This design comes from an exercise in tuning for a short achievable clock period and few clock cycles on the open sky130 flow, not from production work.
At most, simulation tests tie the RTL to the original design; equivalence was not proved.
Some runs may be left out. An edit can pass the tests and still lose a function that they never use.
Function not checked in runs 4 to 11: the RTL went through the layout flow alone.

`design.v`:
```
parameter ADD     = 4'b0000;
parameter SUB     = 4'b0001;
parameter AND     = 4'b0010;
parameter OR      = 4'b0011;
parameter XOR     = 4'b0100;
parameter NOT     = 4'b0101;
parameter MOV     = 4'b0110;
parameter NOP     = 4'b0111;
parameter LOAD    = 4'b1000;
parameter STORE   = 4'b1001;
parameter LOAD_IM = 4'b1010;
parameter BRN_Z   = 4'b1011;
parameter BRN_N   = 4'b1100;
parameter BRN_O   = 4'b1101;
parameter BRN     = 4'b1110;
module microprocessor #(parameter N = 8, ROM_addressBits = 6, RF_addressBits = 3) (
  input  logic                           clk             ,
  input  logic                           rst_n           ,
  input  logic [ 3+2*(RF_addressBits):0] ROM_data        ,
  input  logic [                  N-1:0] SRAM_data       ,
  output logic                           overflowPC      ,
  output logic                           ROM_readEnable  ,
  output logic                           SRAM_readEnable ,
  output logic                           SRAM_writeEnable,
  output logic [    ROM_addressBits-1:0] ROM_address     ,
  output logic [(2**RF_addressBits)-1:0] SRAM_address    ,
  output logic [                  N-1:0] SRAM_data_in
);
parameter ADD     = 4'b0000;
parameter SUB     = 4'b0001;
parameter AND     = 4'b0010;
parameter OR      = 4'b0011;
parameter XOR     = 4'b0100;
parameter NOT     = 4'b0101;
parameter MOV     = 4'b0110;
parameter NOP     = 4'b0111;
parameter LOAD    = 4'b1000;
parameter STORE   = 4'b1001;
parameter LOAD_IM = 4'b1010;
parameter BRN_Z   = 4'b1011;
parameter BRN_N   = 4'b1100;
parameter BRN_O   = 4'b1101;
parameter BRN     = 4'b1110;
  logic [7:0] R [0:7];           
  logic [2:0] F;                 
  logic       ov_reg;            
  logic       dead;              
  logic [5:0] FA;                
  logic       dv;                
  logic [5:0] dpc;               
  logic       dpred;             
  logic       stl;               
  logic [9:0] skid_ir;
  logic [5:0] skid_pc;
  logic [63:0] pv;               
  logic [5:0]  pt [0:63];
  logic       e_v;
  logic       e_wr;              
  logic       e_fl;              
  logic       e_clr;             
  logic       e_ld;              
  logic [2:0] e_dst;
  logic [1:0] e_fn;              
  logic [7:0] e_A, e_B;
  logic       e_cin;
  logic       e_cbr;             
  logic [1:0] e_csel;            
  logic [5:0] e_tgt;
  logic       e_toor;            
  logic       e_last;            
  logic       w_v;
  logic [2:0] w_dst;
  logic [8:0] sum;
  logic [7:0] e_res;
  logic       e_ovf;
  always_comb begin
    sum = {1'b0, e_A} + {1'b0, e_B} + {8'd0, e_cin};
    case (e_fn)
      2'd0: e_res = sum[7:0];
      2'd1: e_res = e_A & e_B;
      2'd2: e_res = e_A | e_B;
      default: e_res = e_A ^ e_B;
    endcase
    e_ovf = (e_fn == 2'd0) & (e_A[7] == e_B[7]) & (sum[7] != e_A[7]);
  end
  logic e_cond, e_redirect, e_halt;
  always_comb begin
    case (e_csel)
      2'd0: e_cond = F[0];
      2'd1: e_cond = F[1];
      default: e_cond = F[2];
    endcase
    e_redirect = e_v & e_cbr & e_cond & ~e_toor;
    e_halt     = e_v & e_cbr & (e_cond ? e_toor : e_last);
  end
  wire e_kill = e_redirect | e_halt;
  wire e_wen  = e_v & e_wr;
  wire [9:0] ir   = stl ? skid_ir : ROM_data;
  wire [5:0] pc   = stl ? skid_pc : dpc;
  wire       ivld = (stl | dv) & ~e_kill & ~ov_reg & ~dead;
  wire [3:0] op   = ir[9:6];
  wire [2:0] fa   = ir[5:3];
  wire [2:0] fb   = ir[2:0];
  wire is_alu2 = (op == ADD) | (op == SUB) | (op == AND) | (op == OR) | (op == XOR);
  wire is_not  = (op == NOT);
  wire is_mov  = (op == MOV);
  wire is_ld   = (op == LOAD);
  wire is_st   = (op == STORE);
  wire is_ldi  = (op == LOAD_IM);
  wire is_cbr  = (op == BRN_Z) | (op == BRN_N) | (op == BRN_O);
  wire is_brn  = (op == BRN);
  wire is_und  = (op == 4'hF);
  wire is_br   = is_cbr | is_brn;
  wire [2:0] sa = is_not ? 3'd1 : fa;
  logic [7:0] va, vb;
  always_comb begin
    if (e_wen && e_dst == sa)    va = e_res;
    else if (w_v && w_dst == sa) va = SRAM_data;
    else                         va = R[sa];
    if (e_wen && e_dst == fb)    vb = e_res;
    else if (w_v && w_dst == fb) vb = SRAM_data;
    else                         vb = R[fb];
  end
  wire uses_a = is_alu2 | is_not | is_st;
  wire uses_b = is_alu2 | is_not | is_mov | is_ld | is_st;
  wire stall  = ivld & e_v & e_ld & ((uses_a & (e_dst == sa)) | (uses_b & (e_dst == fb)));
  wire go     = ivld & ~stall;
  wire [6:0] tgt7 = fa[2] ? ({1'b0, pc} - {2'b00, fa[1:0], fb})
                          : ({1'b0, pc} + {2'b00, fa[1:0], fb});
  wire       toor = tgt7[6];
  wire       last = (pc == 6'd63);
  wire       brn_redirect = go & is_brn & ~toor & ~dpred;
  assign ROM_address    = e_redirect ? e_tgt : FA;
  assign ROM_readEnable = ~stl;
  wire [5:0] ra_next    = pv[ROM_address] ? pt[ROM_address] : ROM_address + 6'd1;
  wire d_halt = go & ((is_brn & toor) | (~is_br & ~is_und & last));
  assign overflowPC = ov_reg;
  always_ff @(posedge clk or negedge rst_n) begin
    if (!rst_n) begin
      FA <= 0; dv <= 0; dpred <= 0; stl <= 0;
      ov_reg <= 0; dead <= 0;
      pv <= 0;
      e_v <= 0; w_v <= 0;
      SRAM_readEnable <= 0; SRAM_writeEnable <= 0;
      F <= 0;
    end else begin
      if (stl) begin
        stl <= 0;
      end else begin
        dpred <= pv[ROM_address];
        dv    <= ~brn_redirect;
        if (brn_redirect) FA <= tgt7[5:0];
        else              FA <= ra_next;
        if (stall)        stl <= 1;
      end
      if (go & is_brn & ~toor) pv[pc] <= 1'b1;
      if (d_halt | e_halt) ov_reg <= 1;
      if (go & is_und) dead <= 1;
      e_v <= go;
      w_v <= e_v & e_ld;
      SRAM_readEnable  <= go & is_ld;
      SRAM_writeEnable <= go & is_st;
      if (e_v & e_fl)       F <= {e_ovf, e_res[7], e_res == 8'd0};
      else if (e_v & e_clr) F <= 3'b000;
    end
  end
  always_ff @(posedge clk) begin
    if (!stl) begin
      dpc <= ROM_address;
      if (stall) begin
        skid_ir <= ROM_data;
        skid_pc <= dpc;
      end
    end
    e_wr  <= is_alu2 | is_not | is_mov | is_ldi;
    e_fl  <= is_alu2 | is_not | is_mov;
    e_clr <= is_br;
    e_ld  <= is_ld;
    e_cbr <= is_cbr;
    e_dst <= fa;
    e_csel <= (op == BRN_Z) ? 2'd0 : (op == BRN_N) ? 2'd1 : 2'd2;
    e_tgt  <= tgt7[5:0];
    e_toor <= toor;
    e_last <= last;
    case (op)
      ADD:     begin e_fn <= 2'd0; e_A <= va;   e_B <= vb;  e_cin <= 0; end
      SUB:     begin e_fn <= 2'd0; e_A <= va;   e_B <= ~vb; e_cin <= 1; end
      AND:     begin e_fn <= 2'd1; e_A <= va;   e_B <= vb;  e_cin <= 0; end
      OR:      begin e_fn <= 2'd2; e_A <= va;   e_B <= vb;  e_cin <= 0; end
      XOR,NOT: begin e_fn <= 2'd3; e_A <= va;   e_B <= vb;  e_cin <= 0; end
      MOV:     begin e_fn <= 2'd2; e_A <= 8'd0; e_B <= vb;  e_cin <= 0; end
      default: begin e_fn <= 2'd2; e_A <= 8'd0; e_B <= {{5{fb[2]}}, fb}; e_cin <= 0; end
    endcase
    SRAM_address <= is_st ? va : vb;
    SRAM_data_in <= vb;
    w_dst <= e_dst;
  end
  always_ff @(posedge clk) begin
    if (go & is_brn & ~toor) pt[pc] <= tgt7[5:0];
  end
  always_ff @(posedge clk or negedge rst_n) begin
    if (!rst_n) begin
      for (int i = 0; i < 8; i++) R[i] <= (i == 1) ? 8'hFF : 8'h00;
    end else begin
      for (int i = 0; i < 8; i++) begin
        if (e_wen && e_dst == i)      R[i] <= e_res;
        else if (w_v && w_dst == i)   R[i] <= SRAM_data;
      end
    end
  end
endmodule
```
`run.sh`:
```
#!/bin/bash
# synth_recipe.tcl (not shown) runs the flow's synth.tcl, then flattens the netlist and writes it again
# the make line also repeats each setting of config.mk as NAME=value (left out here)
make -C /OpenROAD-flow-scripts/flow DESIGN_CONFIG=/design/flow/config.mk WORK_HOME=/design/flow/orfs CLKGATE_MAP_FILE= SYNTH_SCRIPT=/design/flow/synth_recipe.tcl finish
```
`config.mk`:
```
export PLATFORM = sky130hd
export DESIGN_NAME = microprocessor
export DESIGN_NICKNAME = microprocessor
export VERILOG_FILES = /design/flow/design.v
export SDC_FILE = /design/flow/constraint.sdc
export NUM_CORES = 4
export LEC_CHECK = 0
export CAP_MARGIN = 20
export CORE_MARGIN = 2
export CORE_UTILIZATION = 40
export SLEW_MARGIN = 20
```
`constraint.sdc`:
```
create_clock -name core_clock -period 6.0 [get_ports {clk}]
set_input_delay 1.2000 -clock core_clock [delete_from_list [all_inputs] [get_ports {clk}]]
set_output_delay 1.2000 -clock core_clock [all_outputs]
set_load 0.01 [all_outputs]
```
Figure 1. Met1 routing (run 1).
Scale: 1.5 px per um. Cells faint in the background.
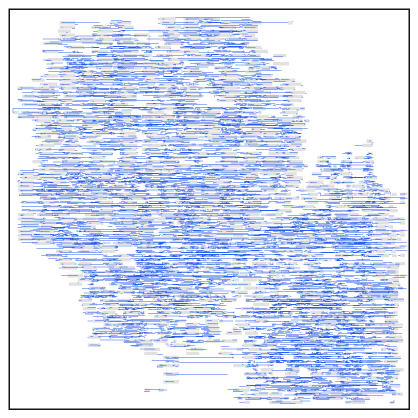
The wires run mostly horizontal. The layer holds 42% of the routed length. 2,349 nets have wire on it.

Figure 2. Signal wires on met2 (run 1).
Scale: 2 px per um. Cells faint in the background.
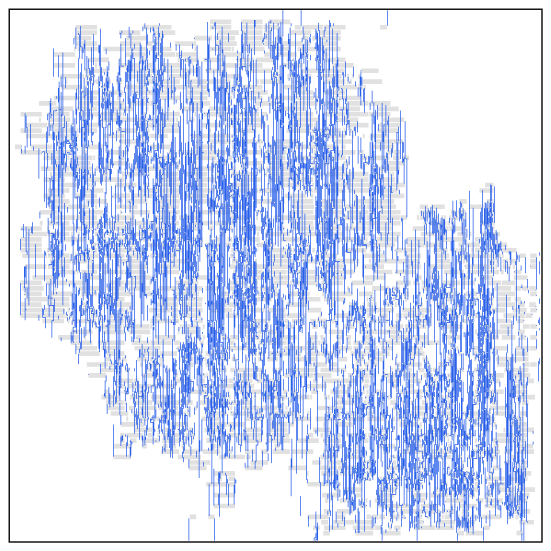
The layer holds 46% of the routed length. The layer carries 37.9 mm of wire. 2,091 nets have wire on it. The wires run mostly vertical. The longest straight run is 98.3 um.

Figure 3. Met3 routing (run 1).
Scale: 2 px per um.
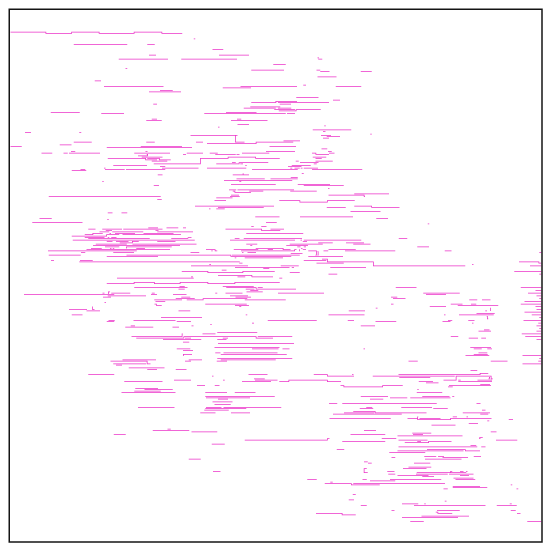
331 nets have wire on it. The layer carries 6,660 um of wire. The longest straight run is 80.0 um.

==> run summary, run 1 <==
- Setup CP Type: input pin to register
- Detailed placement HPWL: ~53,000 um
- Final Max Slew Viols: 0
- Cells resized by post-CTS repair: 0
- WHS: 0.421 ns
- Routed Antenna Nets: 0
- Global-route wire length before repair: between 100,000 and 150,000 um
- Post-Syn Area: 0.0274 sq mm
- Layout cells sized above 1: 9.72%
- Register area share after synthesis: approximately three fifths
- Outcome: no timing/DRC/antenna violations
- Hold path endpoint: w_dst[0]
- Setup TNS: 0 ns
- Skew final: approximately 0.035 ns
- Final RePlAce weighted congestion: roughly 0.93
- Worst hold stages: 0
- WP data required: approximately 6.3 ns
- Syn avg cell area: between 10 and 15 sq um
- Num rows: between 90 and 100
- Clock Sinks: around 610
- Vias: slightly below 20,000
- Crit share post-route: between 80% and 90%
- Clock Tree Buf Depth: 3
- R2R setup slack: 0.93 ns
- Relative slew slack: between 30% and 40%
- Area contributors post-synth: edfxtp_1 (45%), dfrtp_1 (13%), nand2_1 (6.7%)
- Worst setup EP type: register
- Seq cells post-synth: around 610
- Worst reg2reg path endpoint: pt[9][4]
- Nets@finish: roughly 2,500
- Post-synth EDFFs: approximately 400
- MaxCap Viol Count: 0
- Die width: roughly 270 um
- # hold bufs at CTS: 0
- IO buf count: 45
- Die area: about 0.071 sq mm
Testbench counts for the RTL of run 1, summed over its fixed seeds: cycles 23,296.
-- run 1: cell usage after synthesis, types with 4 or more instances --
| library cell | number |
|---|---|
| a211oi_1 | 11 |
| a21o_1 | 13 |
| a21oi_1 | 85 |
| a221oi_1 | 23 |
| a22oi_1 | 18 |
| a31oi_1 | 24 |
| a32oi_1 | 30 |
| and2_1 | 8 |
| and3_1 | 7 |
| buf_1 | 18 |
| buf_2 | 28 |
| buf_4 | 5 |
| clkbuf_1 | 73 |
| dfrtp_1 | 138 |
| dfstp_2 | 8 |
| dfxtp_1 | 56 |
| edfxtp_1 | 406 |
| ha_1 | 32 |
| inv_1 | 61 |
| inv_2 | 4 |
| mux2_2 | 10 |
| mux2i_1 | 165 |
| mux4_2 | 19 |
| nand2_1 | 490 |
| nand2b_1 | 4 |
| nand3_1 | 108 |
| nand3b_1 | 4 |
| nand4_1 | 21 |
| nor2_1 | 174 |
| nor2b_1 | 8 |
| nor3_1 | 19 |
| nor3b_1 | 5 |
| nor4_1 | 4 |
| o211ai_1 | 5 |
| o21a_1 | 4 |
| o21ai_0 | 105 |
| o21bai_1 | 62 |
| o221ai_1 | 10 |
| o22ai_1 | 18 |
| o311ai_0 | 8 |
| o31ai_1 | 4 |
| or3_1 | 5 |
| xnor2_1 | 24 |
| xor2_1 | 7 |
-- run 1: final cells by class --
class	instances	area [sq um]
Clock buffer	88	1840
Clock inverter	31	373
Fill cell	6050	36200
Inverter	67	259
Multi-Input combinational cell	1582	9740
Sequential cell	608	17000
Tap cell	873	1090
Timing Repair Buffer	114	1060
-- run 1: critical path: stages --
cell and delay, ns:
clkdlybuf4s50_1 0.60, mux2i_1 0.14, ha_1 0.29, ha_1 0.29
nand2_1 0.05, o21ai_0 0.09, ha_1 0.40, a21o_1 0.21
a21oi_1 0.28, o21bai_1 0.10, a21oi_1 0.20, xor2_1 0.14
a2111oi_2 0.26, buf_4 0.23, and2_1 0.21, nand3_1 0.12
buf_4 0.19, nor2_1 0.46
-- run 1: worst max-delay path by stage --
stage | startpoint | to | cells past startpoint
floorplan | ROM_data[2] | pt[0][5] | 11
global placement | ROM_data[1] | pt[8][1] | 17
detailed placement | ROM_data[1] | pt[9][4] | 18
CTS | ROM_data[1] | pt[9][4] | 18
global route | ROM_data[1] | pt[9][3] | 18
finish | ROM_data[1] | pt[9][4] | 18
-- run 1: per-stage QoR --
stage	instance area, sq um	std cells
global placement	29100	3244
detailed placement	29100	3244
finish	31300	3363
floorplan	27400	2382
CTS	31300	3363
global route	31300	3363
-- run 1: routing by layer --
metal,vias up,routed length (um),GRT usage (%)
li1,8788,-,-
met1,9782,34500,31.8
met2,1067,37900,36.8
met3,210,6660,3.98
met4,2,3010,9.22
met5,-,13,0
-- run 1: logic make-up after synthesis --
| logic type | Yosys count | share of synthesized area, % |
|---|---|---|
| compound gates | 452 | 11.1 |
| xor+xnor | 31 | 0.991 |
| mux | 196 | 8.14 |
| flops | 608 | 62.0 |
| buf+inv | 192 | 2.86 |
| fa+ha+maj | 35 | 1.68 |
| simple gates | 868 | 13.3 |
Figure 4. CTS result over the die (run 1).
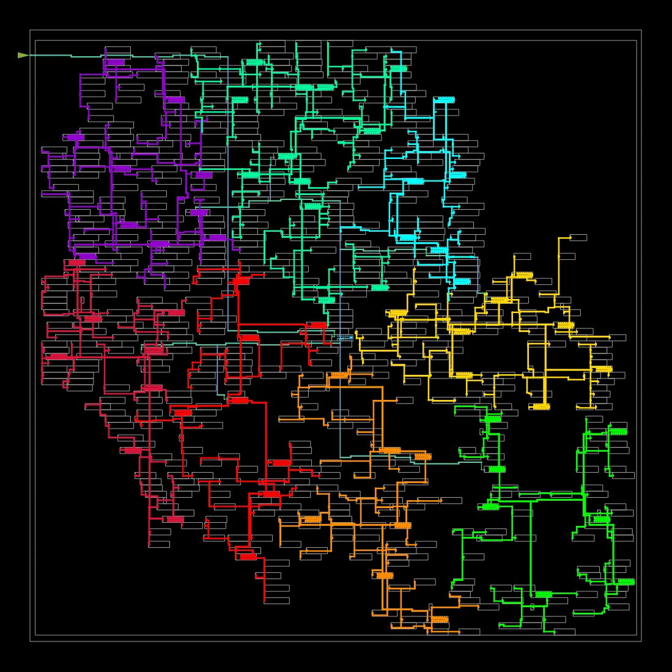

==> run 1 -> run 2 <==
--- a/config.mk
+++ b/config.mk
@@ -8,4 +8,5 @@
 export CAP_MARGIN = 20
 export CORE_MARGIN = 2
 export CORE_UTILIZATION = 40
+export SETUP_SLACK_MARGIN = 2.5
 export SLEW_MARGIN = 20
Figure 5. CTS result over the die (run 2).
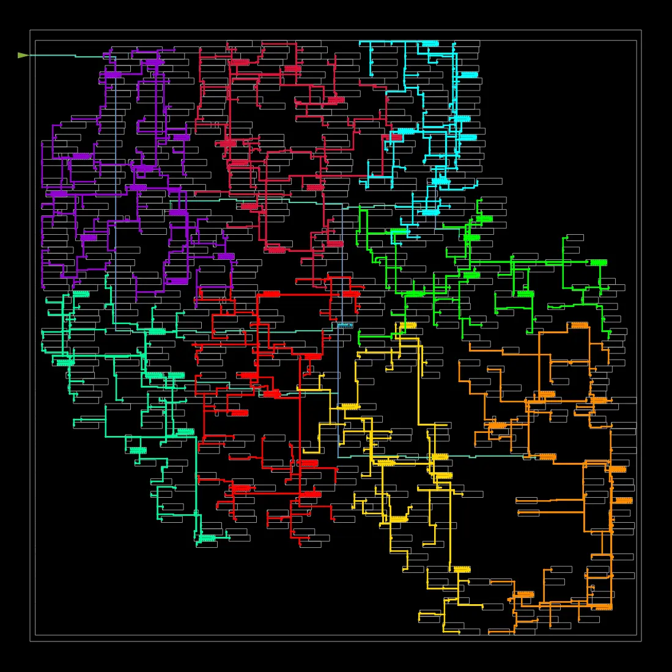
# H-tree levels: 3
FF+latch count: 608
CTS Buf Count: 69
Clock Sinks: 608
root buffer cell: clkbuf_16

Figure 6. Met3 routing (run 2).
Scale: 2 px per um.
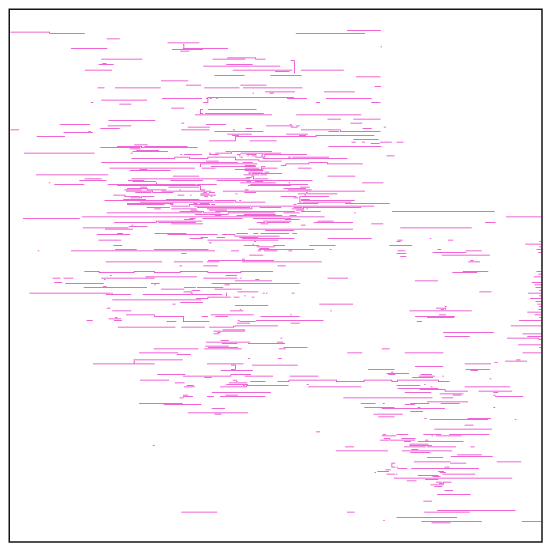
The layer holds 8.9% of the routed length. The wires run mostly horizontal. The longest straight run is 121 um.
grt met3 use: 4.82%
Routed Wire Length: 88,000 um
Vias: 20,672

==> run summary, run 2 <==
- Outcome: no timing/DRC/antenna violations
- Die Y: 266 um
- IO buf count: 45
- Routed Antenna Nets: 0
- Die area: between 0.07 and 0.08 sq mm
- WHS: ~0.43 ns
- Final Max Slew Viols: 0
- Crit share post-route: 69.9%
- Worst setup EP type: register
- Relative slew slack: between 20% and 30%
- Skew final: around 0.026 ns
- Dpl cells: 3,239
- Die width: around 270 um
- Fillers: 5,761
- Leading area contributor after synthesis: edfxtp_1
- Clock latency at the later pin of the worst-skew pair: 0.63 ns
- Layout cells sized above 1: 20.2%
- # hold bufs at CTS: 0
- Clock Tree Buf Depth: 3
- Num rows: 95
- Post-synth EDFFs: about 410
- MaxCap Viol Count: 0
- Worst hold stages: 0
- Register area share after synthesis: between 60% and 70%
- Finish-stage setup viols: 0
- Post-Syn Area: between 0.02 and 0.03 sq mm
- WP data required: approximately 6.3 ns
- Initial Util: slightly above 40%
- Detailed placement HPWL: ~54,000 um
- Final cell count without fillers: between 3,000 and 4,000
- N_diodes: 0
- Syn avg cell area: around 11 sq um
- Final RePlAce weighted congestion: about 0.9
- Nets@finish: around 2,600
- Top-count cell post-synth: nand2_1
- Setup CP Type: input pin to register
- Post-synth top cells: nand2_1 (490), edfxtp_1 (406), nor2_1 (174), mux2i_1 (165), dfrtp_1 (138)
- Initial antenna violation count: 1
- Setup TNS: 0 ns
- Global-route wire length before repair: roughly 130,000 um
==> run 2: cell counts after synthesis <==
Identical to the previous run, type by type.
==> run 2: final timing paths <==
check	start	endpoint	slack, ns
max	ROM_data[0]	pt[41][3]	1.80
max in group asynchronous	rst_n	pv[25]	4.32
min reg2reg	e_dst[0]	w_dst[0]	0.43
min in group asynchronous	rst_n	R[5][4]	0.63
min	e_dst[0]	w_dst[0]	0.43
max reg2reg	stl	pt[41][3]	1.80
==> run 2: final cells by class <==
class / instances / area (sq um) / area share, %
Timing Repair inverter: 3 / 33.8 / 0.0988
Clock buffer: 90 / 1940 / 5.68
Sequential cell: 608 / 17000 / 49.7
Timing Repair Buffer: 217 / 2350 / 6.89
Tap cell: 873 / 1090 / 3.19
Multi-Input combinational cell: 1582 / 11000 / 32.3
Clock inverter: 37 / 430 / 1.26
Inverter: 67 / 309 / 0.904
==> run 2: logic make-up after synthesis <==
| family | synth area share [%] |
|---|---|
| flops | 62.0 |
| compound gates | 11.1 |
| fa+ha+maj | 1.68 |
| buf+inv | 2.86 |
| xor+xnor | 0.991 |
| mux | 8.14 |
| simple gates | 13.3 |
==> run 2: repair_timing <==
action,in CTS,in global routing
gates resized for setup,245,68
pin swaps,63,46
endpoints found under the setup margin,641,507
cloned,9,0
hold endpoints to repair,0,0
setup buffers,83,18
==> run 2: metal layers <==
metal | GRT usage, % | part of all wire [%] | vias up
met5 | 0 | 0 | -
met3 | 4.82 | 8.9 | 219
met2 | 38.9 | 46 | 1095
li1 | - | - | 9031
met1 | 34.2 | 41 | 10327
met4 | 9.16 | 3.5 | 0
==> run 2: stage by stage <==
| stage | utilization, % | instance area [sq um] |
|---|---|---|
| floorplan | - | 27900 |
| global placement | 43.7 | 29500 |
| detailed placement | 43.7 | 29500 |
| CTS | 49.9 | 33700 |
| global route | 50.6 | 34200 |
| finish | 50.6 | 34200 |
==> run 2: critical path: stages <==
cell and delay [ns]:
buf_2 0.12, mux2i_4 0.22, buf_4 0.21, nand3_1 0.13
nand2_1 0.11, xnor2_1 0.13, ha_2 0.36, a21oi_4 0.17
o21bai_1 0.09, a21oi_2 0.19, xor2_2 0.12, a2111oi_4 0.45
buf_4 0.22, and2_4 0.26, nand3_4 0.13, buf_12 0.17
nor2_4 0.19
Figure 7. Met1 routing (run 2).
Scale: 1.5 px per um. Cells faint in the background.
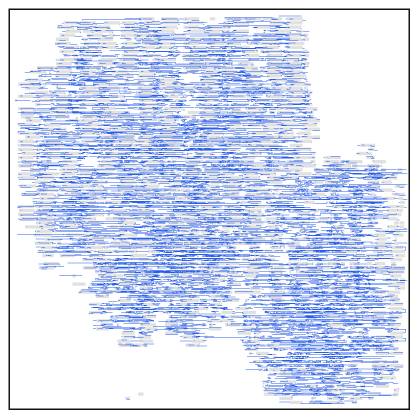

==> run 2 -> run 3 <==
--- a/config.mk
+++ b/config.mk
@@ -5,8 +5,9 @@
 export SDC_FILE = /design/flow/constraint.sdc
 export NUM_CORES = 4
 export LEC_CHECK = 0
+export ABC_CLOCK_PERIOD_IN_PS = 2500
 export CAP_MARGIN = 20
 export CORE_MARGIN = 2
 export CORE_UTILIZATION = 40
-export SETUP_SLACK_MARGIN = 2.5
+export SETUP_SLACK_MARGIN = 3.5
 export SLEW_MARGIN = 20
Figure 8. Met1 routing (run 3).
Scale: 1.5 px per um. Cells faint in the background.
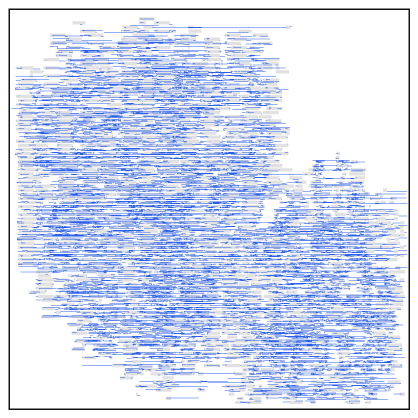
The longest straight run is 76.8 um. The layer holds 38% of the routed length.

Figure 9. Signal wires on met2 (run 3).
Scale: 2 px per um. Cells faint in the background.
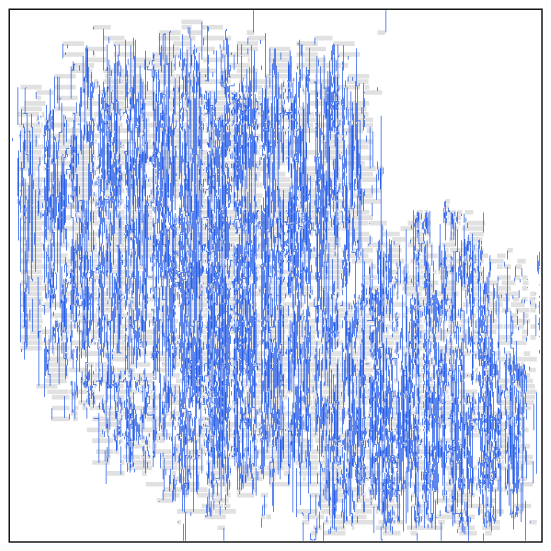
2,381 nets have wire on it. The layer holds 47% of the routed length. The layer carries 46.1 mm of wire. The wires run mostly vertical.

==> run summary, run 3 <==
- Outcome: no timing/DRC/antenna violations
- Skew final: around 0.044 ns
- Post-synthesis xor/xnor area fraction: less than 1%
- Worst hold stages: 0
- CTS Buf Count: 67
- Final cell count without fillers: approximately 3,600
- FF-to-FF Start: stl
- Largest family of logic cells by synthesized area: simple AND/OR/NAND/NOR gates
- Clock Sinks: 608
- Mux cell area share after synthesis: ~8.1%
- Area post-placement: 0.0297 sq mm
- Seq cells post-synth: between 600 and 700
- Layout cells sized above 1: between 20% and 30%
- Synth Area in Adders: roughly 1.7%
- Area contributors post-synth: edfxtp_1 (45%), dfrtp_1 (13%), nand2_1 (6.7%)
- # hold bufs at CTS: 0
- Vias: 21,783
- R2R setup slack: between 2 and 2.5 ns
- Design area: roughly 0.037 sq mm
- Final core occ: 55.4%
- Compound-Gate Fraction of Synth Area: 11.1%
- Crit path launch: ROM_data[0]
- Initial Util: approximately two fifths
- Die area: between 0.07 and 0.08 sq mm
- Highest Signal Layer: met5
- Leading area contributor after synthesis: edfxtp_1
- # H-tree levels: 3
- Metal-1 WL: around 37,000 um
run 3: cell counts after synthesis:
Identical to the previous run, type by type.
run 3: cell type report:
type / count / area [sq um] / area share [%]
Sequential cell: 608 / 17000 / 45.4
Multi-Input combinational cell: 1583 / 11800 / 31.5
Timing Repair Buffer: 352 / 4730 / 12.7
Antenna cell: 2 / 5.00 / 0.0134
Clock inverter: 48 / 636 / 1.70
Tap cell: 873 / 1090 / 2.92
Inverter: 67 / 339 / 0.907
Timing Repair inverter: 4 / 35.0 / 0.0937
Clock buffer: 76 / 1760 / 4.71
run 3: stage by stage:
step | setup WS [ns]
detailed placement | 0.134
global route | 1.91
global placement | 0.175
floorplan | 1.58
finish | 2.01
CTS | 2.05
run 3: repair_timing:
item                       CTS  global route
pin swaps                   92            81
hold endpoints to repair     0             0
buffers inserted           141            60
resized for setup          428           181
setup endpoints to repair  964           879
gates cloned                46             7
run 3: kinds of logic after synthesis:
| kind of cell | Yosys count |
|---|---|
| buffers and inverters | 192 |
| adder cells (fa/ha/maj) | 35 |
| multiplexers | 196 |
| AND/OR/NAND/NOR | 868 |
| AO/OA/AOI/OAI | 452 |
| XOR/XNOR | 31 |
| flip-flops | 608 |
run 3: per-layer routing:
layer / GRT usage, % / vias to the layer above
met2: 43.4 / 1320
met5: 0 / -
met1: 33.6 / 10766
met3: 5.27 / 332
met4: 14.1 / 2
li1: - / 9363
run 3: how the worst max path moves through the flow:
stage,to
after floorplan,pt[6][0]
after global placement,pt[50][2]
after detailed placement,pt[50][2]
after CTS,pt[37][3]
after global routing,pt[49][4]
final,pt[50][2]
run 3: worst max-delay path, stage by stage:
cell       delay (ns)
buf_4            0.12
mux2i_4          0.27
ha_4             0.21
ha_4             0.21
nand2_4          0.06
o21ai_4          0.06
ha_4             0.22
a21o_1           0.20
a21oi_4          0.14
o21bai_1         0.10
a21oi_2          0.20
xor2_2           0.13
a2111oi_4        0.23
buf_6            0.18
and2_4           0.23
buf_12           0.12
nand2_8          0.14
nor2_4           0.25
Figure 10. Metal 4 (run 3).
Scale: 2 px per um. Cells faint in the background.
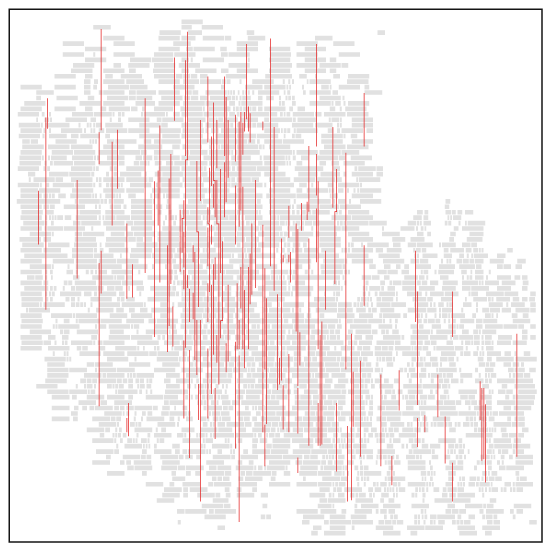

==> run 4: a larger rewrite; changed files in full <==
==> design.v <==
parameter ADD     = 4'b0000;
parameter SUB     = 4'b0001;
parameter AND     = 4'b0010;
parameter OR      = 4'b0011;
parameter XOR     = 4'b0100;
parameter NOT     = 4'b0101;
parameter MOV     = 4'b0110;
parameter NOP     = 4'b0111;
parameter LOAD    = 4'b1000;
parameter STORE   = 4'b1001;
parameter LOAD_IM = 4'b1010;
parameter BRN_Z   = 4'b1011;
parameter BRN_N   = 4'b1100;
parameter BRN_O   = 4'b1101;
parameter BRN     = 4'b1110;
module microprocessor #(parameter N = 8, ROM_addressBits = 6, RF_addressBits = 3) (
  input  logic                           clk             ,
  input  logic                           rst_n           ,
  input  logic [ 3+2*(RF_addressBits):0] ROM_data        ,
  input  logic [                  N-1:0] SRAM_data       ,
  output logic                           overflowPC      ,
  output logic                           ROM_readEnable  ,
  output logic                           SRAM_readEnable ,
  output logic                           SRAM_writeEnable,
  output logic [    ROM_addressBits-1:0] ROM_address     ,
  output logic [(2**RF_addressBits)-1:0] SRAM_address    ,
  output logic [                  N-1:0] SRAM_data_in
);
parameter ADD     = 4'b0000;
parameter SUB     = 4'b0001;
parameter AND     = 4'b0010;
parameter OR      = 4'b0011;
parameter XOR     = 4'b0100;
parameter NOT     = 4'b0101;
parameter MOV     = 4'b0110;
parameter NOP     = 4'b0111;
parameter LOAD    = 4'b1000;
parameter STORE   = 4'b1001;
parameter LOAD_IM = 4'b1010;
parameter BRN_Z   = 4'b1011;
parameter BRN_N   = 4'b1100;
parameter BRN_O   = 4'b1101;
parameter BRN     = 4'b1110;
  logic [7:0] R [0:7];           
  logic [2:0] F;                 
  logic       ov_reg;            
  logic       dead;              
  logic [5:0] FA;                
  logic       dv;                
  logic [5:0] dpc;               
  logic       dpred;             
  logic       dfold;             
  logic       stl;               
  logic [9:0] skid_ir;
  logic [5:0] skid_pc;
  logic       skid_fold;
  logic [63:0] pv;               
  logic [63:0] pf;               
  logic [5:0]  pt [0:63];        
  logic       ta_v, tb_v;
  logic [5:0] ta_i, t_tgt;
  logic       l_v;               
  logic [5:0] l_pc;              
  logic       l_brn;             
  logic       e_v;
  logic       e_wr;              
  logic       e_fl;              
  logic       e_clr;             
  logic       e_ld;              
  logic [2:0] e_dst;
  logic [1:0] e_fn;              
  logic [7:0] e_A, e_B;
  logic       e_cin;
  logic       w_v;
  logic [2:0] w_dst;
  logic [8:0] sum;
  logic [7:0] e_lg, e_res;
  logic       e_ovf, e_z;
  always_comb begin
    sum = {1'b0, e_A} + {1'b0, e_B} + {8'd0, e_cin};
    case (e_fn)
      2'd1: e_lg = e_A & e_B;
      2'd2: e_lg = e_A | e_B;
      default: e_lg = e_A ^ e_B;
    endcase
    e_res = (e_fn == 2'd0) ? sum[7:0] : e_lg;
    e_ovf = (e_fn == 2'd0) & (e_A[7] == e_B[7]) & (sum[7] != e_A[7]);
    e_z   = (e_fn == 2'd0) ? &(~((e_A ^ e_B) ^ {e_A[6:0] | e_B[6:0], e_cin}))
                           : ~|e_lg;
  end
  wire e_wen = e_v & e_wr;
  logic [2:0] Fn;
  always_comb begin
    if (e_v & e_clr)     Fn = 3'b000;
    else if (e_v & e_fl) Fn = {e_ovf, e_res[7], e_z};
    else                 Fn = F;
  end
  wire [9:0] ir   = stl ? skid_ir : ROM_data;
  wire [5:0] pc   = stl ? skid_pc : dpc;
  wire       fold = stl ? skid_fold : dfold;
  wire       ivld = (stl | dv) & ~ov_reg & ~dead;
  wire [3:0] op   = ir[9:6];
  wire [2:0] fa   = ir[5:3];
  wire [2:0] fb   = ir[2:0];
  wire is_alu2 = (op == ADD) | (op == SUB) | (op == AND) | (op == OR) | (op == XOR);
  wire is_not  = (op == NOT);
  wire is_mov  = (op == MOV);
  wire is_ld   = (op == LOAD);
  wire is_st   = (op == STORE);
  wire is_ldi  = (op == LOAD_IM);
  wire is_cbr  = (op == BRN_Z) | (op == BRN_N) | (op == BRN_O);
  wire is_brn  = (op == BRN);
  wire is_und  = (op == 4'hF);
  wire is_br   = is_cbr | is_brn;
  wire [2:0] sa = is_not ? 3'd1 : fa;
  logic [7:0] va, vb;
  always_comb begin
    if (e_wen && e_dst == sa)    va = e_res;
    else if (w_v && w_dst == sa) va = SRAM_data;
    else                         va = R[sa];
    if (e_wen && e_dst == fb)    vb = e_res;
    else if (w_v && w_dst == fb) vb = SRAM_data;
    else                         vb = R[fb];
  end
  wire uses_a = is_alu2 | is_not | is_st;
  wire uses_b = is_alu2 | is_not | is_mov | is_ld | is_st;
  wire stall  = ivld & e_v & e_ld & ((uses_a & (e_dst == sa)) | (uses_b & (e_dst == fb)));
  wire go     = ivld & ~stall;
  wire [6:0] tpl  = {1'b0, pc} + {2'b00, fa[1:0], fb};
  wire [6:0] tmi  = {1'b0, pc} - {2'b00, fa[1:0], fb};
  wire [6:0] tgt7 = fa[2] ? tmi : tpl;
  wire       toor = tgt7[6];
  wire       last = (pc == 6'd63);
  logic cond;
  always_comb begin
    case (op)
      BRN_Z:   cond = Fn[0];
      BRN_N:   cond = Fn[1];
      BRN_O:   cond = Fn[2];
      default: cond = 1'b1;
    endcase
  end
  wire taken    = is_brn | (is_cbr & cond);
  wire redirect = go & ~toor & ((is_brn & ~dpred) | (is_cbr & cond));
  wire d_halt   = go & (taken ? toor : (~is_und & last));
  assign ROM_address    = FA;
  assign ROM_readEnable = ~stl;
  assign overflowPC     = ov_reg;
  wire [5:0] fa_next    = pv[FA] ? pt[FA] : FA + 6'd1;
  always_ff @(posedge clk or negedge rst_n) begin
    if (!rst_n) begin
      FA <= 0; dv <= 0; dpred <= 0; dfold <= 0; stl <= 0;
      ta_v <= 0; tb_v <= 0; l_v <= 0;
      ov_reg <= 0; dead <= 0;
      pv <= 0; pf <= 0;
      e_v <= 0; w_v <= 0;
      SRAM_readEnable <= 0; SRAM_writeEnable <= 0;
      F <= 0;
    end else begin
      if (stl) begin
        stl <= 0;
      end else begin
        dpred <= pv[FA];
        dfold <= pf[FA];
        dv    <= ~redirect;
        FA    <= redirect ? tgt7[5:0] : fa_next;
        if (stall) stl <= 1;
      end
      ta_v <= go & is_brn & ~toor;
      tb_v <= go & is_brn & ~toor & l_v & ~l_brn & (l_pc == pc - 6'd1);
      if (go) l_v <= 1;
      if (ta_v) begin pv[ta_i] <= 1'b1; pf[ta_i] <= 1'b0; end
      if (tb_v) begin pv[ta_i - 6'd1] <= 1'b1; pf[ta_i - 6'd1] <= 1'b1; end
      if (d_halt) ov_reg <= 1;
      if (go & is_und) dead <= 1;
      e_v <= go;
      w_v <= e_v & e_ld;
      SRAM_readEnable  <= go & is_ld;
      SRAM_writeEnable <= go & is_st;
      F <= Fn;
    end
  end
  always_ff @(posedge clk) begin
    if (!stl) begin
      dpc <= FA;
      if (stall) begin
        skid_ir   <= ROM_data;
        skid_pc   <= dpc;
        skid_fold <= dfold;
      end
    end
    e_wr  <= is_alu2 | is_not | is_mov | is_ldi;
    e_fl  <= is_alu2 | is_not | is_mov;
    e_clr <= is_br | fold;
    e_ld  <= is_ld;
    e_dst <= fa;
    case (op)
      ADD:     begin e_fn <= 2'd0; e_A <= va;   e_B <= vb;  e_cin <= 0; end
      SUB:     begin e_fn <= 2'd0; e_A <= va;   e_B <= ~vb; e_cin <= 1; end
      AND:     begin e_fn <= 2'd1; e_A <= va;   e_B <= vb;  e_cin <= 0; end
      OR:      begin e_fn <= 2'd2; e_A <= va;   e_B <= vb;  e_cin <= 0; end
      XOR,NOT: begin e_fn <= 2'd3; e_A <= va;   e_B <= vb;  e_cin <= 0; end
      MOV:     begin e_fn <= 2'd2; e_A <= 8'd0; e_B <= vb;  e_cin <= 0; end
      default: begin e_fn <= 2'd2; e_A <= 8'd0; e_B <= {{5{fb[2]}}, fb}; e_cin <= 0; end
    endcase
    SRAM_address <= is_st ? va : vb;
    SRAM_data_in <= vb;
    w_dst <= e_dst;
    ta_i  <= pc;
    t_tgt <= tgt7[5:0];
    if (go) begin
      l_pc  <= pc;
      l_brn <= is_brn;
    end
    if (ta_v) pt[ta_i] <= t_tgt;
    if (tb_v) pt[ta_i - 6'd1] <= t_tgt;
  end
  always_ff @(posedge clk or negedge rst_n) begin
    if (!rst_n) begin
      for (int i = 0; i < 8; i++) R[i] <= (i == 1) ? 8'hFF : 8'h00;
    end else begin
      for (int i = 0; i < 8; i++) begin
        if (e_wen && e_dst == i)      R[i] <= e_res;
        else if (w_v && w_dst == i)   R[i] <= SRAM_data;
      end
    end
  end
endmodule
==> config.mk <==
export PLATFORM = sky130hd
export DESIGN_NAME = microprocessor
export DESIGN_NICKNAME = microprocessor
export VERILOG_FILES = /design/flow/design.v
export SDC_FILE = /design/flow/constraint.sdc
export NUM_CORES = 4
export LEC_CHECK = 0
export CAP_MARGIN = 20
export CORE_MARGIN = 2
export CORE_UTILIZATION = 40
export SETUP_SLACK_MARGIN = 3.5
export SLEW_MARGIN = 20
Figure 11. Metal 4 (run 4).
Scale: 2 px per um. Cells faint in the background.
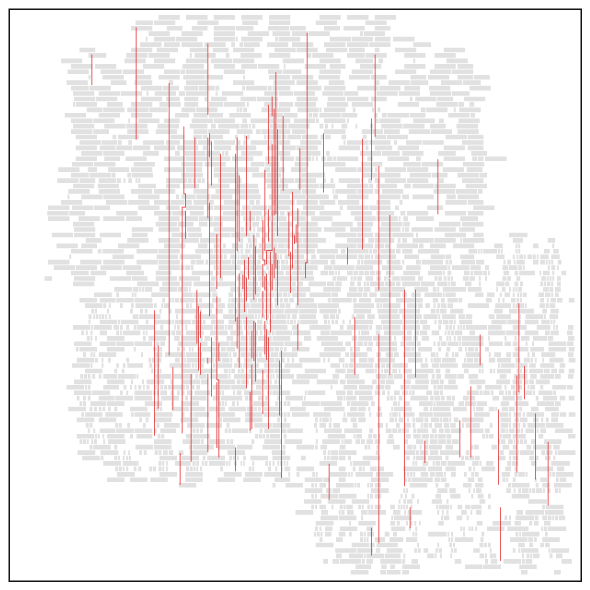
The wires run mostly vertical. 84 nets have wire on it.
Routed Wire Length: 101,000 um
Vias: 23,201

Figure 12. CTS result over the die (run 4).
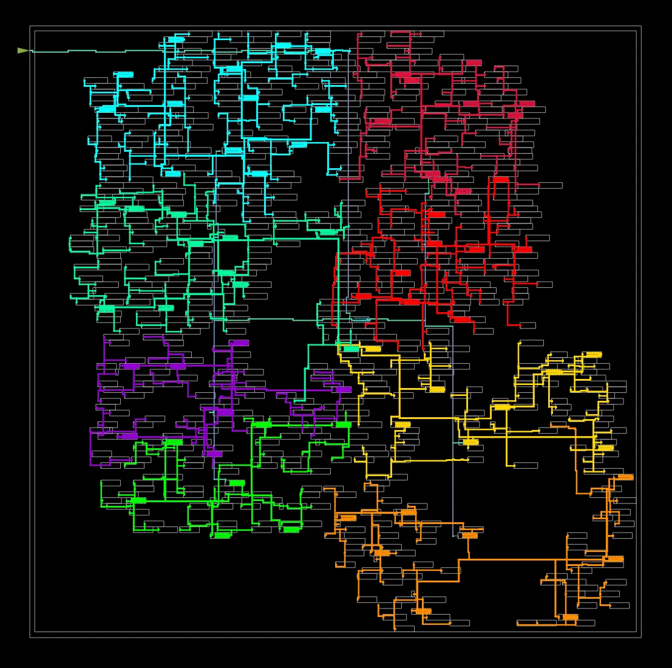
CTS Buf Count: 74
Clock Sinks: 685
FF+latch count: 685

==> run summary, run 4 <==
- Root buffer cell: clkbuf_16
- CP cell instances: buf_12, buf_8, mux2i_4, inv_2, ha_4, nand2_2, o21ai_2, ha_1, a21o_1, a21oi_2, o21bai_1, a21oi_2, xor2_1, buf_4, nand2_4, a31oi_4, buf_6, a21oi_1, a2bb2oi_1
- Pre-CTS WS: 1.28 ns
- IO buf count: 45
- MaxCap Viol Count: 0
- Leading area contributor after synthesis: edfxtp_1
- WP data required: 6.53 ns
- Die area: roughly 0.08 sq mm
- Layout cells sized above 1: a little under a third
- R2R setup slack: roughly 2.5 ns
- Crit path launch: stl
- Post-synth top cells: edfxtp_1 (414), o21ai_0 (270), nand2_1 (266), nor2_1 (218), dfrtp_1 (206)
- Max incr delay on CP: about 0.52 ns
- Die Y: approximately 290 um
- Setup CP Type: register to register
- Final Max Slew Viols: 0
- Outcome: no timing/DRC/antenna violations
- Initial antenna violation count: 1
- Worst setup EP type: register
- Skew final: about 0.031 ns
- Seq cells post-synth: about 690
- N_diodes: 0
- Post-Syn Area: 0.0316 sq mm
- Relative slew slack: 27.5%
- Crit-path slowest cell: dfrtp_4
- Register area share after synthesis: roughly 60%
- Detailed placement HPWL: ~61,000 um
- # H-tree levels: 3
- FF-to-FF Start: stl
- Top-count cell post-synth: edfxtp_1
- Clock Tree Buf Depth: 3
- Crit share post-route: roughly 58%
-- run 4: cell types whose count changed in the layout (fill, tap and decap cells not counted), sizes merged, moves of 60 or more --
cell    previous run  this run
o21bai            62         2
o22ai             18        84
o21ai            107       278
mux2i            167        84
nand2            490       274
buf              310       249
mux4              19       128
nand3            109        41
dfrtp            138       206
-- run 4: kinds of logic after synthesis --
logic type,synth area share [%]
and+or+nand+nor,9.64
DFF,59.9
AOI/OAI and AO/OA,11.3
muxes,12.9
buffers and inverters,3.05
xor gates and xnor gates,1.41
adders and majority gates,1.73
-- run 4: final cells by class --
cell class / count / area [sq um]
Clock inverter: 40 / 455
Clock buffer: 96 / 2000
Tap cell: 1050 / 1310
Fill cell: 6459 / 38400
Sequential cell: 685 / 19000
Multi-Input combinational cell: 1609 / 14000
Timing Repair Buffer: 289 / 3150
Inverter: 57 / 277
-- run 4: worst register-to-register path, stage by stage, from the launching register on --
cell,delay (ns)
dfrtp_4,0.52
buf_12,0.15
buf_8,0.12
mux2i_4,0.24
inv_2,0.12
ha_4,0.23
nand2_2,0.06
o21ai_2,0.05
ha_1,0.31
a21o_1,0.17
a21oi_2,0.16
o21bai_1,0.11
a21oi_2,0.14
xor2_1,0.15
buf_4,0.15
nand2_4,0.06
a31oi_4,0.21
buf_6,0.15
a21oi_1,0.08
a2bb2oi_1,0.21
-- run 4: metrics by stage --
stage	utilization [%]	hold slack, ns	area [sq um]
after floorplan	-	0.329	32200
after global placement	42.6	0.417	33500
after detailed placement	42.6	0.424	33500
after CTS	49.8	0.434	39200
after global routing	51.1	0.446	40200
final	51.1	0.440	40200
-- run 4: routing by layer --
metal  track usage, %  vias up  share of wire [%]
li1                 -     9881                  -
met1             34.4    11849                 41
met2             38.1     1218                 46
met3             4.33      251                8.7
met4             8.80        2                3.6
met5                0        -             0.0069
-- run 4: worst min path at each step --
stage,start,endpoint,slack (ns)
floorplan,e_dst[1],w_dst[1],0.33
global placement,e_dst[0],w_dst[0],0.42
detailed placement,e_dst[0],w_dst[0],0.42
CTS,dpc[4],skid_pc[4],0.43
global route,dpc[4],skid_pc[4],0.45
finish,e_dst[0],w_dst[0],0.44
-- run 4: timing repair --
| item | 4_1_cts | 5_1_grt |
|---|---|---|
| hold buffers | 0 | 0 |
| gates resized for setup | 434 | 131 |
| setup endpoints to repair | 643 | 618 |
| gates cloned | 13 | 2 |
| pin swaps | 73 | 54 |
| setup buffers | 149 | 51 |
==> run 4 -> run 5 <==
--- a/config.mk
+++ b/config.mk
@@ -5,6 +5,7 @@
 export SDC_FILE = /design/flow/constraint.sdc
 export NUM_CORES = 4
 export LEC_CHECK = 0
+export ABC_CLOCK_PERIOD_IN_PS = 2000
 export CAP_MARGIN = 20
 export CORE_MARGIN = 2
 export CORE_UTILIZATION = 40
Figure 13. Met3 routing (run 5).
Scale: 2 px per um.
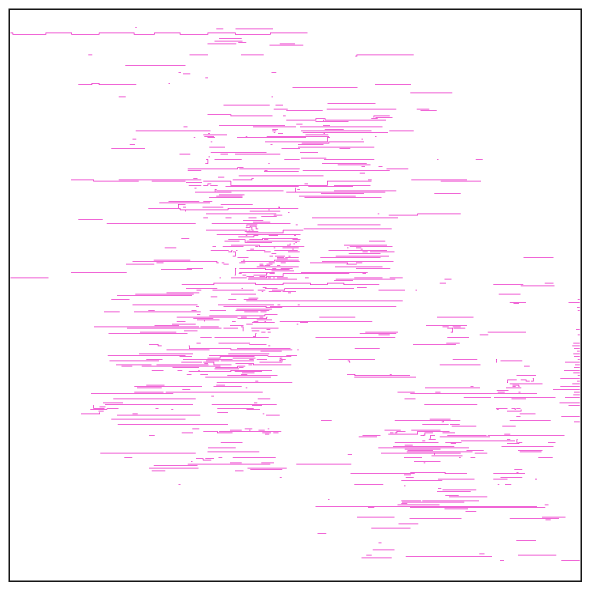
401 nets have wire on it. The longest straight run is 110 um.

Figure 14. Signal wires on met2 (run 5).
Scale: 1.5 px per um. Cells faint in the background.
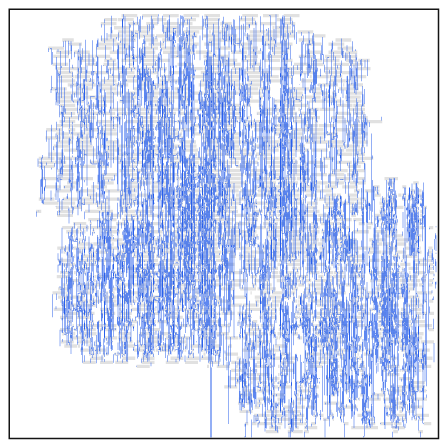
The layer carries 47.1 mm of wire. 2,402 nets have wire on it. The wires run mostly vertical. The layer holds 46% of the routed length.

==> run summary, run 5 <==
- Nets@finish: roughly 2,800
- Routed Wire Length: a little over 100,000 um
- Syn avg cell area: ~13 sq um
- Leading area contributor after synthesis: edfxtp_1
- Final RePlAce weighted congestion: around 0.90
- Routed Antenna Nets: 0
- # hold bufs at CTS: 0
- Clock Tree Buf Depth: 3
- Global-route wire length before repair: 149,000 um
- Die Y: 285 um
- MaxCap Viol Count: 0
- Worst setup EP type: register
- Die area: a little over 0.08 sq mm
- Fillers: between 6,000 and 7,000
- Initial antenna violation count: 1
- CTS Buf Count: 74
- Met2 WL: approximately 47,000 um
- Primary FF master, synth: edfxtp_1
- WP data required: about 6.5 ns
- Setup CP Type: register to register
- Detailed placement HPWL: between 60,000 and 70,000 um
- Total GRT Usage: 24.4%
- Num rows: 103
- Outcome: no timing/DRC/antenna violations
- # H-tree levels: 3
- Post-synth top cells: edfxtp_1 (414), o21ai_0 (270), nand2_1 (266), nor2_1 (218), dfrtp_1 (206)
- Routed wl met3: approximately 8800 um
- Footprint of the multi-input gates: about 0.014 sq mm
- Clock Sinks: 685
- Crit share post-route: 58.4%
- Register area share after synthesis: 59.9%
- Post-Syn Area: about 0.032 sq mm
- Clock latency at the later pin of the worst-skew pair: about 0.66 ns
- Metal-1 WL: ~42,000 um
- Routed vias/inst: between 6 and 7
- Skew final: 0.0314 ns
- Finish-stage setup viols: 0
- IO buf count: 45
- Setup TNS: 0 ns
- Area contributors post-synth: edfxtp_1 (39%), dfrtp_1 (16%), mux4_2 (8.5%)
- Highest Signal Layer: met5
- Layout cells sized above 1: between 30% and 40%
- 1st-iter DRT viols: approximately 2,500
- N_diodes: 0
- Final Max Slew Viols: 0
- Relative slew slack: 27.5%
- Die width: 285 um
- Final Hold Vio Count: 0
- Post-synth EDFFs: 414
- Vias: about 23,000
- CP max FO: 4
- Root buffer cell: clkbuf_16
- Top-count cell post-synth: edfxtp_1
- R2R setup slack: roughly 2.5 ns
- Initial Util: 40.2%
-- run 5: repair_timing --
action	in CTS	in global routing
pin swaps	73	54
gates resized for setup	434	131
setup buffers	149	51
cloned	13	2
endpoints found under the setup margin	643	618
-- run 5: cell type report --
| class | count | area share [%] |
|---|---|---|
| Clock buffer | 96 | 4.97 |
| Multi-Input combinational cell | 1609 | 34.8 |
| Sequential cell | 685 | 47.3 |
| Tap cell | 1050 | 3.27 |
| Clock inverter | 40 | 1.13 |
| Timing Repair Buffer | 289 | 7.83 |
| Inverter | 57 | 0.688 |
-- run 5: cell families after synthesis --
family / Yosys count / synth area share [%]
AOI/OAI and AO/OA: 590 / 11.3
xor gates and xnor gates: 50 / 1.41
adders and majority gates: 42 / 1.73
buffers and inverters: 207 / 3.05
DFF: 685 / 59.9
muxes: 235 / 12.9
and+or+nand+nor: 685 / 9.64
-- run 5: critical path, cell delays in order, from the launching register on --
cell and delay, ns:
dfrtp_4 0.52, buf_12 0.15, buf_8 0.11, mux2i_4 0.24
inv_2 0.12, ha_4 0.23, nand2_2 0.06, o21ai_2 0.05
ha_1 0.31, a21o_1 0.17, a21oi_2 0.16, o21bai_1 0.11
a21oi_2 0.14, xor2_1 0.15, buf_4 0.15, nand2_4 0.06
a31oi_4 0.21, buf_6 0.15, a21oi_1 0.08, a2bb2oi_1 0.21
-- run 5: path summary, 6_finish.rpt --
path                           from       end  cells past startpoint
setup / recovery                stl     FA[3]                     19
hold / removal             e_dst[0]  w_dst[0]                      0
setup reg to reg                stl     FA[3]                     19
hold reg to reg            e_dst[0]  w_dst[0]                      0
max in group asynchronous     rst_n    pv[27]                      2
min in group asynchronous     rst_n   R[4][2]                      1
-- run 5: metrics by stage --
stage	cell area [sq um]	hold WS, ns	cells	utilization [%]
2_1_floorplan	32200	0.329	2494	-
3_3_place_gp	33500	0.417	3474	42.6
3_5_place_dp	33500	0.424	3475	42.6
4_1_cts	39200	0.434	3773	49.8
5_1_grt	40200	0.446	3826	51.1
6_report	40200	0.440	3826	51.1
-- run 5: layer usage --
metal,up-vias,global-route usage (%)
met5,-,0
met3,251,4.33
li1,9881,-
met1,11849,34.4
met2,1218,38.1
met4,2,8.80
Figure 15. Met1 routing (run 5).
Scale: 1.5 px per um. Cells faint in the background.
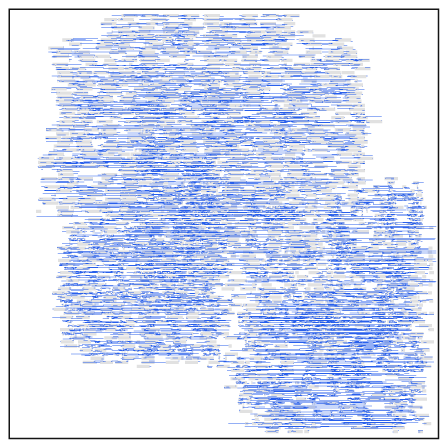

==> run 6: a larger rewrite; changed files in full <==
==> design.v <==
parameter ADD     = 4'b0000;
parameter SUB     = 4'b0001;
parameter AND     = 4'b0010;
parameter OR      = 4'b0011;
parameter XOR     = 4'b0100;
parameter NOT     = 4'b0101;
parameter MOV     = 4'b0110;
parameter NOP     = 4'b0111;
parameter LOAD    = 4'b1000;
parameter STORE   = 4'b1001;
parameter LOAD_IM = 4'b1010;
parameter BRN_Z   = 4'b1011;
parameter BRN_N   = 4'b1100;
parameter BRN_O   = 4'b1101;
parameter BRN     = 4'b1110;
module microprocessor #(parameter N = 8, ROM_addressBits = 6, RF_addressBits = 3) (
  input  logic                           clk             ,
  input  logic                           rst_n           ,
  input  logic [ 3+2*(RF_addressBits):0] ROM_data        ,
  input  logic [                  N-1:0] SRAM_data       ,
  output logic                           overflowPC      ,
  output logic                           ROM_readEnable  ,
  output logic                           SRAM_readEnable ,
  output logic                           SRAM_writeEnable,
  output logic [    ROM_addressBits-1:0] ROM_address     ,
  output logic [(2**RF_addressBits)-1:0] SRAM_address    ,
  output logic [                  N-1:0] SRAM_data_in
);
parameter ADD     = 4'b0000;
parameter SUB     = 4'b0001;
parameter AND     = 4'b0010;
parameter OR      = 4'b0011;
parameter XOR     = 4'b0100;
parameter NOT     = 4'b0101;
parameter MOV     = 4'b0110;
parameter NOP     = 4'b0111;
parameter LOAD    = 4'b1000;
parameter STORE   = 4'b1001;
parameter LOAD_IM = 4'b1010;
parameter BRN_Z   = 4'b1011;
parameter BRN_N   = 4'b1100;
parameter BRN_O   = 4'b1101;
parameter BRN     = 4'b1110;
  function automatic logic [5:0] inc6(input logic [5:0] x);
    inc6 = x ^ {&x[4:0], &x[3:0], &x[2:0], &x[1:0], x[0], 1'b1};
  endfunction
  logic [7:0] R [0:7];           
  logic [2:0] F;                 
  logic       ov_reg;            
  logic       dead;              
  logic [5:0] FA;                
  logic       dv;                
  logic [5:0] dpc;               
  logic       dfold;             
  logic       dpred;             
  logic       dcv;               
  logic [5:0] dcT;               
  logic       dctoor;            
  logic       stl;               
  logic [9:0] skid_ir;
  logic [5:0] pc;                
  logic       fold;              
  logic       pend;              
  logic [5:0] p_tgt;
  logic       p_toor;
  logic [63:0] nv, nf;
  logic [5:0]  nT [0:63];
  logic [63:0] cv, ctoor;
  logic [5:0]  cT [0:63];
  logic       ta_v, tb_v, tc_v;
  logic [5:0] t_i, t_tgt;
  logic       t_toor;
  logic       l_v;               
  logic [5:0] l_pc;              
  logic       l_brn;             
  logic       e_v;
  logic       e_wr;              
  logic       e_fl;              
  logic       e_clr;             
  logic       e_ld;              
  logic [2:0] e_dst;
  logic [1:0] e_fn;              
  logic [7:0] e_A, e_B;
  logic       e_cin;
  logic       w_v;
  logic [2:0] w_dst;
  logic [8:0] sum;
  logic [7:0] e_lg, e_res;
  logic       e_ovf, e_z;
  always_comb begin
    sum = {1'b0, e_A} + {1'b0, e_B} + {8'd0, e_cin};
    case (e_fn)
      2'd1: e_lg = e_A & e_B;
      2'd2: e_lg = e_A | e_B;
      default: e_lg = e_A ^ e_B;
    endcase
    e_res = (e_fn == 2'd0) ? sum[7:0] : e_lg;
    e_ovf = (e_fn == 2'd0) & (e_A[7] == e_B[7]) & (sum[7] != e_A[7]);
    e_z   = (e_fn == 2'd0) ? &(~((e_A ^ e_B) ^ {e_A[6:0] | e_B[6:0], e_cin}))
                           : ~|e_lg;
  end
  wire e_wen = e_v & e_wr;
  logic [2:0] Fn;
  always_comb begin
    if (e_v & e_clr)     Fn = 3'b000;
    else if (e_v & e_fl) Fn = {e_ovf, e_res[7], e_z};
    else                 Fn = F;
  end
  wire [9:0] ir   = stl ? skid_ir : ROM_data;
  wire       ivld = (stl | dv) & ~pend & ~ov_reg & ~dead;
  wire [3:0] op   = ir[9:6];
  wire [2:0] fa   = ir[5:3];
  wire [2:0] fb   = ir[2:0];
  wire is_alu2 = (op == ADD) | (op == SUB) | (op == AND) | (op == OR) | (op == XOR);
  wire is_not  = (op == NOT);
  wire is_mov  = (op == MOV);
  wire is_ld   = (op == LOAD);
  wire is_st   = (op == STORE);
  wire is_ldi  = (op == LOAD_IM);
  wire is_cbr  = (op == BRN_Z) | (op == BRN_N) | (op == BRN_O);
  wire is_brn  = (op == BRN);
  wire is_und  = (op == 4'hF);
  wire is_br   = is_cbr | is_brn;
  wire [2:0] sa = is_not ? 3'd1 : fa;
  logic [7:0] va, vb;
  always_comb begin
    if (e_wen && e_dst == sa)    va = e_res;
    else if (w_v && w_dst == sa) va = SRAM_data;
    else                         va = R[sa];
    if (e_wen && e_dst == fb)    vb = e_res;
    else if (w_v && w_dst == fb) vb = SRAM_data;
    else                         vb = R[fb];
  end
  wire uses_a = is_alu2 | is_not | is_st;
  wire uses_b = is_alu2 | is_not | is_mov | is_ld | is_st;
  wire stall  = ivld & e_v & e_ld & ((uses_a & (e_dst == sa)) | (uses_b & (e_dst == fb)));
  wire go     = ivld & ~stall;
  wire [6:0] tpl  = {1'b0, pc} + {2'b00, fa[1:0], fb};
  wire [6:0] tmi  = {1'b0, pc} - {2'b00, fa[1:0], fb};
  wire [6:0] tgt7 = fa[2] ? tmi : tpl;
  wire       last = (pc == 6'd63);
  logic cond;
  always_comb begin
    case (op)
      BRN_Z:   cond = Fn[0];
      BRN_N:   cond = Fn[1];
      BRN_O:   cond = Fn[2];
      default: cond = 1'b0;
    endcase
  end
  wire c_tk     = is_cbr & cond;                        
  wire redirect = go & c_tk & dcv & ~dctoor;            
  wire pend_set = go & ((is_brn & ~dpred) | (c_tk & ~dcv));
  wire d_halt   = go & ((c_tk & dcv & dctoor) | (~is_brn & ~c_tk & ~is_und & last));
  assign ROM_address    = FA;
  assign ROM_readEnable = ~stl;
  assign overflowPC     = ov_reg;
  wire [5:0] fa_next    = nv[FA] ? nT[FA] : inc6(FA);
  always_ff @(posedge clk or negedge rst_n) begin
    if (!rst_n) begin
      FA <= 0; dv <= 0; stl <= 0; pend <= 0;
      dpred <= 0; dcv <= 0;
      ta_v <= 0; tb_v <= 0; tc_v <= 0; l_v <= 0;
      ov_reg <= 0; dead <= 0;
      nv <= 0; nf <= 0; cv <= 0; ctoor <= 0;
      e_v <= 0; w_v <= 0;
      SRAM_readEnable <= 0; SRAM_writeEnable <= 0;
      F <= 0;
    end else begin
      if (stl) begin
        stl <= 0;
      end else begin
        dpred <= nv[FA] & ~nf[FA];
        dcv   <= cv[FA];
        dv    <= ~pend & ~redirect;
        if (pend)          FA <= p_tgt;
        else if (redirect) FA <= dcT;
        else               FA <= fa_next;
        if (stall) stl <= 1;
      end
      pend <= pend_set;
      if (pend & p_toor) ov_reg <= 1;
      if (d_halt) ov_reg <= 1;
      if (go & is_und) dead <= 1;
      ta_v <= go & is_brn;
      tb_v <= go & is_brn & l_v & ~l_brn & (inc6(l_pc) == pc);
      tc_v <= go & is_cbr;
      if (go) l_v <= 1;
      if (ta_v & ~t_toor) begin nv[t_i] <= 1'b1; nf[t_i] <= 1'b0; end
      if (tb_v & ~t_toor) begin nv[t_i - 6'd1] <= 1'b1; nf[t_i - 6'd1] <= 1'b1; end
      if (tc_v) begin cv[t_i] <= 1'b1; ctoor[t_i] <= t_toor; end
      e_v <= go;
      w_v <= e_v & e_ld;
      SRAM_readEnable  <= go & is_ld;
      SRAM_writeEnable <= go & is_st;
      F <= Fn;
    end
  end
  always_ff @(posedge clk) begin
    if (!stl) begin
      dpc    <= FA;
      dfold  <= nv[FA] & nf[FA];
      dcT    <= cT[FA];
      dctoor <= ctoor[FA];
      if (stall) skid_ir <= ROM_data;
      else begin
        pc   <= FA;
        fold <= nv[FA] & nf[FA];
      end
    end else begin
      pc   <= dpc;
      fold <= dfold;
    end
    p_tgt  <= tgt7[5:0];
    p_toor <= tgt7[6];
    e_wr  <= is_alu2 | is_not | is_mov | is_ldi;
    e_fl  <= is_alu2 | is_not | is_mov;
    e_clr <= is_br | fold;
    e_ld  <= is_ld;
    e_dst <= fa;
    case (op)
      ADD:     begin e_fn <= 2'd0; e_A <= va;   e_B <= vb;  e_cin <= 0; end
      SUB:     begin e_fn <= 2'd0; e_A <= va;   e_B <= ~vb; e_cin <= 1; end
      AND:     begin e_fn <= 2'd1; e_A <= va;   e_B <= vb;  e_cin <= 0; end
      OR:      begin e_fn <= 2'd2; e_A <= va;   e_B <= vb;  e_cin <= 0; end
      XOR,NOT: begin e_fn <= 2'd3; e_A <= va;   e_B <= vb;  e_cin <= 0; end
      MOV:     begin e_fn <= 2'd2; e_A <= 8'd0; e_B <= vb;  e_cin <= 0; end
      default: begin e_fn <= 2'd2; e_A <= 8'd0; e_B <= {{5{fb[2]}}, fb}; e_cin <= 0; end
    endcase
    SRAM_address <= is_st ? va : vb;
    SRAM_data_in <= vb;
    w_dst <= e_dst;
    t_i    <= pc;
    t_tgt  <= tgt7[5:0];
    t_toor <= tgt7[6];
    if (go) begin
      l_pc  <= pc;
      l_brn <= is_brn;
    end
    if (ta_v & ~t_toor) nT[t_i] <= t_tgt;
    if (tb_v & ~t_toor) nT[t_i - 6'd1] <= t_tgt;
    if (tc_v) cT[t_i] <= t_tgt;
  end
  always_ff @(posedge clk or negedge rst_n) begin
    if (!rst_n) begin
      for (int i = 0; i < 8; i++) R[i] <= (i == 1) ? 8'hFF : 8'h00;
    end else begin
      for (int i = 0; i < 8; i++) begin
        if (e_wen && e_dst == i)      R[i] <= e_res;
        else if (w_v && w_dst == i)   R[i] <= SRAM_data;
      end
    end
  end
endmodule
==> config.mk <==
export PLATFORM = sky130hd
export DESIGN_NAME = microprocessor
export DESIGN_NICKNAME = microprocessor
export VERILOG_FILES = /design/flow/design.v
export SDC_FILE = /design/flow/constraint.sdc
export NUM_CORES = 4
export LEC_CHECK = 0
export CAP_MARGIN = 20
export CORE_MARGIN = 2
export CORE_UTILIZATION = 40
export SETUP_SLACK_MARGIN = 3.5
export SLEW_MARGIN = 20
Figure 16. Met1 routing (run 6).
Scale: 1 px per um. Cells faint in the background.
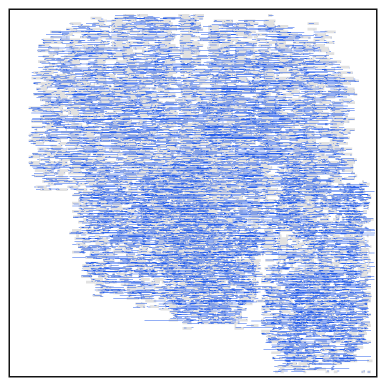
The layer holds 39% of the routed length. 3,823 nets have wire on it.

Figure 17. Signal wires on met2 (run 6).
Scale: 1 px per um. Cells faint in the background.
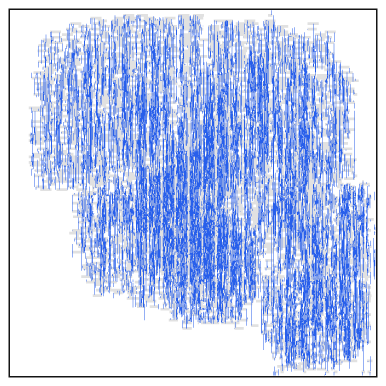
3,490 nets have wire on it. The layer carries 78.9 mm of wire. The layer holds 48% of the routed length.
Routed Wire Length: 166,000 um
GRT met2 Usage: 37.4%

==> run summary, run 6 <==
- Post-synth top cells: edfxtp_1 (806), o21ai_0 (350), dfrtp_1 (336), nor2_1 (308), mux4_2 (266)
- Worst reg2reg path depth: 7
- Area contributors post-synth: edfxtp_1 (46%), dfrtp_1 (16%), mux4_2 (11%)
- Setup TNS: 0 ns
- Worst setup EP type: register
- Detailed placement HPWL: 90,100 um
- Crit share post-route: approximately half
- MaxCap Viol Count: 0
- Initial Util: about 40%
- Seq cells post-synth: between 1,000 and 1,500
- Final Max Slew Viols: 0
- Routed vias/inst: approximately 6.1
- Layout cells sized above 1: about 36%
- Crit-path leading delay family: multiplexers
- FF/Latch Area: approximately 0.034 sq mm
- CTS Buf Count: roughly 130
- Post-synth EDFFs: between 800 and 900
- 1st-iter DRT viols: around 4,400
- Vias: ~35,000
- Die width: around 370 um
- CP max FO: 7
- Routed Antenna Nets: 0
- Max incr delay on CP: between 0.6 and 0.7 ns
- Primary FF master, synth: edfxtp_1
- Skew final: between 0.02 and 0.025 ns
- FF-to-FF Start: FA[0]
- Register area share after synthesis: between 60% and 70%
- Top-count cell post-synth: edfxtp_1
- Met2 WL: between 70,000 and 80,000 um
- Initial antenna violation count: 1
- Final Hold Vio Count: 0
- Footprint of the multi-input gates: ~0.021 sq mm
- IO buf count: between 40 and 50
- N_diodes: 0
- Finish-stage setup viols: 0
- Outcome: no timing/DRC/antenna violations
- Buf/Inv on CP: 4
- Setup CP Type: register to register
- Most used cell along the critical path: mux4_2
- Relative slew slack: roughly 29%
run 6: cell families (layout without fill, tap and decap cells):
logic type                 Yosys count  in the layout  synth area share (%)
xor gates and xnor gates            49             49                 0.877
AOI/OAI and AO/OA                  794            794                  9.27
buffers and inverters              295            730                  2.25
DFF                               1208           1208                  64.9
and+or+nand+nor                    738            755                  6.33
adders and majority gates           45             45                  1.12
muxes                              460            460                  15.3
run 6: stage by stage:
step | hold slack [ns] | worst slack [ns] | instances | utilization (%)
3_5_place_dp | 0.444 | 1.46 | 5208 | 42.7
5_1_grt | 0.427 | 2.92 | 5783 | 51.8
3_3_place_gp | 0.433 | 1.55 | 5208 | 42.7
4_1_cts | 0.379 | 2.93 | 5655 | 49.5
6_report | 0.381 | 2.93 | 5783 | 51.8
2_1_floorplan | 0.329 | 2.69 | 3589 | -
run 6: final cells by class:
type / instances / area share (%)
clock buffers: 192 / 5.53
clock inverters: 45 / 0.835
inverters: 55 / 0.420
multi-input cells: 2103 / 31.2
flip-flops and latches: 1208 / 50.6
well taps: 1742 / 3.24
repair buffers: 437 / 8.18
repair inverters: 1 / 0.0130
run 6: per-layer routing:
layer	global-route usage, %	up-vias
li1	-	14676
met1	32.1	18009
met2	37.4	1898
met3	4.94	452
met4	8.29	2
met5	0	-
run 6: worst max-delay path by stage:
stage                 endpoint  cells past startpoint         from  slack (ns)
floorplan               e_B[7]                     11  ROM_data[1]        2.69
global placement    skid_ir[2]                      8  ROM_data[3]        1.55
detailed placement  skid_ir[2]                      8  ROM_data[3]        1.46
CTS                     e_B[4]                     12          stl        2.93
global route            e_B[4]                     12          stl        2.92
finish                  dcT[2]                      7        FA[0]        2.93
run 6: what timing repair did:
item                                    in CTS  in global routing
buffers inserted                           170                107
endpoints found under the hold margin        0                  0
pin swaps                                   90                159
cloned                                      40                 21
gates resized for setup                    565                530
endpoints found under the setup margin     877                815
Figure 18. Met3 routing (run 6).
Scale: 1.5 px per um.
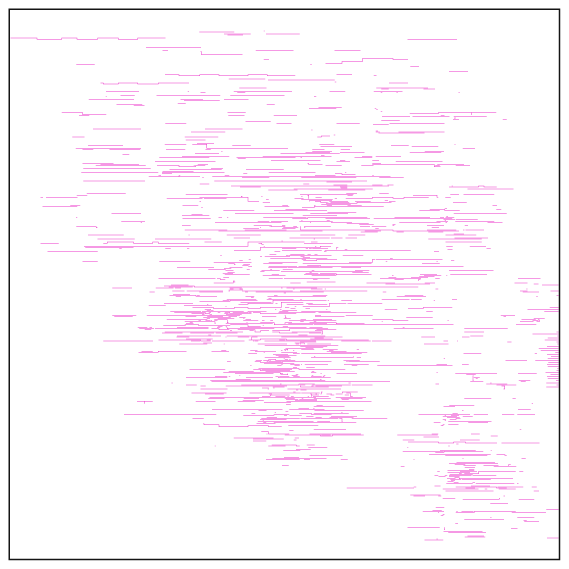

--- run 7 (changed files replaced; the others as in run 6) ---
==> design.v <==
parameter ADD     = 4'b0000;
parameter SUB     = 4'b0001;
parameter AND     = 4'b0010;
parameter OR      = 4'b0011;
parameter XOR     = 4'b0100;
parameter NOT     = 4'b0101;
parameter MOV     = 4'b0110;
parameter NOP     = 4'b0111;
parameter LOAD    = 4'b1000;
parameter STORE   = 4'b1001;
parameter LOAD_IM = 4'b1010;
parameter BRN_Z   = 4'b1011;
parameter BRN_N   = 4'b1100;
parameter BRN_O   = 4'b1101;
parameter BRN     = 4'b1110;
module microprocessor #(parameter N = 8, ROM_addressBits = 6, RF_addressBits = 3) (
  input  logic                           clk             ,
  input  logic                           rst_n           ,
  input  logic [ 3+2*(RF_addressBits):0] ROM_data        ,
  input  logic [                  N-1:0] SRAM_data       ,
  output logic                           overflowPC      ,
  output logic                           ROM_readEnable  ,
  output logic                           SRAM_readEnable ,
  output logic                           SRAM_writeEnable,
  output logic [    ROM_addressBits-1:0] ROM_address     ,
  output logic [(2**RF_addressBits)-1:0] SRAM_address    ,
  output logic [                  N-1:0] SRAM_data_in
);
parameter ADD     = 4'b0000;
parameter SUB     = 4'b0001;
parameter AND     = 4'b0010;
parameter OR      = 4'b0011;
parameter XOR     = 4'b0100;
parameter NOT     = 4'b0101;
parameter MOV     = 4'b0110;
parameter NOP     = 4'b0111;
parameter LOAD    = 4'b1000;
parameter STORE   = 4'b1001;
parameter LOAD_IM = 4'b1010;
parameter BRN_Z   = 4'b1011;
parameter BRN_N   = 4'b1100;
parameter BRN_O   = 4'b1101;
parameter BRN     = 4'b1110;
  function automatic logic [5:0] inc6(input logic [5:0] x);
    inc6 = x ^ {&x[4:0], &x[3:0], &x[2:0], &x[1:0], x[0], 1'b1};
  endfunction
  logic [7:0] R [0:7];           
  logic [2:0] F;                 
  logic       ov_reg;            
  logic       dead;              
  logic [5:0] FA;                
  logic       rv;                
  logic [5:0] rpc;               
  logic       rpred;             
  logic       rfold;             
  logic       stl;               
  logic       kv;
  logic [9:0] kir;
  logic [5:0] kpc;
  logic       kpred, kfold;
  logic       iv;
  logic [9:0] ir;
  logic [5:0] ipc;
  logic       ipred, ifold;
  logic [5:0] itgt;              
  logic       itoor;             
  logic       ilast;             
  logic [63:0] nv, nf;
  logic [5:0]  nT [0:63];
  logic       ta_v, tb_v;
  logic [5:0] t_i, t_tgt;
  logic       l_v;               
  logic [5:0] l_pc;              
  logic       l_brn;             
  logic       e_v;
  logic       e_wr;              
  logic       e_fl;              
  logic       e_clr;             
  logic       e_ld;              
  logic [2:0] e_dst;
  logic [1:0] e_fn;              
  logic [7:0] e_A, e_B;
  logic       e_cin;
  logic       w_v;
  logic [2:0] w_dst;
  logic [8:0] sum;
  logic [7:0] e_lg, e_res;
  logic       e_ovf, e_z;
  always_comb begin
    sum = {1'b0, e_A} + {1'b0, e_B} + {8'd0, e_cin};
    case (e_fn)
      2'd1: e_lg = e_A & e_B;
      2'd2: e_lg = e_A | e_B;
      default: e_lg = e_A ^ e_B;
    endcase
    e_res = (e_fn == 2'd0) ? sum[7:0] : e_lg;
    e_ovf = (e_fn == 2'd0) & (e_A[7] == e_B[7]) & (sum[7] != e_A[7]);
    e_z   = (e_fn == 2'd0) ? &(~((e_A ^ e_B) ^ {e_A[6:0] | e_B[6:0], e_cin}))
                           : ~|e_lg;
  end
  wire e_wen = e_v & e_wr;
  logic [2:0] Fn;
  always_comb begin
    if (e_v & e_clr)     Fn = 3'b000;
    else if (e_v & e_fl) Fn = {e_ovf, e_res[7], e_z};
    else                 Fn = F;
  end
  wire       ivld = iv & ~ov_reg & ~dead;
  wire [3:0] op   = ir[9:6];
  wire [2:0] fa   = ir[5:3];
  wire [2:0] fb   = ir[2:0];
  wire is_alu2 = (op == ADD) | (op == SUB) | (op == AND) | (op == OR) | (op == XOR);
  wire is_not  = (op == NOT);
  wire is_mov  = (op == MOV);
  wire is_ld   = (op == LOAD);
  wire is_st   = (op == STORE);
  wire is_ldi  = (op == LOAD_IM);
  wire is_cbr  = (op == BRN_Z) | (op == BRN_N) | (op == BRN_O);
  wire is_brn  = (op == BRN);
  wire is_und  = (op == 4'hF);
  wire is_br   = is_cbr | is_brn;
  wire [2:0] sa = is_not ? 3'd1 : fa;
  logic [7:0] va, vb;
  always_comb begin
    if (e_wen && e_dst == sa)    va = e_res;
    else if (w_v && w_dst == sa) va = SRAM_data;
    else                         va = R[sa];
    if (e_wen && e_dst == fb)    vb = e_res;
    else if (w_v && w_dst == fb) vb = SRAM_data;
    else                         vb = R[fb];
  end
  wire uses_a = is_alu2 | is_not | is_st;
  wire uses_b = is_alu2 | is_not | is_mov | is_ld | is_st;
  wire stall  = ivld & e_v & e_ld & ((uses_a & (e_dst == sa)) | (uses_b & (e_dst == fb)));
  wire go     = ivld & ~stall;
  logic cond;
  always_comb begin
    case (op)
      BRN_Z:   cond = Fn[0];
      BRN_N:   cond = Fn[1];
      BRN_O:   cond = Fn[2];
      default: cond = 1'b0;
    endcase
  end
  wire c_tk     = is_cbr & cond;
  wire redirect = go & ~itoor & ((is_brn & ~ipred) | c_tk);
  wire d_halt   = go & ((is_brn | c_tk) ? itoor : (~is_und & ilast));
  wire [9:0] s_ir   = stl ? kir   : ROM_data;
  wire       s_v    = stl ? kv    : rv;
  wire [5:0] s_pc   = stl ? kpc   : rpc;
  wire       s_pred = stl ? kpred : rpred;
  wire       s_fold = stl ? kfold : rfold;
  wire [4:0] s_off  = s_ir[4:0];
  wire [6:0] s_tgt  = s_ir[5] ? ({1'b0, s_pc} - {2'b00, s_off})
                              : ({1'b0, s_pc} + {2'b00, s_off});
  assign ROM_address    = FA;
  assign ROM_readEnable = ~stl;
  assign overflowPC     = ov_reg;
  wire [5:0] fa_next    = nv[FA] ? nT[FA] : inc6(FA);
  always_ff @(posedge clk or negedge rst_n) begin
    if (!rst_n) begin
      FA <= 0; rv <= 0; rpred <= 0; stl <= 0; kv <= 0; kpred <= 0;
      iv <= 0; ipred <= 0;
      ta_v <= 0; tb_v <= 0; l_v <= 0;
      ov_reg <= 0; dead <= 0;
      nv <= 0; nf <= 0;
      e_v <= 0; w_v <= 0;
      SRAM_readEnable <= 0; SRAM_writeEnable <= 0;
      F <= 0;
    end else begin
      if (redirect) begin
        FA  <= itgt;
        rv  <= 0;
        stl <= 0;
        iv  <= 0;
      end else begin
        if (!stl) begin
          FA    <= fa_next;
          rv    <= 1'b1;
          rpred <= nv[FA] & ~nf[FA];
        end
        if (stall) begin
          stl   <= 1;
          kv    <= rv;
          kpred <= rpred;
        end else begin
          stl   <= 0;
          iv    <= s_v;
          ipred <= s_pred;
        end
      end
      if (d_halt) ov_reg <= 1;
      if (go & is_und) dead <= 1;
      ta_v <= go & is_brn & ~itoor;
      tb_v <= go & is_brn & ~itoor & l_v & ~l_brn & (inc6(l_pc) == ipc);
      if (go) l_v <= 1;
      if (ta_v) begin nv[t_i] <= 1'b1; nf[t_i] <= 1'b0; end
      if (tb_v) begin nv[t_i - 6'd1] <= 1'b1; nf[t_i - 6'd1] <= 1'b1; end
      e_v <= go;
      w_v <= e_v & e_ld;
      SRAM_readEnable  <= go & is_ld;
      SRAM_writeEnable <= go & is_st;
      F <= Fn;
    end
  end
  always_ff @(posedge clk) begin
    if (!stl) begin
      rpc   <= FA;
      rfold <= nv[FA] & nf[FA];
    end
    if (stall) begin
      kir   <= ROM_data;
      kpc   <= rpc;
      kfold <= rfold;
    end else begin
      ir    <= s_ir;
      ipc   <= s_pc;
      ifold <= s_fold;
      itgt  <= s_tgt[5:0];
      itoor <= s_tgt[6];
      ilast <= (s_pc == 6'd63);
    end
    e_wr  <= is_alu2 | is_not | is_mov | is_ldi;
    e_fl  <= is_alu2 | is_not | is_mov;
    e_clr <= is_br | ifold;
    e_ld  <= is_ld;
    e_dst <= fa;
    case (op)
      ADD:     begin e_fn <= 2'd0; e_A <= va;   e_B <= vb;  e_cin <= 0; end
      SUB:     begin e_fn <= 2'd0; e_A <= va;   e_B <= ~vb; e_cin <= 1; end
      AND:     begin e_fn <= 2'd1; e_A <= va;   e_B <= vb;  e_cin <= 0; end
      OR:      begin e_fn <= 2'd2; e_A <= va;   e_B <= vb;  e_cin <= 0; end
      XOR,NOT: begin e_fn <= 2'd3; e_A <= va;   e_B <= vb;  e_cin <= 0; end
      MOV:     begin e_fn <= 2'd2; e_A <= 8'd0; e_B <= vb;  e_cin <= 0; end
      default: begin e_fn <= 2'd2; e_A <= 8'd0; e_B <= {{5{fb[2]}}, fb}; e_cin <= 0; end
    endcase
    SRAM_address <= is_st ? va : vb;
    SRAM_data_in <= vb;
    w_dst <= e_dst;
    t_i   <= ipc;
    t_tgt <= itgt;
    if (go) begin
      l_pc  <= ipc;
      l_brn <= is_brn;
    end
    if (ta_v) nT[t_i] <= t_tgt;
    if (tb_v) nT[t_i - 6'd1] <= t_tgt;
  end
  always_ff @(posedge clk or negedge rst_n) begin
    if (!rst_n) begin
      for (int i = 0; i < 8; i++) R[i] <= (i == 1) ? 8'hFF : 8'h00;
    end else begin
      for (int i = 0; i < 8; i++) begin
        if (e_wen && e_dst == i)      R[i] <= e_res;
        else if (w_v && w_dst == i)   R[i] <= SRAM_data;
      end
    end
  end
endmodule
Figure 19. Met3 routing (run 7).
Scale: 2 px per um.
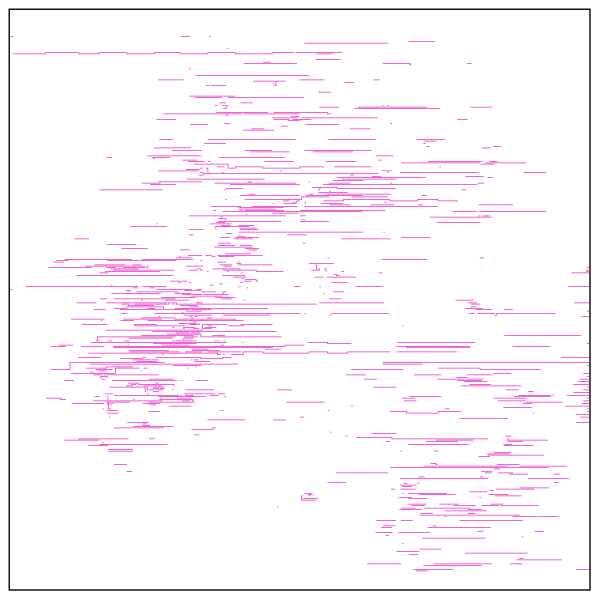
408 nets have wire on it. The layer carries 8,960 um of wire. The longest straight run is 103 um.

==> run summary, run 7 <==
- Outcome: no timing/DRC/antenna violations
- Routed Wire Length: about 100,000 um
- Post-synth EDFFs: 440
- Clock Sinks: just over 700
- CP max FO: 7
- Post-synth top cells: edfxtp_1 (440), o21ai_0 (221), dfrtp_1 (209), nand2_1 (167), mux4_2 (136)
- Setup CP Type: register to register
- Primary FF master, synth: edfxtp_1
- Final RePlAce weighted congestion: ~0.9
- Die area: roughly 0.084 sq mm
- IO buf count: 45
- Routed vias/inst: a little over 6
- WP data required: ~6.5 ns
- Clock Tree Buf Depth: 3
- Root buffer cell: clkbuf_16
- MaxCap Viol Count: 0
- Layout cells sized above 1: 33.5%
- Fillers: about 6,600
- Num rows: ~100
- Area post-placement: ~0.035 sq mm
- Design area: just over 0.04 sq mm
- Initial Util: about two fifths
- 1st-iter DRT viols: between 2,000 and 3,000
- Global-route wire length before repair: 150,000 um
- Final core occ: 51.4%
Figure 20. CTS result over the die (run 7).
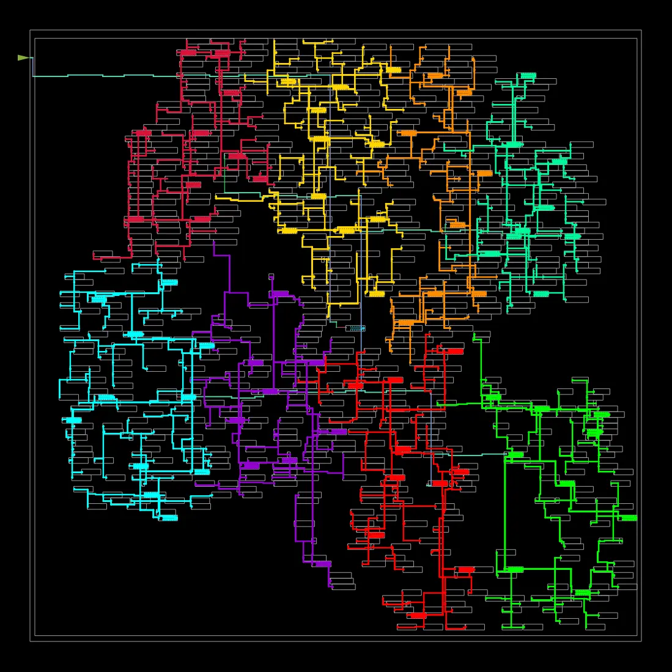
FF+latch count: 714
CTS Buf Count: 78

==> run 7: timing repair <==
action | in CTS | in global routing
setup buffers | 137 | 53
endpoints found under the setup margin | 668 | 502
cloned | 19 | 5
gates resized for setup | 337 | 167
pin swaps | 68 | 67
==> run 7: cell type report <==
type | instances | area share (%)
repair inverters | 1 | 0.0181
well taps | 1060 | 3.20
repair buffers | 292 | 7.58
flip-flops and latches | 714 | 47.9
inverters | 60 | 0.640
clock buffers | 103 | 5.19
clock inverters | 39 | 1.09
diodes | 1 | 0.00604
multi-input cells | 1524 | 34.4
==> run 7: layer usage <==
metal | global-route usage [%] | vias up | part of all wire [%]
li1 | - | 9918 | -
met2 | 38.0 | 1239 | 47
met3 | 4.99 | 275 | 8.8
met1 | 33.2 | 11874 | 41
met4 | 8.01 | 2 | 3.7
met5 | 0 | - | 0.0069
==> run 7: path summary, 6_finish.rpt <==
path / from / to / slack, ns
worst min-delay path: itgt[0] / t_tgt[0] / 0.42
worst max-delay path: FA[0] / FA[1] / 3.16
worst min register to register: itgt[0] / t_tgt[0] / 0.42
min in group asynchronous: rst_n / R[7][1] / 0.52
max in group asynchronous: rst_n / nv[50] / 4.14
worst max register to register: FA[0] / FA[1] / 3.16
==> run 7: critical path: stages, from the launching register on <==
cell,delay (ns)
dfrtp_4,0.44
buf_12,0.15
buf_16,0.16
mux4_2,0.53
a32oi_2,0.30
nand4_1,0.18
mux2i_4,0.21
buf_6,0.19
nand4b_1,0.19
a2bb2oi_2,0.08
mux2_2,0.26
==> run 7: stage by stage <==
step                      cells
after floorplan            2449
after global placement     3436
after detailed placement   3437
after CTS                  3735
after global routing       3794
final                      3794
==> run 7: cell families (layout without fill, tap and decap cells) <==
group | Yosys count | after routing | share of synthesized area [%]
adder cells (fa/ha/maj) | 41 | 41 | 1.64
AO/OA/AOI/OAI | 657 | 658 | 12.4
flip-flops | 714 | 714 | 60.7
multiplexers | 266 | 266 | 13.6
AND/OR/NAND/NOR | 504 | 512 | 7.42
other | 0 | 1 | 0
XOR/XNOR | 47 | 47 | 1.34
buffers and inverters | 220 | 495 | 2.89
Figure 21. Signal wires on met2 (run 7).
Scale: 1.5 px per um. Cells faint in the background.
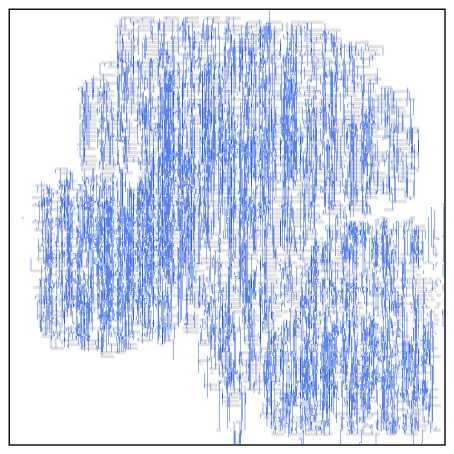

==> run 7 -> run 8 <==
--- a/design.v
+++ b/design.v
@@ -49,6 +49,8 @@
   logic       ov_reg;            
   logic       dead;              
   logic [5:0] FA;                
+  logic [5:0] FAo;               
+  logic       re;                
   logic       rv;                
   logic [5:0] rpc;               
   logic       rpred;             
@@ -65,9 +67,10 @@
   logic [5:0] itgt;              
   logic       itoor;             
   logic       ilast;             
+  logic [5:0] ipc1;              
   logic [63:0] nv, nf;
   logic [5:0]  nT [0:63];
-  logic       ta_v, tb_v;
+  logic       ta_v, tb_v, tc_v, tn_v;
   logic [5:0] t_i, t_tgt;
   logic       l_v;               
   logic [5:0] l_pc;              
@@ -143,7 +146,10 @@
     endcase
   end
   wire c_tk     = is_cbr & cond;
-  wire redirect = go & ~itoor & ((is_brn & ~ipred) | c_tk);
+  wire c_nt     = is_cbr & ~cond;
+  wire redirect = go & ((~itoor & ((is_brn & ~ipred) | (c_tk & ~ipred))) |
+                        (c_nt & ipred & ~ilast));
+  wire [5:0] rd_tgt = c_nt ? ipc1 : itgt;
   wire d_halt   = go & ((is_brn | c_tk) ? itoor : (~is_und & ilast));
   wire [9:0] s_ir   = stl ? kir   : ROM_data;
   wire       s_v    = stl ? kv    : rv;
@@ -153,38 +159,52 @@
   wire [4:0] s_off  = s_ir[4:0];
   wire [6:0] s_tgt  = s_ir[5] ? ({1'b0, s_pc} - {2'b00, s_off})
                               : ({1'b0, s_pc} + {2'b00, s_off});
-  assign ROM_address    = FA;
-  assign ROM_readEnable = ~stl;
+  wire r_redirect   = s_v & (s_ir[9:6] == BRN) & ~s_pred & ~stall;
+  assign ROM_address    = FAo;
+  assign ROM_readEnable = re;
   assign overflowPC     = ov_reg;
   wire [5:0] fa_next    = nv[FA] ? nT[FA] : inc6(FA);
+  logic [5:0] FA_n;
+  logic       stl_n;
+  always_comb begin
+    if (redirect)        begin FA_n = rd_tgt;     stl_n = 0; end
+    else if (r_redirect) begin FA_n = s_tgt[5:0]; stl_n = 0; end
+    else begin
+      FA_n  = stl ? FA : fa_next;
+      stl_n = stall;
+    end
+  end
   always_ff @(posedge clk or negedge rst_n) begin
     if (!rst_n) begin
-      FA <= 0; rv <= 0; rpred <= 0; stl <= 0; kv <= 0; kpred <= 0;
+      FA <= 0; FAo <= 0; re <= 1; rv <= 0; rpred <= 0; stl <= 0; kv <= 0; kpred <= 0;
       iv <= 0; ipred <= 0;
-      ta_v <= 0; tb_v <= 0; l_v <= 0;
+      ta_v <= 0; tb_v <= 0; tc_v <= 0; tn_v <= 0; l_v <= 0;
       ov_reg <= 0; dead <= 0;
       nv <= 0; nf <= 0;
       e_v <= 0; w_v <= 0;
       SRAM_readEnable <= 0; SRAM_writeEnable <= 0;
       F <= 0;
     end else begin
+      FA  <= FA_n;
+      FAo <= FA_n;
+      stl <= stl_n;
+      re  <= ~stl_n;
       if (redirect) begin
-        FA  <= itgt;
         rv  <= 0;
-        stl <= 0;
         iv  <= 0;
+      end else if (r_redirect) begin
+        rv    <= 0;
+        iv    <= 1;
+        ipred <= 1;
       end else begin
         if (!stl) begin
-          FA    <= fa_next;
           rv    <= 1'b1;
           rpred <= nv[FA] & ~nf[FA];
         end
         if (stall) begin
-          stl   <= 1;
           kv    <= rv;
           kpred <= rpred;
         end else begin
-          stl   <= 0;
           iv    <= s_v;
           ipred <= s_pred;
         end
@@ -193,8 +213,11 @@
       if (go & is_und) dead <= 1;
       ta_v <= go & is_brn & ~itoor;
       tb_v <= go & is_brn & ~itoor & l_v & ~l_brn & (inc6(l_pc) == ipc);
+      tc_v <= go & c_tk & ~itoor & ~ipred;
+      tn_v <= go & c_nt & ipred;
       if (go) l_v <= 1;
-      if (ta_v) begin nv[t_i] <= 1'b1; nf[t_i] <= 1'b0; end
+      if (ta_v | tc_v) begin nv[t_i] <= 1'b1; nf[t_i] <= 1'b0; end
+      if (tn_v) nv[t_i] <= 1'b0;
       if (tb_v) begin nv[t_i - 6'd1] <= 1'b1; nf[t_i - 6'd1] <= 1'b1; end
       e_v <= go;
       w_v <= e_v & e_ld;
@@ -219,6 +242,7 @@
       itgt  <= s_tgt[5:0];
       itoor <= s_tgt[6];
       ilast <= (s_pc == 6'd63);
+      ipc1  <= inc6(s_pc);
     end
     e_wr  <= is_alu2 | is_not | is_mov | is_ldi;
     e_fl  <= is_alu2 | is_not | is_mov;
@@ -243,7 +267,7 @@
       l_pc  <= ipc;
       l_brn <= is_brn;
     end
-    if (ta_v) nT[t_i] <= t_tgt;
+    if (ta_v | tc_v) nT[t_i] <= t_tgt;
     if (tb_v) nT[t_i - 6'd1] <= t_tgt;
   end
   always_ff @(posedge clk or negedge rst_n) begin
Figure 22. Signal wires on met2 (run 8).
Scale: 1.5 px per um. Cells faint in the background.
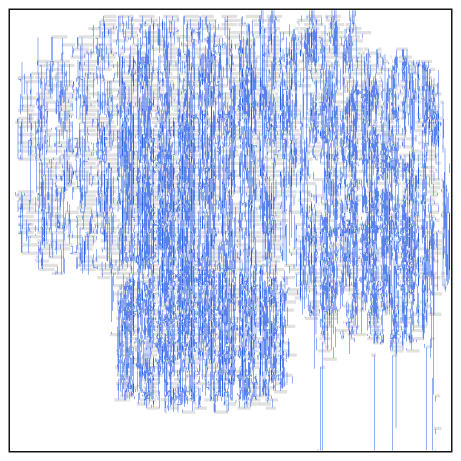
The longest straight run is 102 um. The layer holds 49% of the routed length.
GRT met2 Usage: 40.8%
Vias: 25,153
Routed Wire Length: 112,000 um

Figure 23. CTS result over the die (run 8).
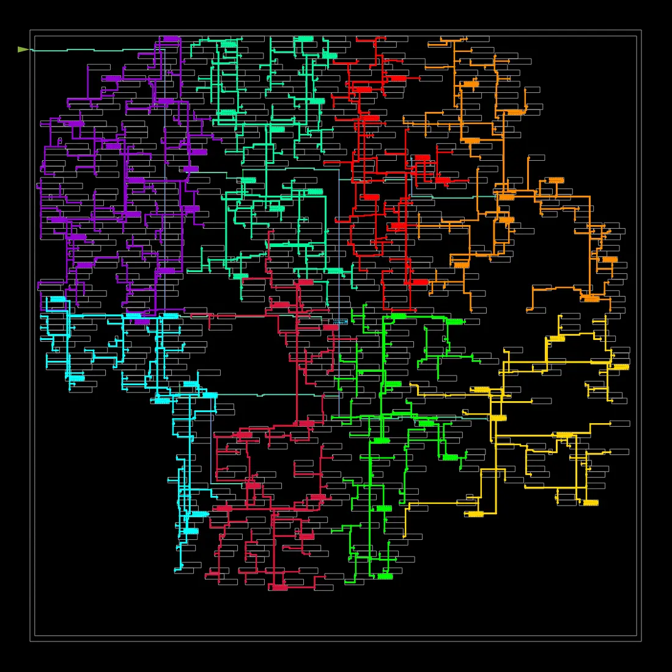
Clock Sinks: 723
FF+latch count: 723

==> run summary, run 8 <==
- Nets@finish: between 2,000 and 3,000
- FF-to-FF Start: FAo[0]
- Post-synth EDFFs: about 450
- Hold Startpoint: itgt[2]
- R2R setup slack: approximately 3 ns
- Detailed placement HPWL: about 62,000 um
- Final Hold Vio Count: 0
- Top-count cell post-synth: edfxtp_1
- Worst reg2reg path depth: 7
- Die width: between 200 and 300 um
- Outcome: no timing/DRC/antenna violations
- Fillers: roughly 6,700
- Die area: between 0.08 and 0.09 sq mm
- WP data required: approximately 6.4 ns
- Max incr delay on CP: 0.60 ns
- Register area share after synthesis: about three fifths
- Final RePlAce weighted congestion: just under 0.9
- IO buf count: 45
- Initial antenna violation count: 3
- Worst Slack Setup Final: 3.00 ns
- Post-Syn Area: approximately 0.034 sq mm
- Crit-path slowest cell: mux4_2
- Area contributors post-synth: edfxtp_1 (40%), dfrtp_1 (16%), mux4_2 (10%)
- Routed vias/inst: 6.28
- CP max FO: 6
- MaxCap Viol Count: 0
- Crit share post-route: roughly 50%
- Relative slew slack: between 20 and 30%
- Worst reg2reg path endpoint: rfold
- # H-tree levels: 3
- Routed Antenna Nets: 0
- Worst setup EP type: register
- 1st-iter DRT viols: between 3,000 and 4,000
-- run 8: through the flow --
step	area, sq um	util (%)	std cells
3_3_place_gp	35500	42.6	3559
2_1_floorplan	34200	-	2572
4_1_cts	41800	50.2	3888
5_1_grt	43900	52.6	4003
6_report	43900	52.6	4003
3_5_place_dp	35600	42.7	3561
-- run 8: worst max-delay path by stage --
stage / end / slack [ns]
2_1_floorplan: FAo[5] / 2.84
4_1_cts: rfold / 3.04
3_5_place_dp: FAo[3] / 1.73
5_1_grt: FAo[2] / 2.96
3_3_place_gp: FAo[3] / 1.76
6_report: rfold / 3.00
-- run 8: routing by layer --
metal	routed length (um)	track usage, %	up-vias
li1	-	-	10527
met1	41400	31.4	12658
met2	54600	40.8	1516
met3	9450	4.22	452
met4	6540	11.0	0
met5	0	0	-
-- run 8: cell families (layout without fill, tap and decap cells) --
group                    Yosys count  count (layout)  share of synthesized area, %
other                              0               1                             0
adder cells (fa/ha/maj)           44              44                          1.70
AO/OA/AOI/OAI                    647             647                          11.7
multiplexers                     288             288                          14.6
AND/OR/NAND/NOR                  585             596                          8.26
flip-flops                       723             723                          59.6
XOR/XNOR                          44              46                          1.15
buffers and inverters            241             578                          2.97
-- run 8: cell type report --
type	count	area [sq um]	share of cell area, %
Sequential cell	723	20100	45.8
Multi-Input combinational cell	1621	15500	35.3
Timing Repair Buffer	372	4110	9.36
Clock buffer	106	2110	4.80
Tap cell	1080	1350	3.08
Clock inverter	37	437	0.995
Inverter	63	270	0.616
Antenna cell	1	2.50	0.00570
-- run 8: critical path, delay by kind of cell, from the launching register on --
kind / cells / cell delay (ns)
and+or+nand+nor: 1 / 0.20
muxes: 3 / 1.64
buffers and inverters: 3 / 0.44
DFF: 1 / 0.46
-- run 8: repair_timing --
item,CTS,global route
buffers inserted,161,103
hold buffers,0,0
pin swaps,99,102
resized for setup,481,231
endpoints found under the setup margin,688,606
gates cloned,23,11
Figure 24. Met1 routing (run 8).
Scale: 1 px per um. Cells faint in the background.
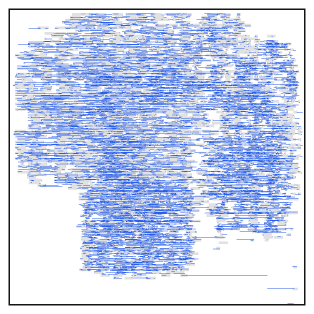

==> run 8 -> run 9 <==
--- a/design.v
+++ b/design.v
@@ -50,6 +50,7 @@
   logic       dead;              
   logic [5:0] FA;                
   logic [5:0] FAo;               
+  logic [63:0] FAh;              
   logic       re;                
   logic       rv;                
   logic [5:0] rpc;               
@@ -163,7 +164,16 @@
   assign ROM_address    = FAo;
   assign ROM_readEnable = re;
   assign overflowPC     = ov_reg;
-  wire [5:0] fa_next    = nv[FA] ? nT[FA] : inc6(FA);
+  logic       f_hit, f_pred, f_fold;
+  logic [5:0] f_tgt;
+  always_comb begin
+    f_hit  = |(FAh & nv);
+    f_pred = |(FAh & nv & ~nf);
+    f_fold = |(FAh & nv & nf);
+    f_tgt  = 6'd0;
+    for (int i = 0; i < 64; i++) f_tgt = f_tgt | (nT[i] & {6{FAh[i]}});
+  end
+  wire [5:0] fa_next    = f_hit ? f_tgt : inc6(FA);
   logic [5:0] FA_n;
   logic       stl_n;
   always_comb begin
@@ -176,7 +186,7 @@
   end
   always_ff @(posedge clk or negedge rst_n) begin
     if (!rst_n) begin
-      FA <= 0; FAo <= 0; re <= 1; rv <= 0; rpred <= 0; stl <= 0; kv <= 0; kpred <= 0;
+      FA <= 0; FAo <= 0; FAh <= 64'd1; re <= 1; rv <= 0; rpred <= 0; stl <= 0; kv <= 0; kpred <= 0;
       iv <= 0; ipred <= 0;
       ta_v <= 0; tb_v <= 0; tc_v <= 0; tn_v <= 0; l_v <= 0;
       ov_reg <= 0; dead <= 0;
@@ -187,6 +197,7 @@
     end else begin
       FA  <= FA_n;
       FAo <= FA_n;
+      FAh <= 64'd1 << FA_n;
       stl <= stl_n;
       re  <= ~stl_n;
       if (redirect) begin
@@ -199,7 +210,7 @@
       end else begin
         if (!stl) begin
           rv    <= 1'b1;
-          rpred <= nv[FA] & ~nf[FA];
+          rpred <= f_pred;
         end
         if (stall) begin
           kv    <= rv;
@@ -229,7 +240,7 @@
   always_ff @(posedge clk) begin
     if (!stl) begin
       rpc   <= FA;
-      rfold <= nv[FA] & nf[FA];
+      rfold <= f_fold;
     end
     if (stall) begin
       kir   <= ROM_data;
Figure 25. Met1 routing (run 9).
Scale: 1 px per um. Cells faint in the background.
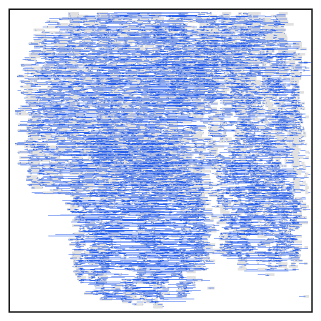
The layer carries 58.5 mm of wire. The wires run mostly horizontal.
GR Util met1: 42.7%
Routed Wire Length: 157,000 um
Vias: 30,578

==> run summary, run 9 <==
- Outcome: no timing/DRC/antenna violations
- Relative slew slack: around 25%
- Pre-CTS WS: about 1.2 ns
- Root buffer cell: clkbuf_16
- Top-count cell post-synth: edfxtp_1
- Total GRT Usage: around a third
- Final Max Slew Viols: 0
- MaxCap Viol Count: 0
- CP max FO: 9
- Clock Sinks: between 700 and 800
- IO buf count: 45
- Post-Syn Area: ~0.035 sq mm
- Grt met3 use: 7.00%
- Die area: slightly above 0.09 sq mm
- 1st-iter DRT viols: around 4,500
- Die Y: ~300 um
- Leading area contributor after synthesis: edfxtp_1
- Register area share after synthesis: 61.2%
- # H-tree levels: 3
- Global-route wire length before repair: ~210,000 um
- Worst Slack Setup Final: around 2.4 ns
- Max incr delay on CP: approximately 0.6 ns
- GRT met2 Usage: slightly above 50%
- Setup CP Type: register to register
- Final Hold Vio Count: 0
- Initial Util: 40.2%
- Routed Antenna Nets: 0
- Hold Startpoint: rpc[3]
- Area contributors post-synth: edfxtp_1 (38%), dfrtp_1 (19%), o22ai_1 (3.9%)
- Skew final: 0.0473 ns
- FF-to-FF Start: FAh[58]
- Final RePlAce weighted congestion: 0.997
- Nets@finish: about 3,500
- Post-synth top cells: edfxtp_1 (446), dfrtp_1 (274), o21ai_0 (270), nand2_1 (250), o22ai_1 (222)
- Post-synth EDFFs: about 450
- Clock latency at the later pin of the worst-skew pair: around 0.69 ns
- Finish-stage setup viols: 0
- Routed vias/inst: between 6 and 7
- Syn avg cell area: roughly 12 sq um
- Initial antenna violation count: 1
- WP data required: approximately 6.6 ns
- Buf/Inv on CP: 0
- Seq cells post-synth: approximately 800
Figure 26. Metal 4 (run 9).
Scale: 2 px per um. Cells faint in the background.
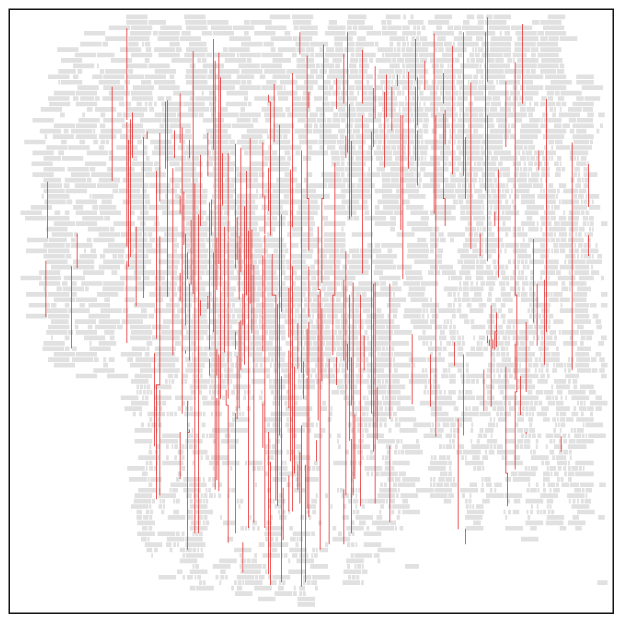
The layer carries 10,700 um of wire. The longest straight run is 214 um. The layer holds 6.8% of the routed length.

run 9: cell count changes after synthesis, moves of 48 or more:
cell      change
nand3_1      +78
a22oi_1      +48
nand2_1      +83
nand4_1      +56
mux4_2      -154
a22o_1       +65
dfrtp_1      +63
clkbuf_1     +59
a221oi_1     +70
o22ai_1      +86
run 9: through the flow:
stage                     hold WS [ns]  cell area (sq um)
after floorplan                  0.326              35800
after global placement           0.429              37500
after detailed placement         0.434              37500
after CTS                        0.448              44700
after global routing             0.463              48100
final                            0.447              48100
run 9: cells by family after synthesis:
| logic type | after synthesis | share of synthesized area, % |
|---|---|---|
| AO/OA/AOI/OAI | 905 | 16.6 |
| XOR/XNOR | 45 | 1.11 |
| AND/OR/NAND/NOR | 857 | 11.8 |
| flip-flops | 787 | 61.2 |
| buffers and inverters | 283 | 3.14 |
| multiplexers | 148 | 4.43 |
| adder cells (fa/ha/maj) | 44 | 1.62 |
run 9: final cells by class:
class	count	area (sq um)
Multi-Input combinational cell	2016	16600
Timing Repair inverter	3	20.0
Timing Repair Buffer	449	4990
Sequential cell	787	21800
Antenna cell	1	2.50
Fill cell	7025	39800
Inverter	66	280
Tap cell	1165	1460
Clock buffer	124	2470
Clock inverter	38	478
run 9: what timing repair did:
item	CTS	global route
buffers inserted	175	123
resized for setup	599	529
endpoints found under the setup margin	746	592
gates cloned	18	19
pin swaps	129	137
hold buffers	0	0
run 9: final timing paths:
kind / to / slack, ns / depth (start not counted)
worst max-delay path: FAh[12] / 2.40 / 8
worst min register to register: kpc[3] / 0.45 / 0
max in group asynchronous: FAh[51] / 4.27 / 2
worst max register to register: FAh[12] / 2.40 / 8
worst min-delay path: kpc[3] / 0.45 / 0
min in group asynchronous: R[2][1] / 0.47 / 1
run 9: metal layers:
layer	share of wire, %	up-vias
met5	0.0095	-
li1	-	12466
met2	45	2091
met1	37	15538
met4	6.8	2
met3	11	481
Figure 27. Signal wires on met2 (run 9).
Scale: 1.5 px per um. Cells faint in the background.
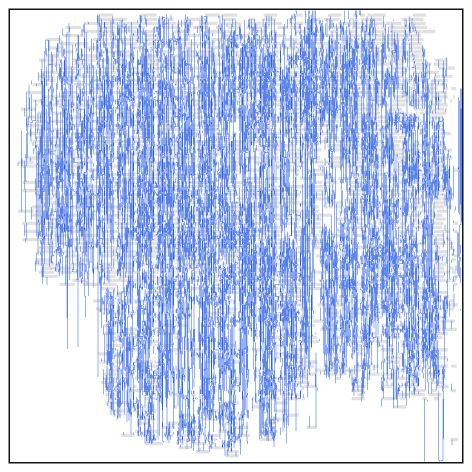

==> run 10: a larger rewrite; changed files in full <==
==> design.v <==
parameter ADD     = 4'b0000;
parameter SUB     = 4'b0001;
parameter AND     = 4'b0010;
parameter OR      = 4'b0011;
parameter XOR     = 4'b0100;
parameter NOT     = 4'b0101;
parameter MOV     = 4'b0110;
parameter NOP     = 4'b0111;
parameter LOAD    = 4'b1000;
parameter STORE   = 4'b1001;
parameter LOAD_IM = 4'b1010;
parameter BRN_Z   = 4'b1011;
parameter BRN_N   = 4'b1100;
parameter BRN_O   = 4'b1101;
parameter BRN     = 4'b1110;
module microprocessor #(parameter N = 8, ROM_addressBits = 6, RF_addressBits = 3) (
  input  logic                           clk             ,
  input  logic                           rst_n           ,
  input  logic [ 3+2*(RF_addressBits):0] ROM_data        ,
  input  logic [                  N-1:0] SRAM_data       ,
  output logic                           overflowPC      ,
  output logic                           ROM_readEnable  ,
  output logic                           SRAM_readEnable ,
  output logic                           SRAM_writeEnable,
  output logic [    ROM_addressBits-1:0] ROM_address     ,
  output logic [(2**RF_addressBits)-1:0] SRAM_address    ,
  output logic [                  N-1:0] SRAM_data_in
);
parameter ADD     = 4'b0000;
parameter SUB     = 4'b0001;
parameter AND     = 4'b0010;
parameter OR      = 4'b0011;
parameter XOR     = 4'b0100;
parameter NOT     = 4'b0101;
parameter MOV     = 4'b0110;
parameter NOP     = 4'b0111;
parameter LOAD    = 4'b1000;
parameter STORE   = 4'b1001;
parameter LOAD_IM = 4'b1010;
parameter BRN_Z   = 4'b1011;
parameter BRN_N   = 4'b1100;
parameter BRN_O   = 4'b1101;
parameter BRN     = 4'b1110;
  function automatic logic [15:0] prefix8(input logic [7:0] g, input logic [7:0] t);
    logic [7:0] G, T;
    G = g; T = t;
    for (int l = 0; l < 3; l++)
      for (int i = 0; i < 8; i++)
        if ((i >> l) & 1) begin
          G[i] = G[i] | (T[i] & G[((i >> l) << l) - 1]);
          T[i] = T[i] & T[((i >> l) << l) - 1];
        end
    prefix8 = {G, T};
  endfunction
  function automatic logic [7:0] add8(input logic [7:0] a, input logic [7:0] b,
                                      input logic cin);
    logic [7:0] G, T, c;
    {G, T} = prefix8(a & b, a | b);
    c = {G[6:0] | (T[6:0] & {7{cin}}), cin};
    add8 = (a ^ c) ^ b;
  endfunction
  function automatic logic [5:0] inc6(input logic [5:0] x);
    inc6 = x ^ {&x[4:0], &x[3:0], &x[2:0], &x[1:0], x[0], 1'b1};
  endfunction
  logic [7:0] R [0:7];           
  logic [2:0] F;                 
  logic       ov_reg;            
  logic       dead;              
  logic [5:0] FA;                
  logic [5:0] FAo;               
  logic       re;                
  logic       rv;                
  logic [5:0] rpc;               
  logic       rpred;             
  logic       rfold;             
  logic       stl;               
  logic       kv;
  logic [9:0] kir;
  logic [5:0] kpc;
  logic       kpred, kfold;
  logic       iv;
  logic [9:0] ir;
  logic [5:0] ipc;
  logic       ipred, ifold;
  logic       ilast;             
  logic [5:0] ipc1;              
  localparam int NA = 8, NB = 4;
  logic [NA-1:0] av;
  logic [5:0]    atag [NA];
  logic [5:0]    aT   [NA];
  logic [2:0]    aptr;
  logic [NB-1:0] bv;
  logic [5:0]    btag [NB];
  logic [5:0]    bT   [NB];
  logic [1:0]    bptr;
  logic       ta_v, tb_v, tc_v, tn_v;
  logic [5:0] t_i, t_im1, t_tgt;
  logic       l_v;               
  logic [5:0] l_pc;              
  logic       l_brn;             
  logic       e_v;
  logic       e_wr;              
  logic       e_fl;              
  logic       e_clr;             
  logic       e_ld;              
  logic [2:0] e_dst;
  logic       e_cen;             
  logic       e_and, e_or;       
  logic [7:0] e_A, e_B;
  logic       e_cin;
  logic       w_v;
  logic [2:0] w_dst;
  logic [7:0] e_g, e_t, e_G, e_T, e_c, e_k, sum, e_res;
  logic       e_cout, e_ovf, e_z;
  always_comb begin
    e_g   = e_A & e_B;
    e_t   = e_A | e_B;
    {e_G, e_T} = prefix8(e_g, e_t);
    e_c   = {(e_G[6:0] & {7{e_cen}}) | (e_T[6:0] & {7{e_cin}}), e_cin};
    sum   = (e_A ^ e_c) ^ e_B;
    e_res = e_and ? e_g : e_or ? e_t : sum;
    e_cout = e_G[7] | (e_T[7] & e_cin);
    e_ovf = e_cen & (e_c[7] ^ e_cout);
    e_k   = e_cen ? {e_t[6:0], e_cin} : 8'd0;
    e_z   = e_and ? ~|e_g : e_or ? ~|e_t : &(~((e_A ^ e_k) ^ e_B));
  end
  wire e_wen = e_v & e_wr;
  logic [2:0] Fn;
  always_comb begin
    if (e_v & e_clr)     Fn = 3'b000;
    else if (e_v & e_fl) Fn = {e_ovf, e_res[7], e_z};
    else                 Fn = F;
  end
  wire       ivld = iv & ~ov_reg & ~dead;
  wire [3:0] op   = ir[9:6];
  wire [2:0] fa   = ir[5:3];
  wire [2:0] fb   = ir[2:0];
  wire is_alu2 = (op == ADD) | (op == SUB) | (op == AND) | (op == OR) | (op == XOR);
  wire is_not  = (op == NOT);
  wire is_mov  = (op == MOV);
  wire is_ld   = (op == LOAD);
  wire is_st   = (op == STORE);
  wire is_ldi  = (op == LOAD_IM);
  wire is_cbr  = (op == BRN_Z) | (op == BRN_N) | (op == BRN_O);
  wire is_brn  = (op == BRN);
  wire is_und  = (op == 4'hF);
  wire is_br   = is_cbr | is_brn;
  wire [2:0] sa = is_not ? 3'd1 : fa;
  logic [7:0] va, vb;
  always_comb begin
    if (e_wen && e_dst == sa)    va = e_res;
    else if (w_v && w_dst == sa) va = SRAM_data;
    else                         va = R[sa];
    if (e_wen && e_dst == fb)    vb = e_res;
    else if (w_v && w_dst == fb) vb = SRAM_data;
    else                         vb = R[fb];
  end
  wire uses_a = is_alu2 | is_not | is_st;
  wire uses_b = is_alu2 | is_not | is_mov | is_ld | is_st;
  wire stall  = ivld & e_v & e_ld & ((uses_a & (e_dst == sa)) | (uses_b & (e_dst == fb)));
  wire go     = ivld & ~stall;
  wire [7:0] tsum  = add8({2'b00, ipc}, {3'b000, ir[4:0]} ^ {8{ir[5]}}, ir[5]);
  wire [5:0] itgt  = tsum[5:0];
  wire       itoor = tsum[6];
  logic cond;
  always_comb begin
    case (op)
      BRN_Z:   cond = Fn[0];
      BRN_N:   cond = Fn[1];
      BRN_O:   cond = Fn[2];
      default: cond = 1'b0;
    endcase
  end
  wire c_tk     = is_cbr & cond;
  wire c_nt     = is_cbr & ~cond;
  wire redirect = go & ((~itoor & ((is_brn & ~ipred) | (c_tk & ~ipred))) |
                        (c_nt & ipred & ~ilast));
  wire [5:0] rd_tgt = c_nt ? ipc1 : itgt;
  wire d_halt   = go & ((is_brn | c_tk) ? itoor : (~is_und & ilast));
  wire [9:0] s_ir   = stl ? kir   : ROM_data;
  wire       s_v    = stl ? kv    : rv;
  wire [5:0] s_pc   = stl ? kpc   : rpc;
  wire       s_pred = stl ? kpred : rpred;
  wire       s_fold = stl ? kfold : rfold;
  assign ROM_address    = FAo;
  assign ROM_readEnable = re;
  assign overflowPC     = ov_reg;
  logic       f_hita, f_hitb;
  logic [5:0] f_ta, f_tb;
  always_comb begin
    f_hita = 1'b0; f_ta = 6'd0;
    for (int i = 0; i < NA; i++)
      if (av[i] && atag[i] == FA) begin f_hita = 1'b1; f_ta = f_ta | aT[i]; end
    f_hitb = 1'b0; f_tb = 6'd0;
    for (int i = 0; i < NB; i++)
      if (bv[i] && btag[i] == FA) begin f_hitb = 1'b1; f_tb = f_tb | bT[i]; end
  end
  wire [5:0] fa_next    = f_hita ? f_ta : f_hitb ? f_tb : inc6(FA);
  logic [NA-1:0] wa_m;
  logic [NB-1:0] wb_m;
  always_comb begin
    for (int i = 0; i < NA; i++) wa_m[i] = av[i] && atag[i] == t_i;
    for (int i = 0; i < NB; i++) wb_m[i] = bv[i] && btag[i] == t_im1;
  end
  logic [5:0] FA_n, FAo_n;
  logic       stl_n;
  always_comb begin
    if (redirect)        begin FA_n = rd_tgt;     stl_n = 0; end
    else begin
      FA_n  = stl ? FA : fa_next;
      stl_n = stall;
    end
    if (redirect)        FAo_n = rd_tgt;
    else                 FAo_n = stl ? FAo : fa_next;
  end
  always_ff @(posedge clk or negedge rst_n) begin
    if (!rst_n) begin
      FA <= 0; FAo <= 0; re <= 1; rv <= 0; rpred <= 0; stl <= 0; kv <= 0; kpred <= 0;
      iv <= 0; ipred <= 0;
      ta_v <= 0; tb_v <= 0; tc_v <= 0; tn_v <= 0; l_v <= 0;
      ov_reg <= 0; dead <= 0;
      av <= 0; aptr <= 0; bv <= 0; bptr <= 0;
      e_v <= 0; w_v <= 0;
      SRAM_readEnable <= 0; SRAM_writeEnable <= 0;
      F <= 0;
    end else begin
      FA  <= FA_n;
      FAo <= FAo_n;
      stl <= stl_n;
      re  <= ~stl_n;
      if (redirect) begin
        rv  <= 0;
        iv  <= 0;
      end else begin
        if (!stl) begin
          rv    <= 1'b1;
          rpred <= f_hita;
        end
        if (stall) begin
          kv    <= rv;
          kpred <= rpred;
        end else begin
          iv    <= s_v;
          ipred <= s_pred;
        end
      end
      if (d_halt) ov_reg <= 1;
      if (go & is_und) dead <= 1;
      ta_v <= go & is_brn & ~itoor;
      tb_v <= go & is_brn & ~itoor & l_v & ~l_brn & (inc6(l_pc) == ipc);
      tc_v <= go & c_tk & ~itoor & ~ipred;
      tn_v <= go & c_nt & ipred;
      if (go) l_v <= 1;
      if (ta_v | tc_v) begin
        if (wa_m == 0) begin av[aptr] <= 1'b1; aptr <= aptr + 3'd1; end
      end
      if (tn_v) av <= av & ~wa_m;
      if (tb_v) begin
        if (wb_m == 0) begin bv[bptr] <= 1'b1; bptr <= bptr + 2'd1; end
      end
      e_v <= go;
      w_v <= e_v & e_ld;
      SRAM_readEnable  <= go & is_ld;
      SRAM_writeEnable <= go & is_st;
      F <= Fn;
    end
  end
  always_ff @(posedge clk) begin
    if (!stl) begin
      rpc   <= FA;
      rfold <= ~f_hita & f_hitb;
    end
    if (stall) begin
      kir   <= ROM_data;
      kpc   <= rpc;
      kfold <= rfold;
    end else begin
      ir    <= s_ir;
      ipc   <= s_pc;
      ifold <= s_fold;
      ilast <= (s_pc == 6'd63);
      ipc1  <= inc6(s_pc);
    end
    e_wr  <= is_alu2 | is_not | is_mov | is_ldi;
    e_fl  <= is_alu2 | is_not | is_mov;
    e_clr <= is_br | ifold;
    e_ld  <= is_ld;
    e_dst <= fa;
    e_cen <= (op == ADD) | (op == SUB);
    e_and <= (op == AND);
    e_or  <= (op == OR) | (op == MOV) | ~(is_alu2 | is_not);
    e_A   <= (is_mov | ~(is_alu2 | is_not)) ? 8'd0 : va;
    e_B   <= (op == SUB) ? ~vb : (is_alu2 | is_not | is_mov) ? vb : {{5{fb[2]}}, fb};
    e_cin <= (op == SUB);
    SRAM_address <= is_st ? va : vb;
    SRAM_data_in <= vb;
    w_dst <= e_dst;
    t_i   <= ipc;
    t_im1 <= ipc - 6'd1;
    t_tgt <= itgt;
    if (go) begin
      l_pc  <= ipc;
      l_brn <= is_brn;
    end
    for (int i = 0; i < NA; i++)
      if ((ta_v | tc_v) && (wa_m[i] || (wa_m == 0 && aptr == i))) begin
        atag[i] <= t_i;
        aT[i]   <= t_tgt;
      end
    for (int i = 0; i < NB; i++)
      if (tb_v && (wb_m[i] || (wb_m == 0 && bptr == i))) begin
        btag[i] <= t_im1;
        bT[i]   <= t_tgt;
      end
  end
  always_ff @(posedge clk or negedge rst_n) begin
    if (!rst_n) begin
      for (int i = 0; i < 8; i++) R[i] <= (i == 1) ? 8'hFF : 8'h00;
    end else begin
      for (int i = 0; i < 8; i++) begin
        if (e_wen && e_dst == i)      R[i] <= e_res;
        else if (w_v && w_dst == i)   R[i] <= SRAM_data;
      end
    end
  end
endmodule
Figure 28. Signal wires on met2 (run 10).
Scale: 2 px per um. Cells faint in the background.
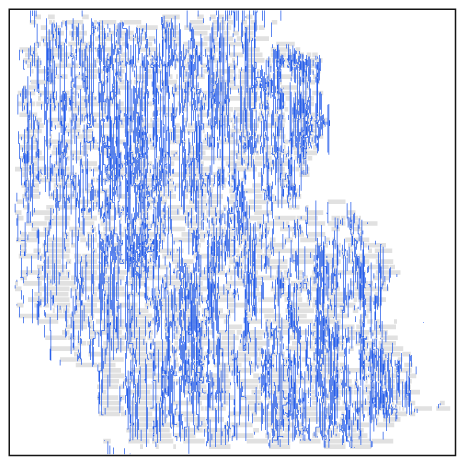
The wires run mostly vertical. 1,588 nets have wire on it. The longest straight run is 63.9 um. The layer carries 24.9 mm of wire. The layer holds 45% of the routed length.
GRT met2 Usage: 32.6%
Routed Wire Length: 55,100 um
Vias: 14,476

Figure 29. CTS result over the die (run 10).
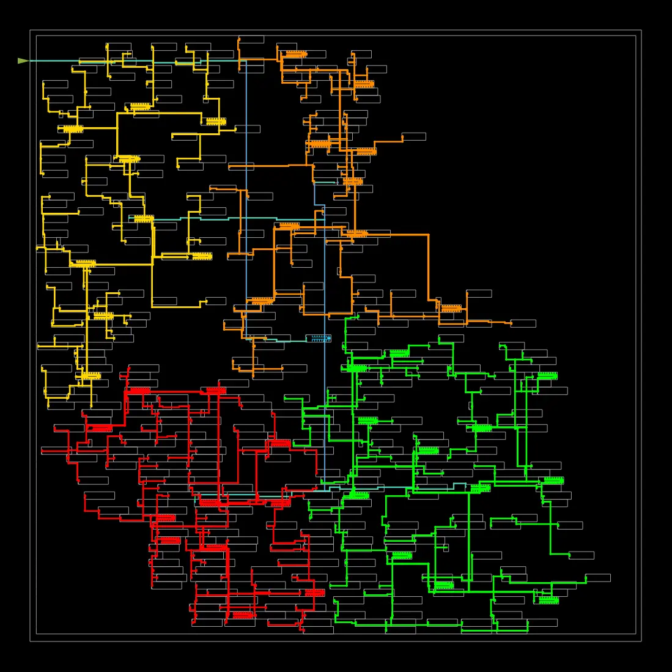
CTS Buf Count: 42
FF+latch count: 372

==> run summary, run 10 <==
- Relative slew slack: a little over a third
- Final RePlAce weighted congestion: ~0.85
- Crit share post-route: between 40 and 50%
- FF-to-FF Start: ir[0]
- N_diodes: 0
- Crit path launch: ir[0]
- R2R setup slack: about 3.2 ns
- CP max FO: 5
- Routed vias/inst: about 5.7
- Outcome: no timing/DRC/antenna violations
- Initial antenna violation count: 0
- Initial Util: between 40 and 50%
- Die width: ~220 um
- Num rows: 80
- Worst reg2reg path endpoint: FAo[5]
- Worst reg2reg path depth: 12
- Leading area contributor after synthesis: edfxtp_1
- Setup CP Type: register to register
- Worst setup EP type: register
- Final Hold Vio Count: 0
- Clock Tree Buf Depth: 3
- Finish-stage setup viols: 0
- Die Y: around 220 um
- WP data required: 6.46 ns
- Clock latency at the later pin of the worst-skew pair: just under 0.6 ns
- Clock Sinks: about 370
- Post-synth EDFFs: around 200
- Nets@finish: roughly 1,900
- MaxCap Viol Count: 0
- Skew final: 0.0299 ns
- Primary FF master, synth: edfxtp_1
- Layout cells sized above 1: about a quarter
- Final Max Slew Viols: 0
==> run 10: cell count changes after synthesis, moves of 37 or more <==
cell / delta
nand3_1: -100
xor2_1: +72
nand2_1: -92
nand4_1: -37
edfxtp_1: -247
a22o_1: -56
a22oi_1: -41
xnor2_1: +79
clkbuf_1: -117
a221oi_1: -63
nor2_1: -117
dfrtp_1: -174
o21ai_0: -181
o22ai_1: -207
==> run 10: layer usage <==
layer  up-vias  part of all wire [%]  GRT usage (%)
li1       6691                     -              -
met1      7187                    46           30.8
met2       517                    45           32.6
met3        81                   6.9           3.50
met4         0                   2.0           5.76
met5         -                     0              0
==> run 10: worst min-delay path by stage <==
stage	end	slack (ns)	depth (start not counted)
4_1_cts	e_clr	0.44	1
3_3_place_gp	F[2]	0.42	1
2_1_floorplan	w_dst[2]	0.33	0
3_5_place_dp	F[2]	0.43	1
5_1_grt	e_clr	0.45	1
6_report	e_clr	0.44	1
==> run 10: final cells by class <==
| class | instances | area, sq um |
|---|---|---|
| timing repair inverter | 1 | 5.00 |
| tap | 615 | 769 |
| fill | 4161 | 23500 |
| sequential | 372 | 10100 |
| timing repair buffer | 240 | 2140 |
| inverter | 43 | 178 |
| multi-input combinational | 1199 | 9380 |
| clock buffer | 53 | 1140 |
| clock inverter | 25 | 233 |
==> run 10: timing repair <==
action,in CTS,in global routing
cloned,1,10
buffers inserted,90,81
pin swaps,26,49
endpoints found under the setup margin,304,234
resized for setup,162,131
==> run 10: metrics by stage <==
stage               hold slack, ns  setup slack (ns)  cell area (sq um)
detailed placement           0.435              2.50              20200
global placement             0.420              2.52              20200
CTS                          0.436              3.26              22700
floorplan                    0.329              3.42              19400
finish                       0.439              3.24              24000
global route                 0.446              3.16              24000
==> run 10: cells by family after synthesis <==
group           share of synthesized area [%]
simple gates                             12.5
compound gates                           12.9
mux                                      7.93
flops                                    52.4
xor+xnor                                 9.00
fa+ha+maj                                1.74
buf+inv                                  3.50
==> run 10: worst max-delay path, cell delays in order (launching register included) <==
cell	delay, ns
edfxtp_1	0.43
buf_12	0.16
nand3b_1	0.19
o2111ai_4	0.13
buf_4	0.17
a221oi_2	0.07
nor4_2	0.30
buf_4	0.17
a221o_1	0.16
nand3_2	0.09
o21bai_4	0.21
o32ai_4	0.22
mux2_4	0.33
Figure 30. Met1 routing (run 10).
Scale: 1.5 px per um. Cells faint in the background.
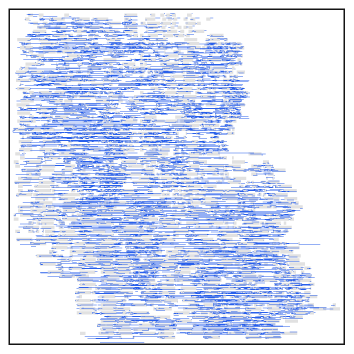

==> run 10 -> run 11 <==
--- a/design.v
+++ b/design.v
@@ -74,6 +74,7 @@
   logic       rpred;             
   logic       rfold;             
   logic       stl;               
+  logic       hz;                
   logic       kv;
   logic [9:0] kir;
   logic [5:0] kpc;
@@ -155,9 +156,7 @@
     else if (w_v && w_dst == fb) vb = SRAM_data;
     else                         vb = R[fb];
   end
-  wire uses_a = is_alu2 | is_not | is_st;
-  wire uses_b = is_alu2 | is_not | is_mov | is_ld | is_st;
-  wire stall  = ivld & e_v & e_ld & ((uses_a & (e_dst == sa)) | (uses_b & (e_dst == fb)));
+  wire stall  = ivld & hz;
   wire go     = ivld & ~stall;
   wire [7:0] tsum  = add8({2'b00, ipc}, {3'b000, ir[4:0]} ^ {8{ir[5]}}, ir[5]);
   wire [5:0] itgt  = tsum[5:0];
@@ -178,6 +177,13 @@
   wire [5:0] rd_tgt = c_nt ? ipc1 : itgt;
   wire d_halt   = go & ((is_brn | c_tk) ? itoor : (~is_und & ilast));
   wire [9:0] s_ir   = stl ? kir   : ROM_data;
+  wire [3:0] s_op   = s_ir[9:6];
+  wire       s_not  = (s_op == NOT);
+  wire       s_alu2 = (s_op == ADD) | (s_op == SUB) | (s_op == AND) | (s_op == OR) | (s_op == XOR);
+  wire       s_usea = s_alu2 | s_not | (s_op == STORE);
+  wire       s_useb = s_alu2 | s_not | (s_op == MOV) | (s_op == LOAD) | (s_op == STORE);
+  wire [2:0] s_sa   = s_not ? 3'd1 : s_ir[5:3];
+  wire       hz_n   = go & is_ld & s_v & ((s_usea & (s_sa == fa)) | (s_useb & (s_ir[2:0] == fa)));
   wire       s_v    = stl ? kv    : rv;
   wire [5:0] s_pc   = stl ? kpc   : rpc;
   wire       s_pred = stl ? kpred : rpred;
@@ -220,7 +226,7 @@
       ta_v <= 0; tb_v <= 0; tc_v <= 0; tn_v <= 0; l_v <= 0;
       ov_reg <= 0; dead <= 0;
       av <= 0; aptr <= 0; bv <= 0; bptr <= 0;
-      e_v <= 0; w_v <= 0;
+      e_v <= 0; w_v <= 0; hz <= 0;
       SRAM_readEnable <= 0; SRAM_writeEnable <= 0;
       F <= 0;
     end else begin
@@ -260,6 +266,7 @@
       end
       e_v <= go;
       w_v <= e_v & e_ld;
+      hz  <= hz_n;
       SRAM_readEnable  <= go & is_ld;
       SRAM_writeEnable <= go & is_st;
       F <= Fn;
Figure 31. Met1 routing (run 11).
Scale: 1.5 px per um. Cells faint in the background.
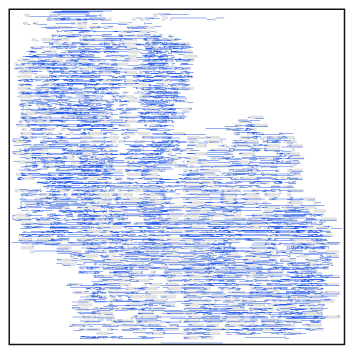
The layer holds 42% of the routed length. 1,781 nets have wire on it. The layer carries 23.2 mm of wire.
GR Util met1: 28.8%
Routed Wire Length: 55,400 um

Figure 32. Metal 4 (run 11).
Scale: 2 px per um. Cells faint in the background.
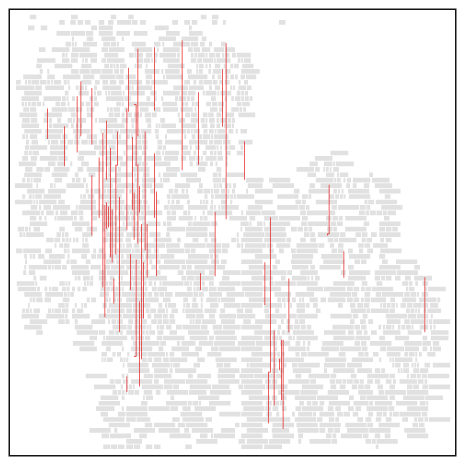
The layer holds 3.4% of the routed length. The layer carries 1,870 um of wire. The wires run mostly vertical. 45 nets have wire on it.
Vias: 14,379

==> run summary, run 11 <==
- Outcome: no timing/DRC/antenna violations
- Routed Antenna Nets: 0
- Routed vias/inst: around 5.8
- IO buf count: 45
- Area post-placement: a little over 0.02 sq mm
- Die area: 0.0495 sq mm
- Setup TNS: 0 ns
- Final cell count without fillers: 2,484
- Syn avg cell area: roughly 11 sq um
- Post-synth top cells: edfxtp_1 (199), nand2_1 (157), xnor2_1 (108), dfrtp_1 (101), mux2i_1 (99)
- Crit path launch: ir[0]
- Worst setup EP type: register
- Post-Syn Area: between 0.015 and 0.02 sq mm
- Worst hold stages: 1
- MaxCap Viol Count: 0
- Clock Tree Buf Depth: 3
- Detailed placement HPWL: approximately 36,000 um
- # hold bufs at CTS: 0
- Clock latency at the later pin of the worst-skew pair: 0.58 ns
- Met2 WL: ~27,000 um
- Post-synth EDFFs: roughly 200
- R2R setup slack: between 3 and 4 ns
- Nets@finish: 1,880
- Max incr delay on CP: ~0.52 ns
- N_diodes: 0
- Grt met3 use: 3.41%
- Final Hold Vio Count: 0
- Area contributors post-synth: edfxtp_1 (31%), dfrtp_1 (13%), dfxtp_1 (6.7%)
- Crit share post-route: a little under half
- Primary FF master, synth: edfxtp_1
- Cells resized by post-CTS repair: between 200 and 250
- Footprint of the multi-input gates: ~0.0094 sq mm
- Skew final: approximately 0.02 ns
- CP cell instances: buf_6, a21oi_4, o31ai_4, nor2_4, a211o_1, maj3_2, a22oi_2, buf_4, a31o_4, mux2_4
- Layout cells sized above 1: 26.6%
-- run 11: cell count changes after synthesis, moves of 8 or more --
cell	before	now
mux2i_1	87	99
a21oi_1	61	71
nor3_1	26	37
a31oi_1	10	20
nor2_1	82	91
o21a_1	11	2
o211ai_1	29	10
or3_1	10	2
-- run 11: final cells by class --
cell class                 count  share of cell area, %
sequential                   373                   42.4
clock buffer                  53                   4.62
clock inverter                23                   1.18
inverter                      40                  0.667
tap                          615                   3.23
multi-input combinational   1173                   39.6
timing repair buffer         207                   8.29
-- run 11: worst max-delay path by stage --
stage	to	slack, ns
3_5_place_dp	rpred	2.68
5_1_grt	FAo[3]	3.16
4_1_cts	FAo[3]	3.24
2_1_floorplan	rpred	3.38
3_3_place_gp	FAo[3]	2.72
6_report	FAo[3]	3.19
-- run 11: logic make-up (layout without fill, tap and decap cells) --
group	Yosys count	count (layout)	share of synthesized area, %
AOI/OAI and AO/OA	344	344	12.4
and+or+nand+nor	450	451	11.6
adders and majority gates	26	26	1.68
xor gates and xnor gates	196	196	8.99
buffers and inverters	156	323	3.48
muxes	156	156	9.32
DFF	373	373	52.5
-- run 11: through the flow --
stage / hold slack, ns / util [%] / setup WS (ns)
final: 0.441 / 50.2 / 3.19
after global routing: 0.450 / 50.2 / 3.16
after CTS: 0.442 / 49.0 / 3.24
after detailed placement: 0.430 / 42.8 / 2.68
after global placement: 0.437 / 42.8 / 2.72
after floorplan: 0.329 / - / 3.38
-- run 11: worst max-delay path, delay by kind of cell, from the launching register on --
family          cells  cell delay (ns)
fa+ha+maj           1             0.32
simple gates        1             0.07
compound gates      5             1.14
buf+inv             2             0.32
flops               1             0.52
mux                 1             0.32

==> separate check: timing with driven ports <==
No port has a modelled driver above. Below, the same layouts with a new extraction and two added sets of constraints.
Step 1 sets driving cells, clkbuf_16 on the clock port and buf_2 on the other inputs (assumed; they add their load-dependent delay and slew).
Step 2, shift: input delay + t, output delay - t, t = (earliest + latest rising clock arrival at the registers) / 2. This alone moves slack from input paths to output paths.
a / b / c = ideal ports / drivers / drivers and shift; a / b = the first two.
| run | t, ns | setup WS [ns] | worst setup path after step 2 | pins driven straight from the clock port |
|---|---|---|---|---|
| run 1 | 0.680 | 0.801 / 0.829 / 0.165 | input to register | 1 |
| run 2 | 0.680 | 1.803 / 1.805 / 1.149 | input to register | 1 |
| run 3 | 0.686 | 2.007 / 2.038 / 1.362 | input to register | 1 |
| run 4 | 0.705 | 2.497 / 2.497 / 1.846 | input to register | 1 |
| run 5 | 0.705 | 2.497 / 2.497 / 1.846 | input to register | 1 |
| run 6 | 0.859 | 2.933 / 2.888 / 2.261 | input to register | 1 |
| run 7 | 0.689 | 3.165 / 3.165 / 2.786 | input to register | 1 |
| run 8 | 0.729 | 3.004 / 3.004 / 2.465 | input to register | 1 |
| run 9 | 0.744 | 2.402 / 2.402 / 1.780 | input to register | 1 |
| run 10 | 0.624 | 3.240 / 3.240 / 3.138 | input to register | 1 |
| run 11 | 0.629 | 3.194 / 3.194 / 2.995 | input to register | 1 |
After both steps every run listed still meets setup and hold. For run 6, which loses most, drivers alone change the setup slack by -0.045 ns; drivers and shift together by -0.672 ns.
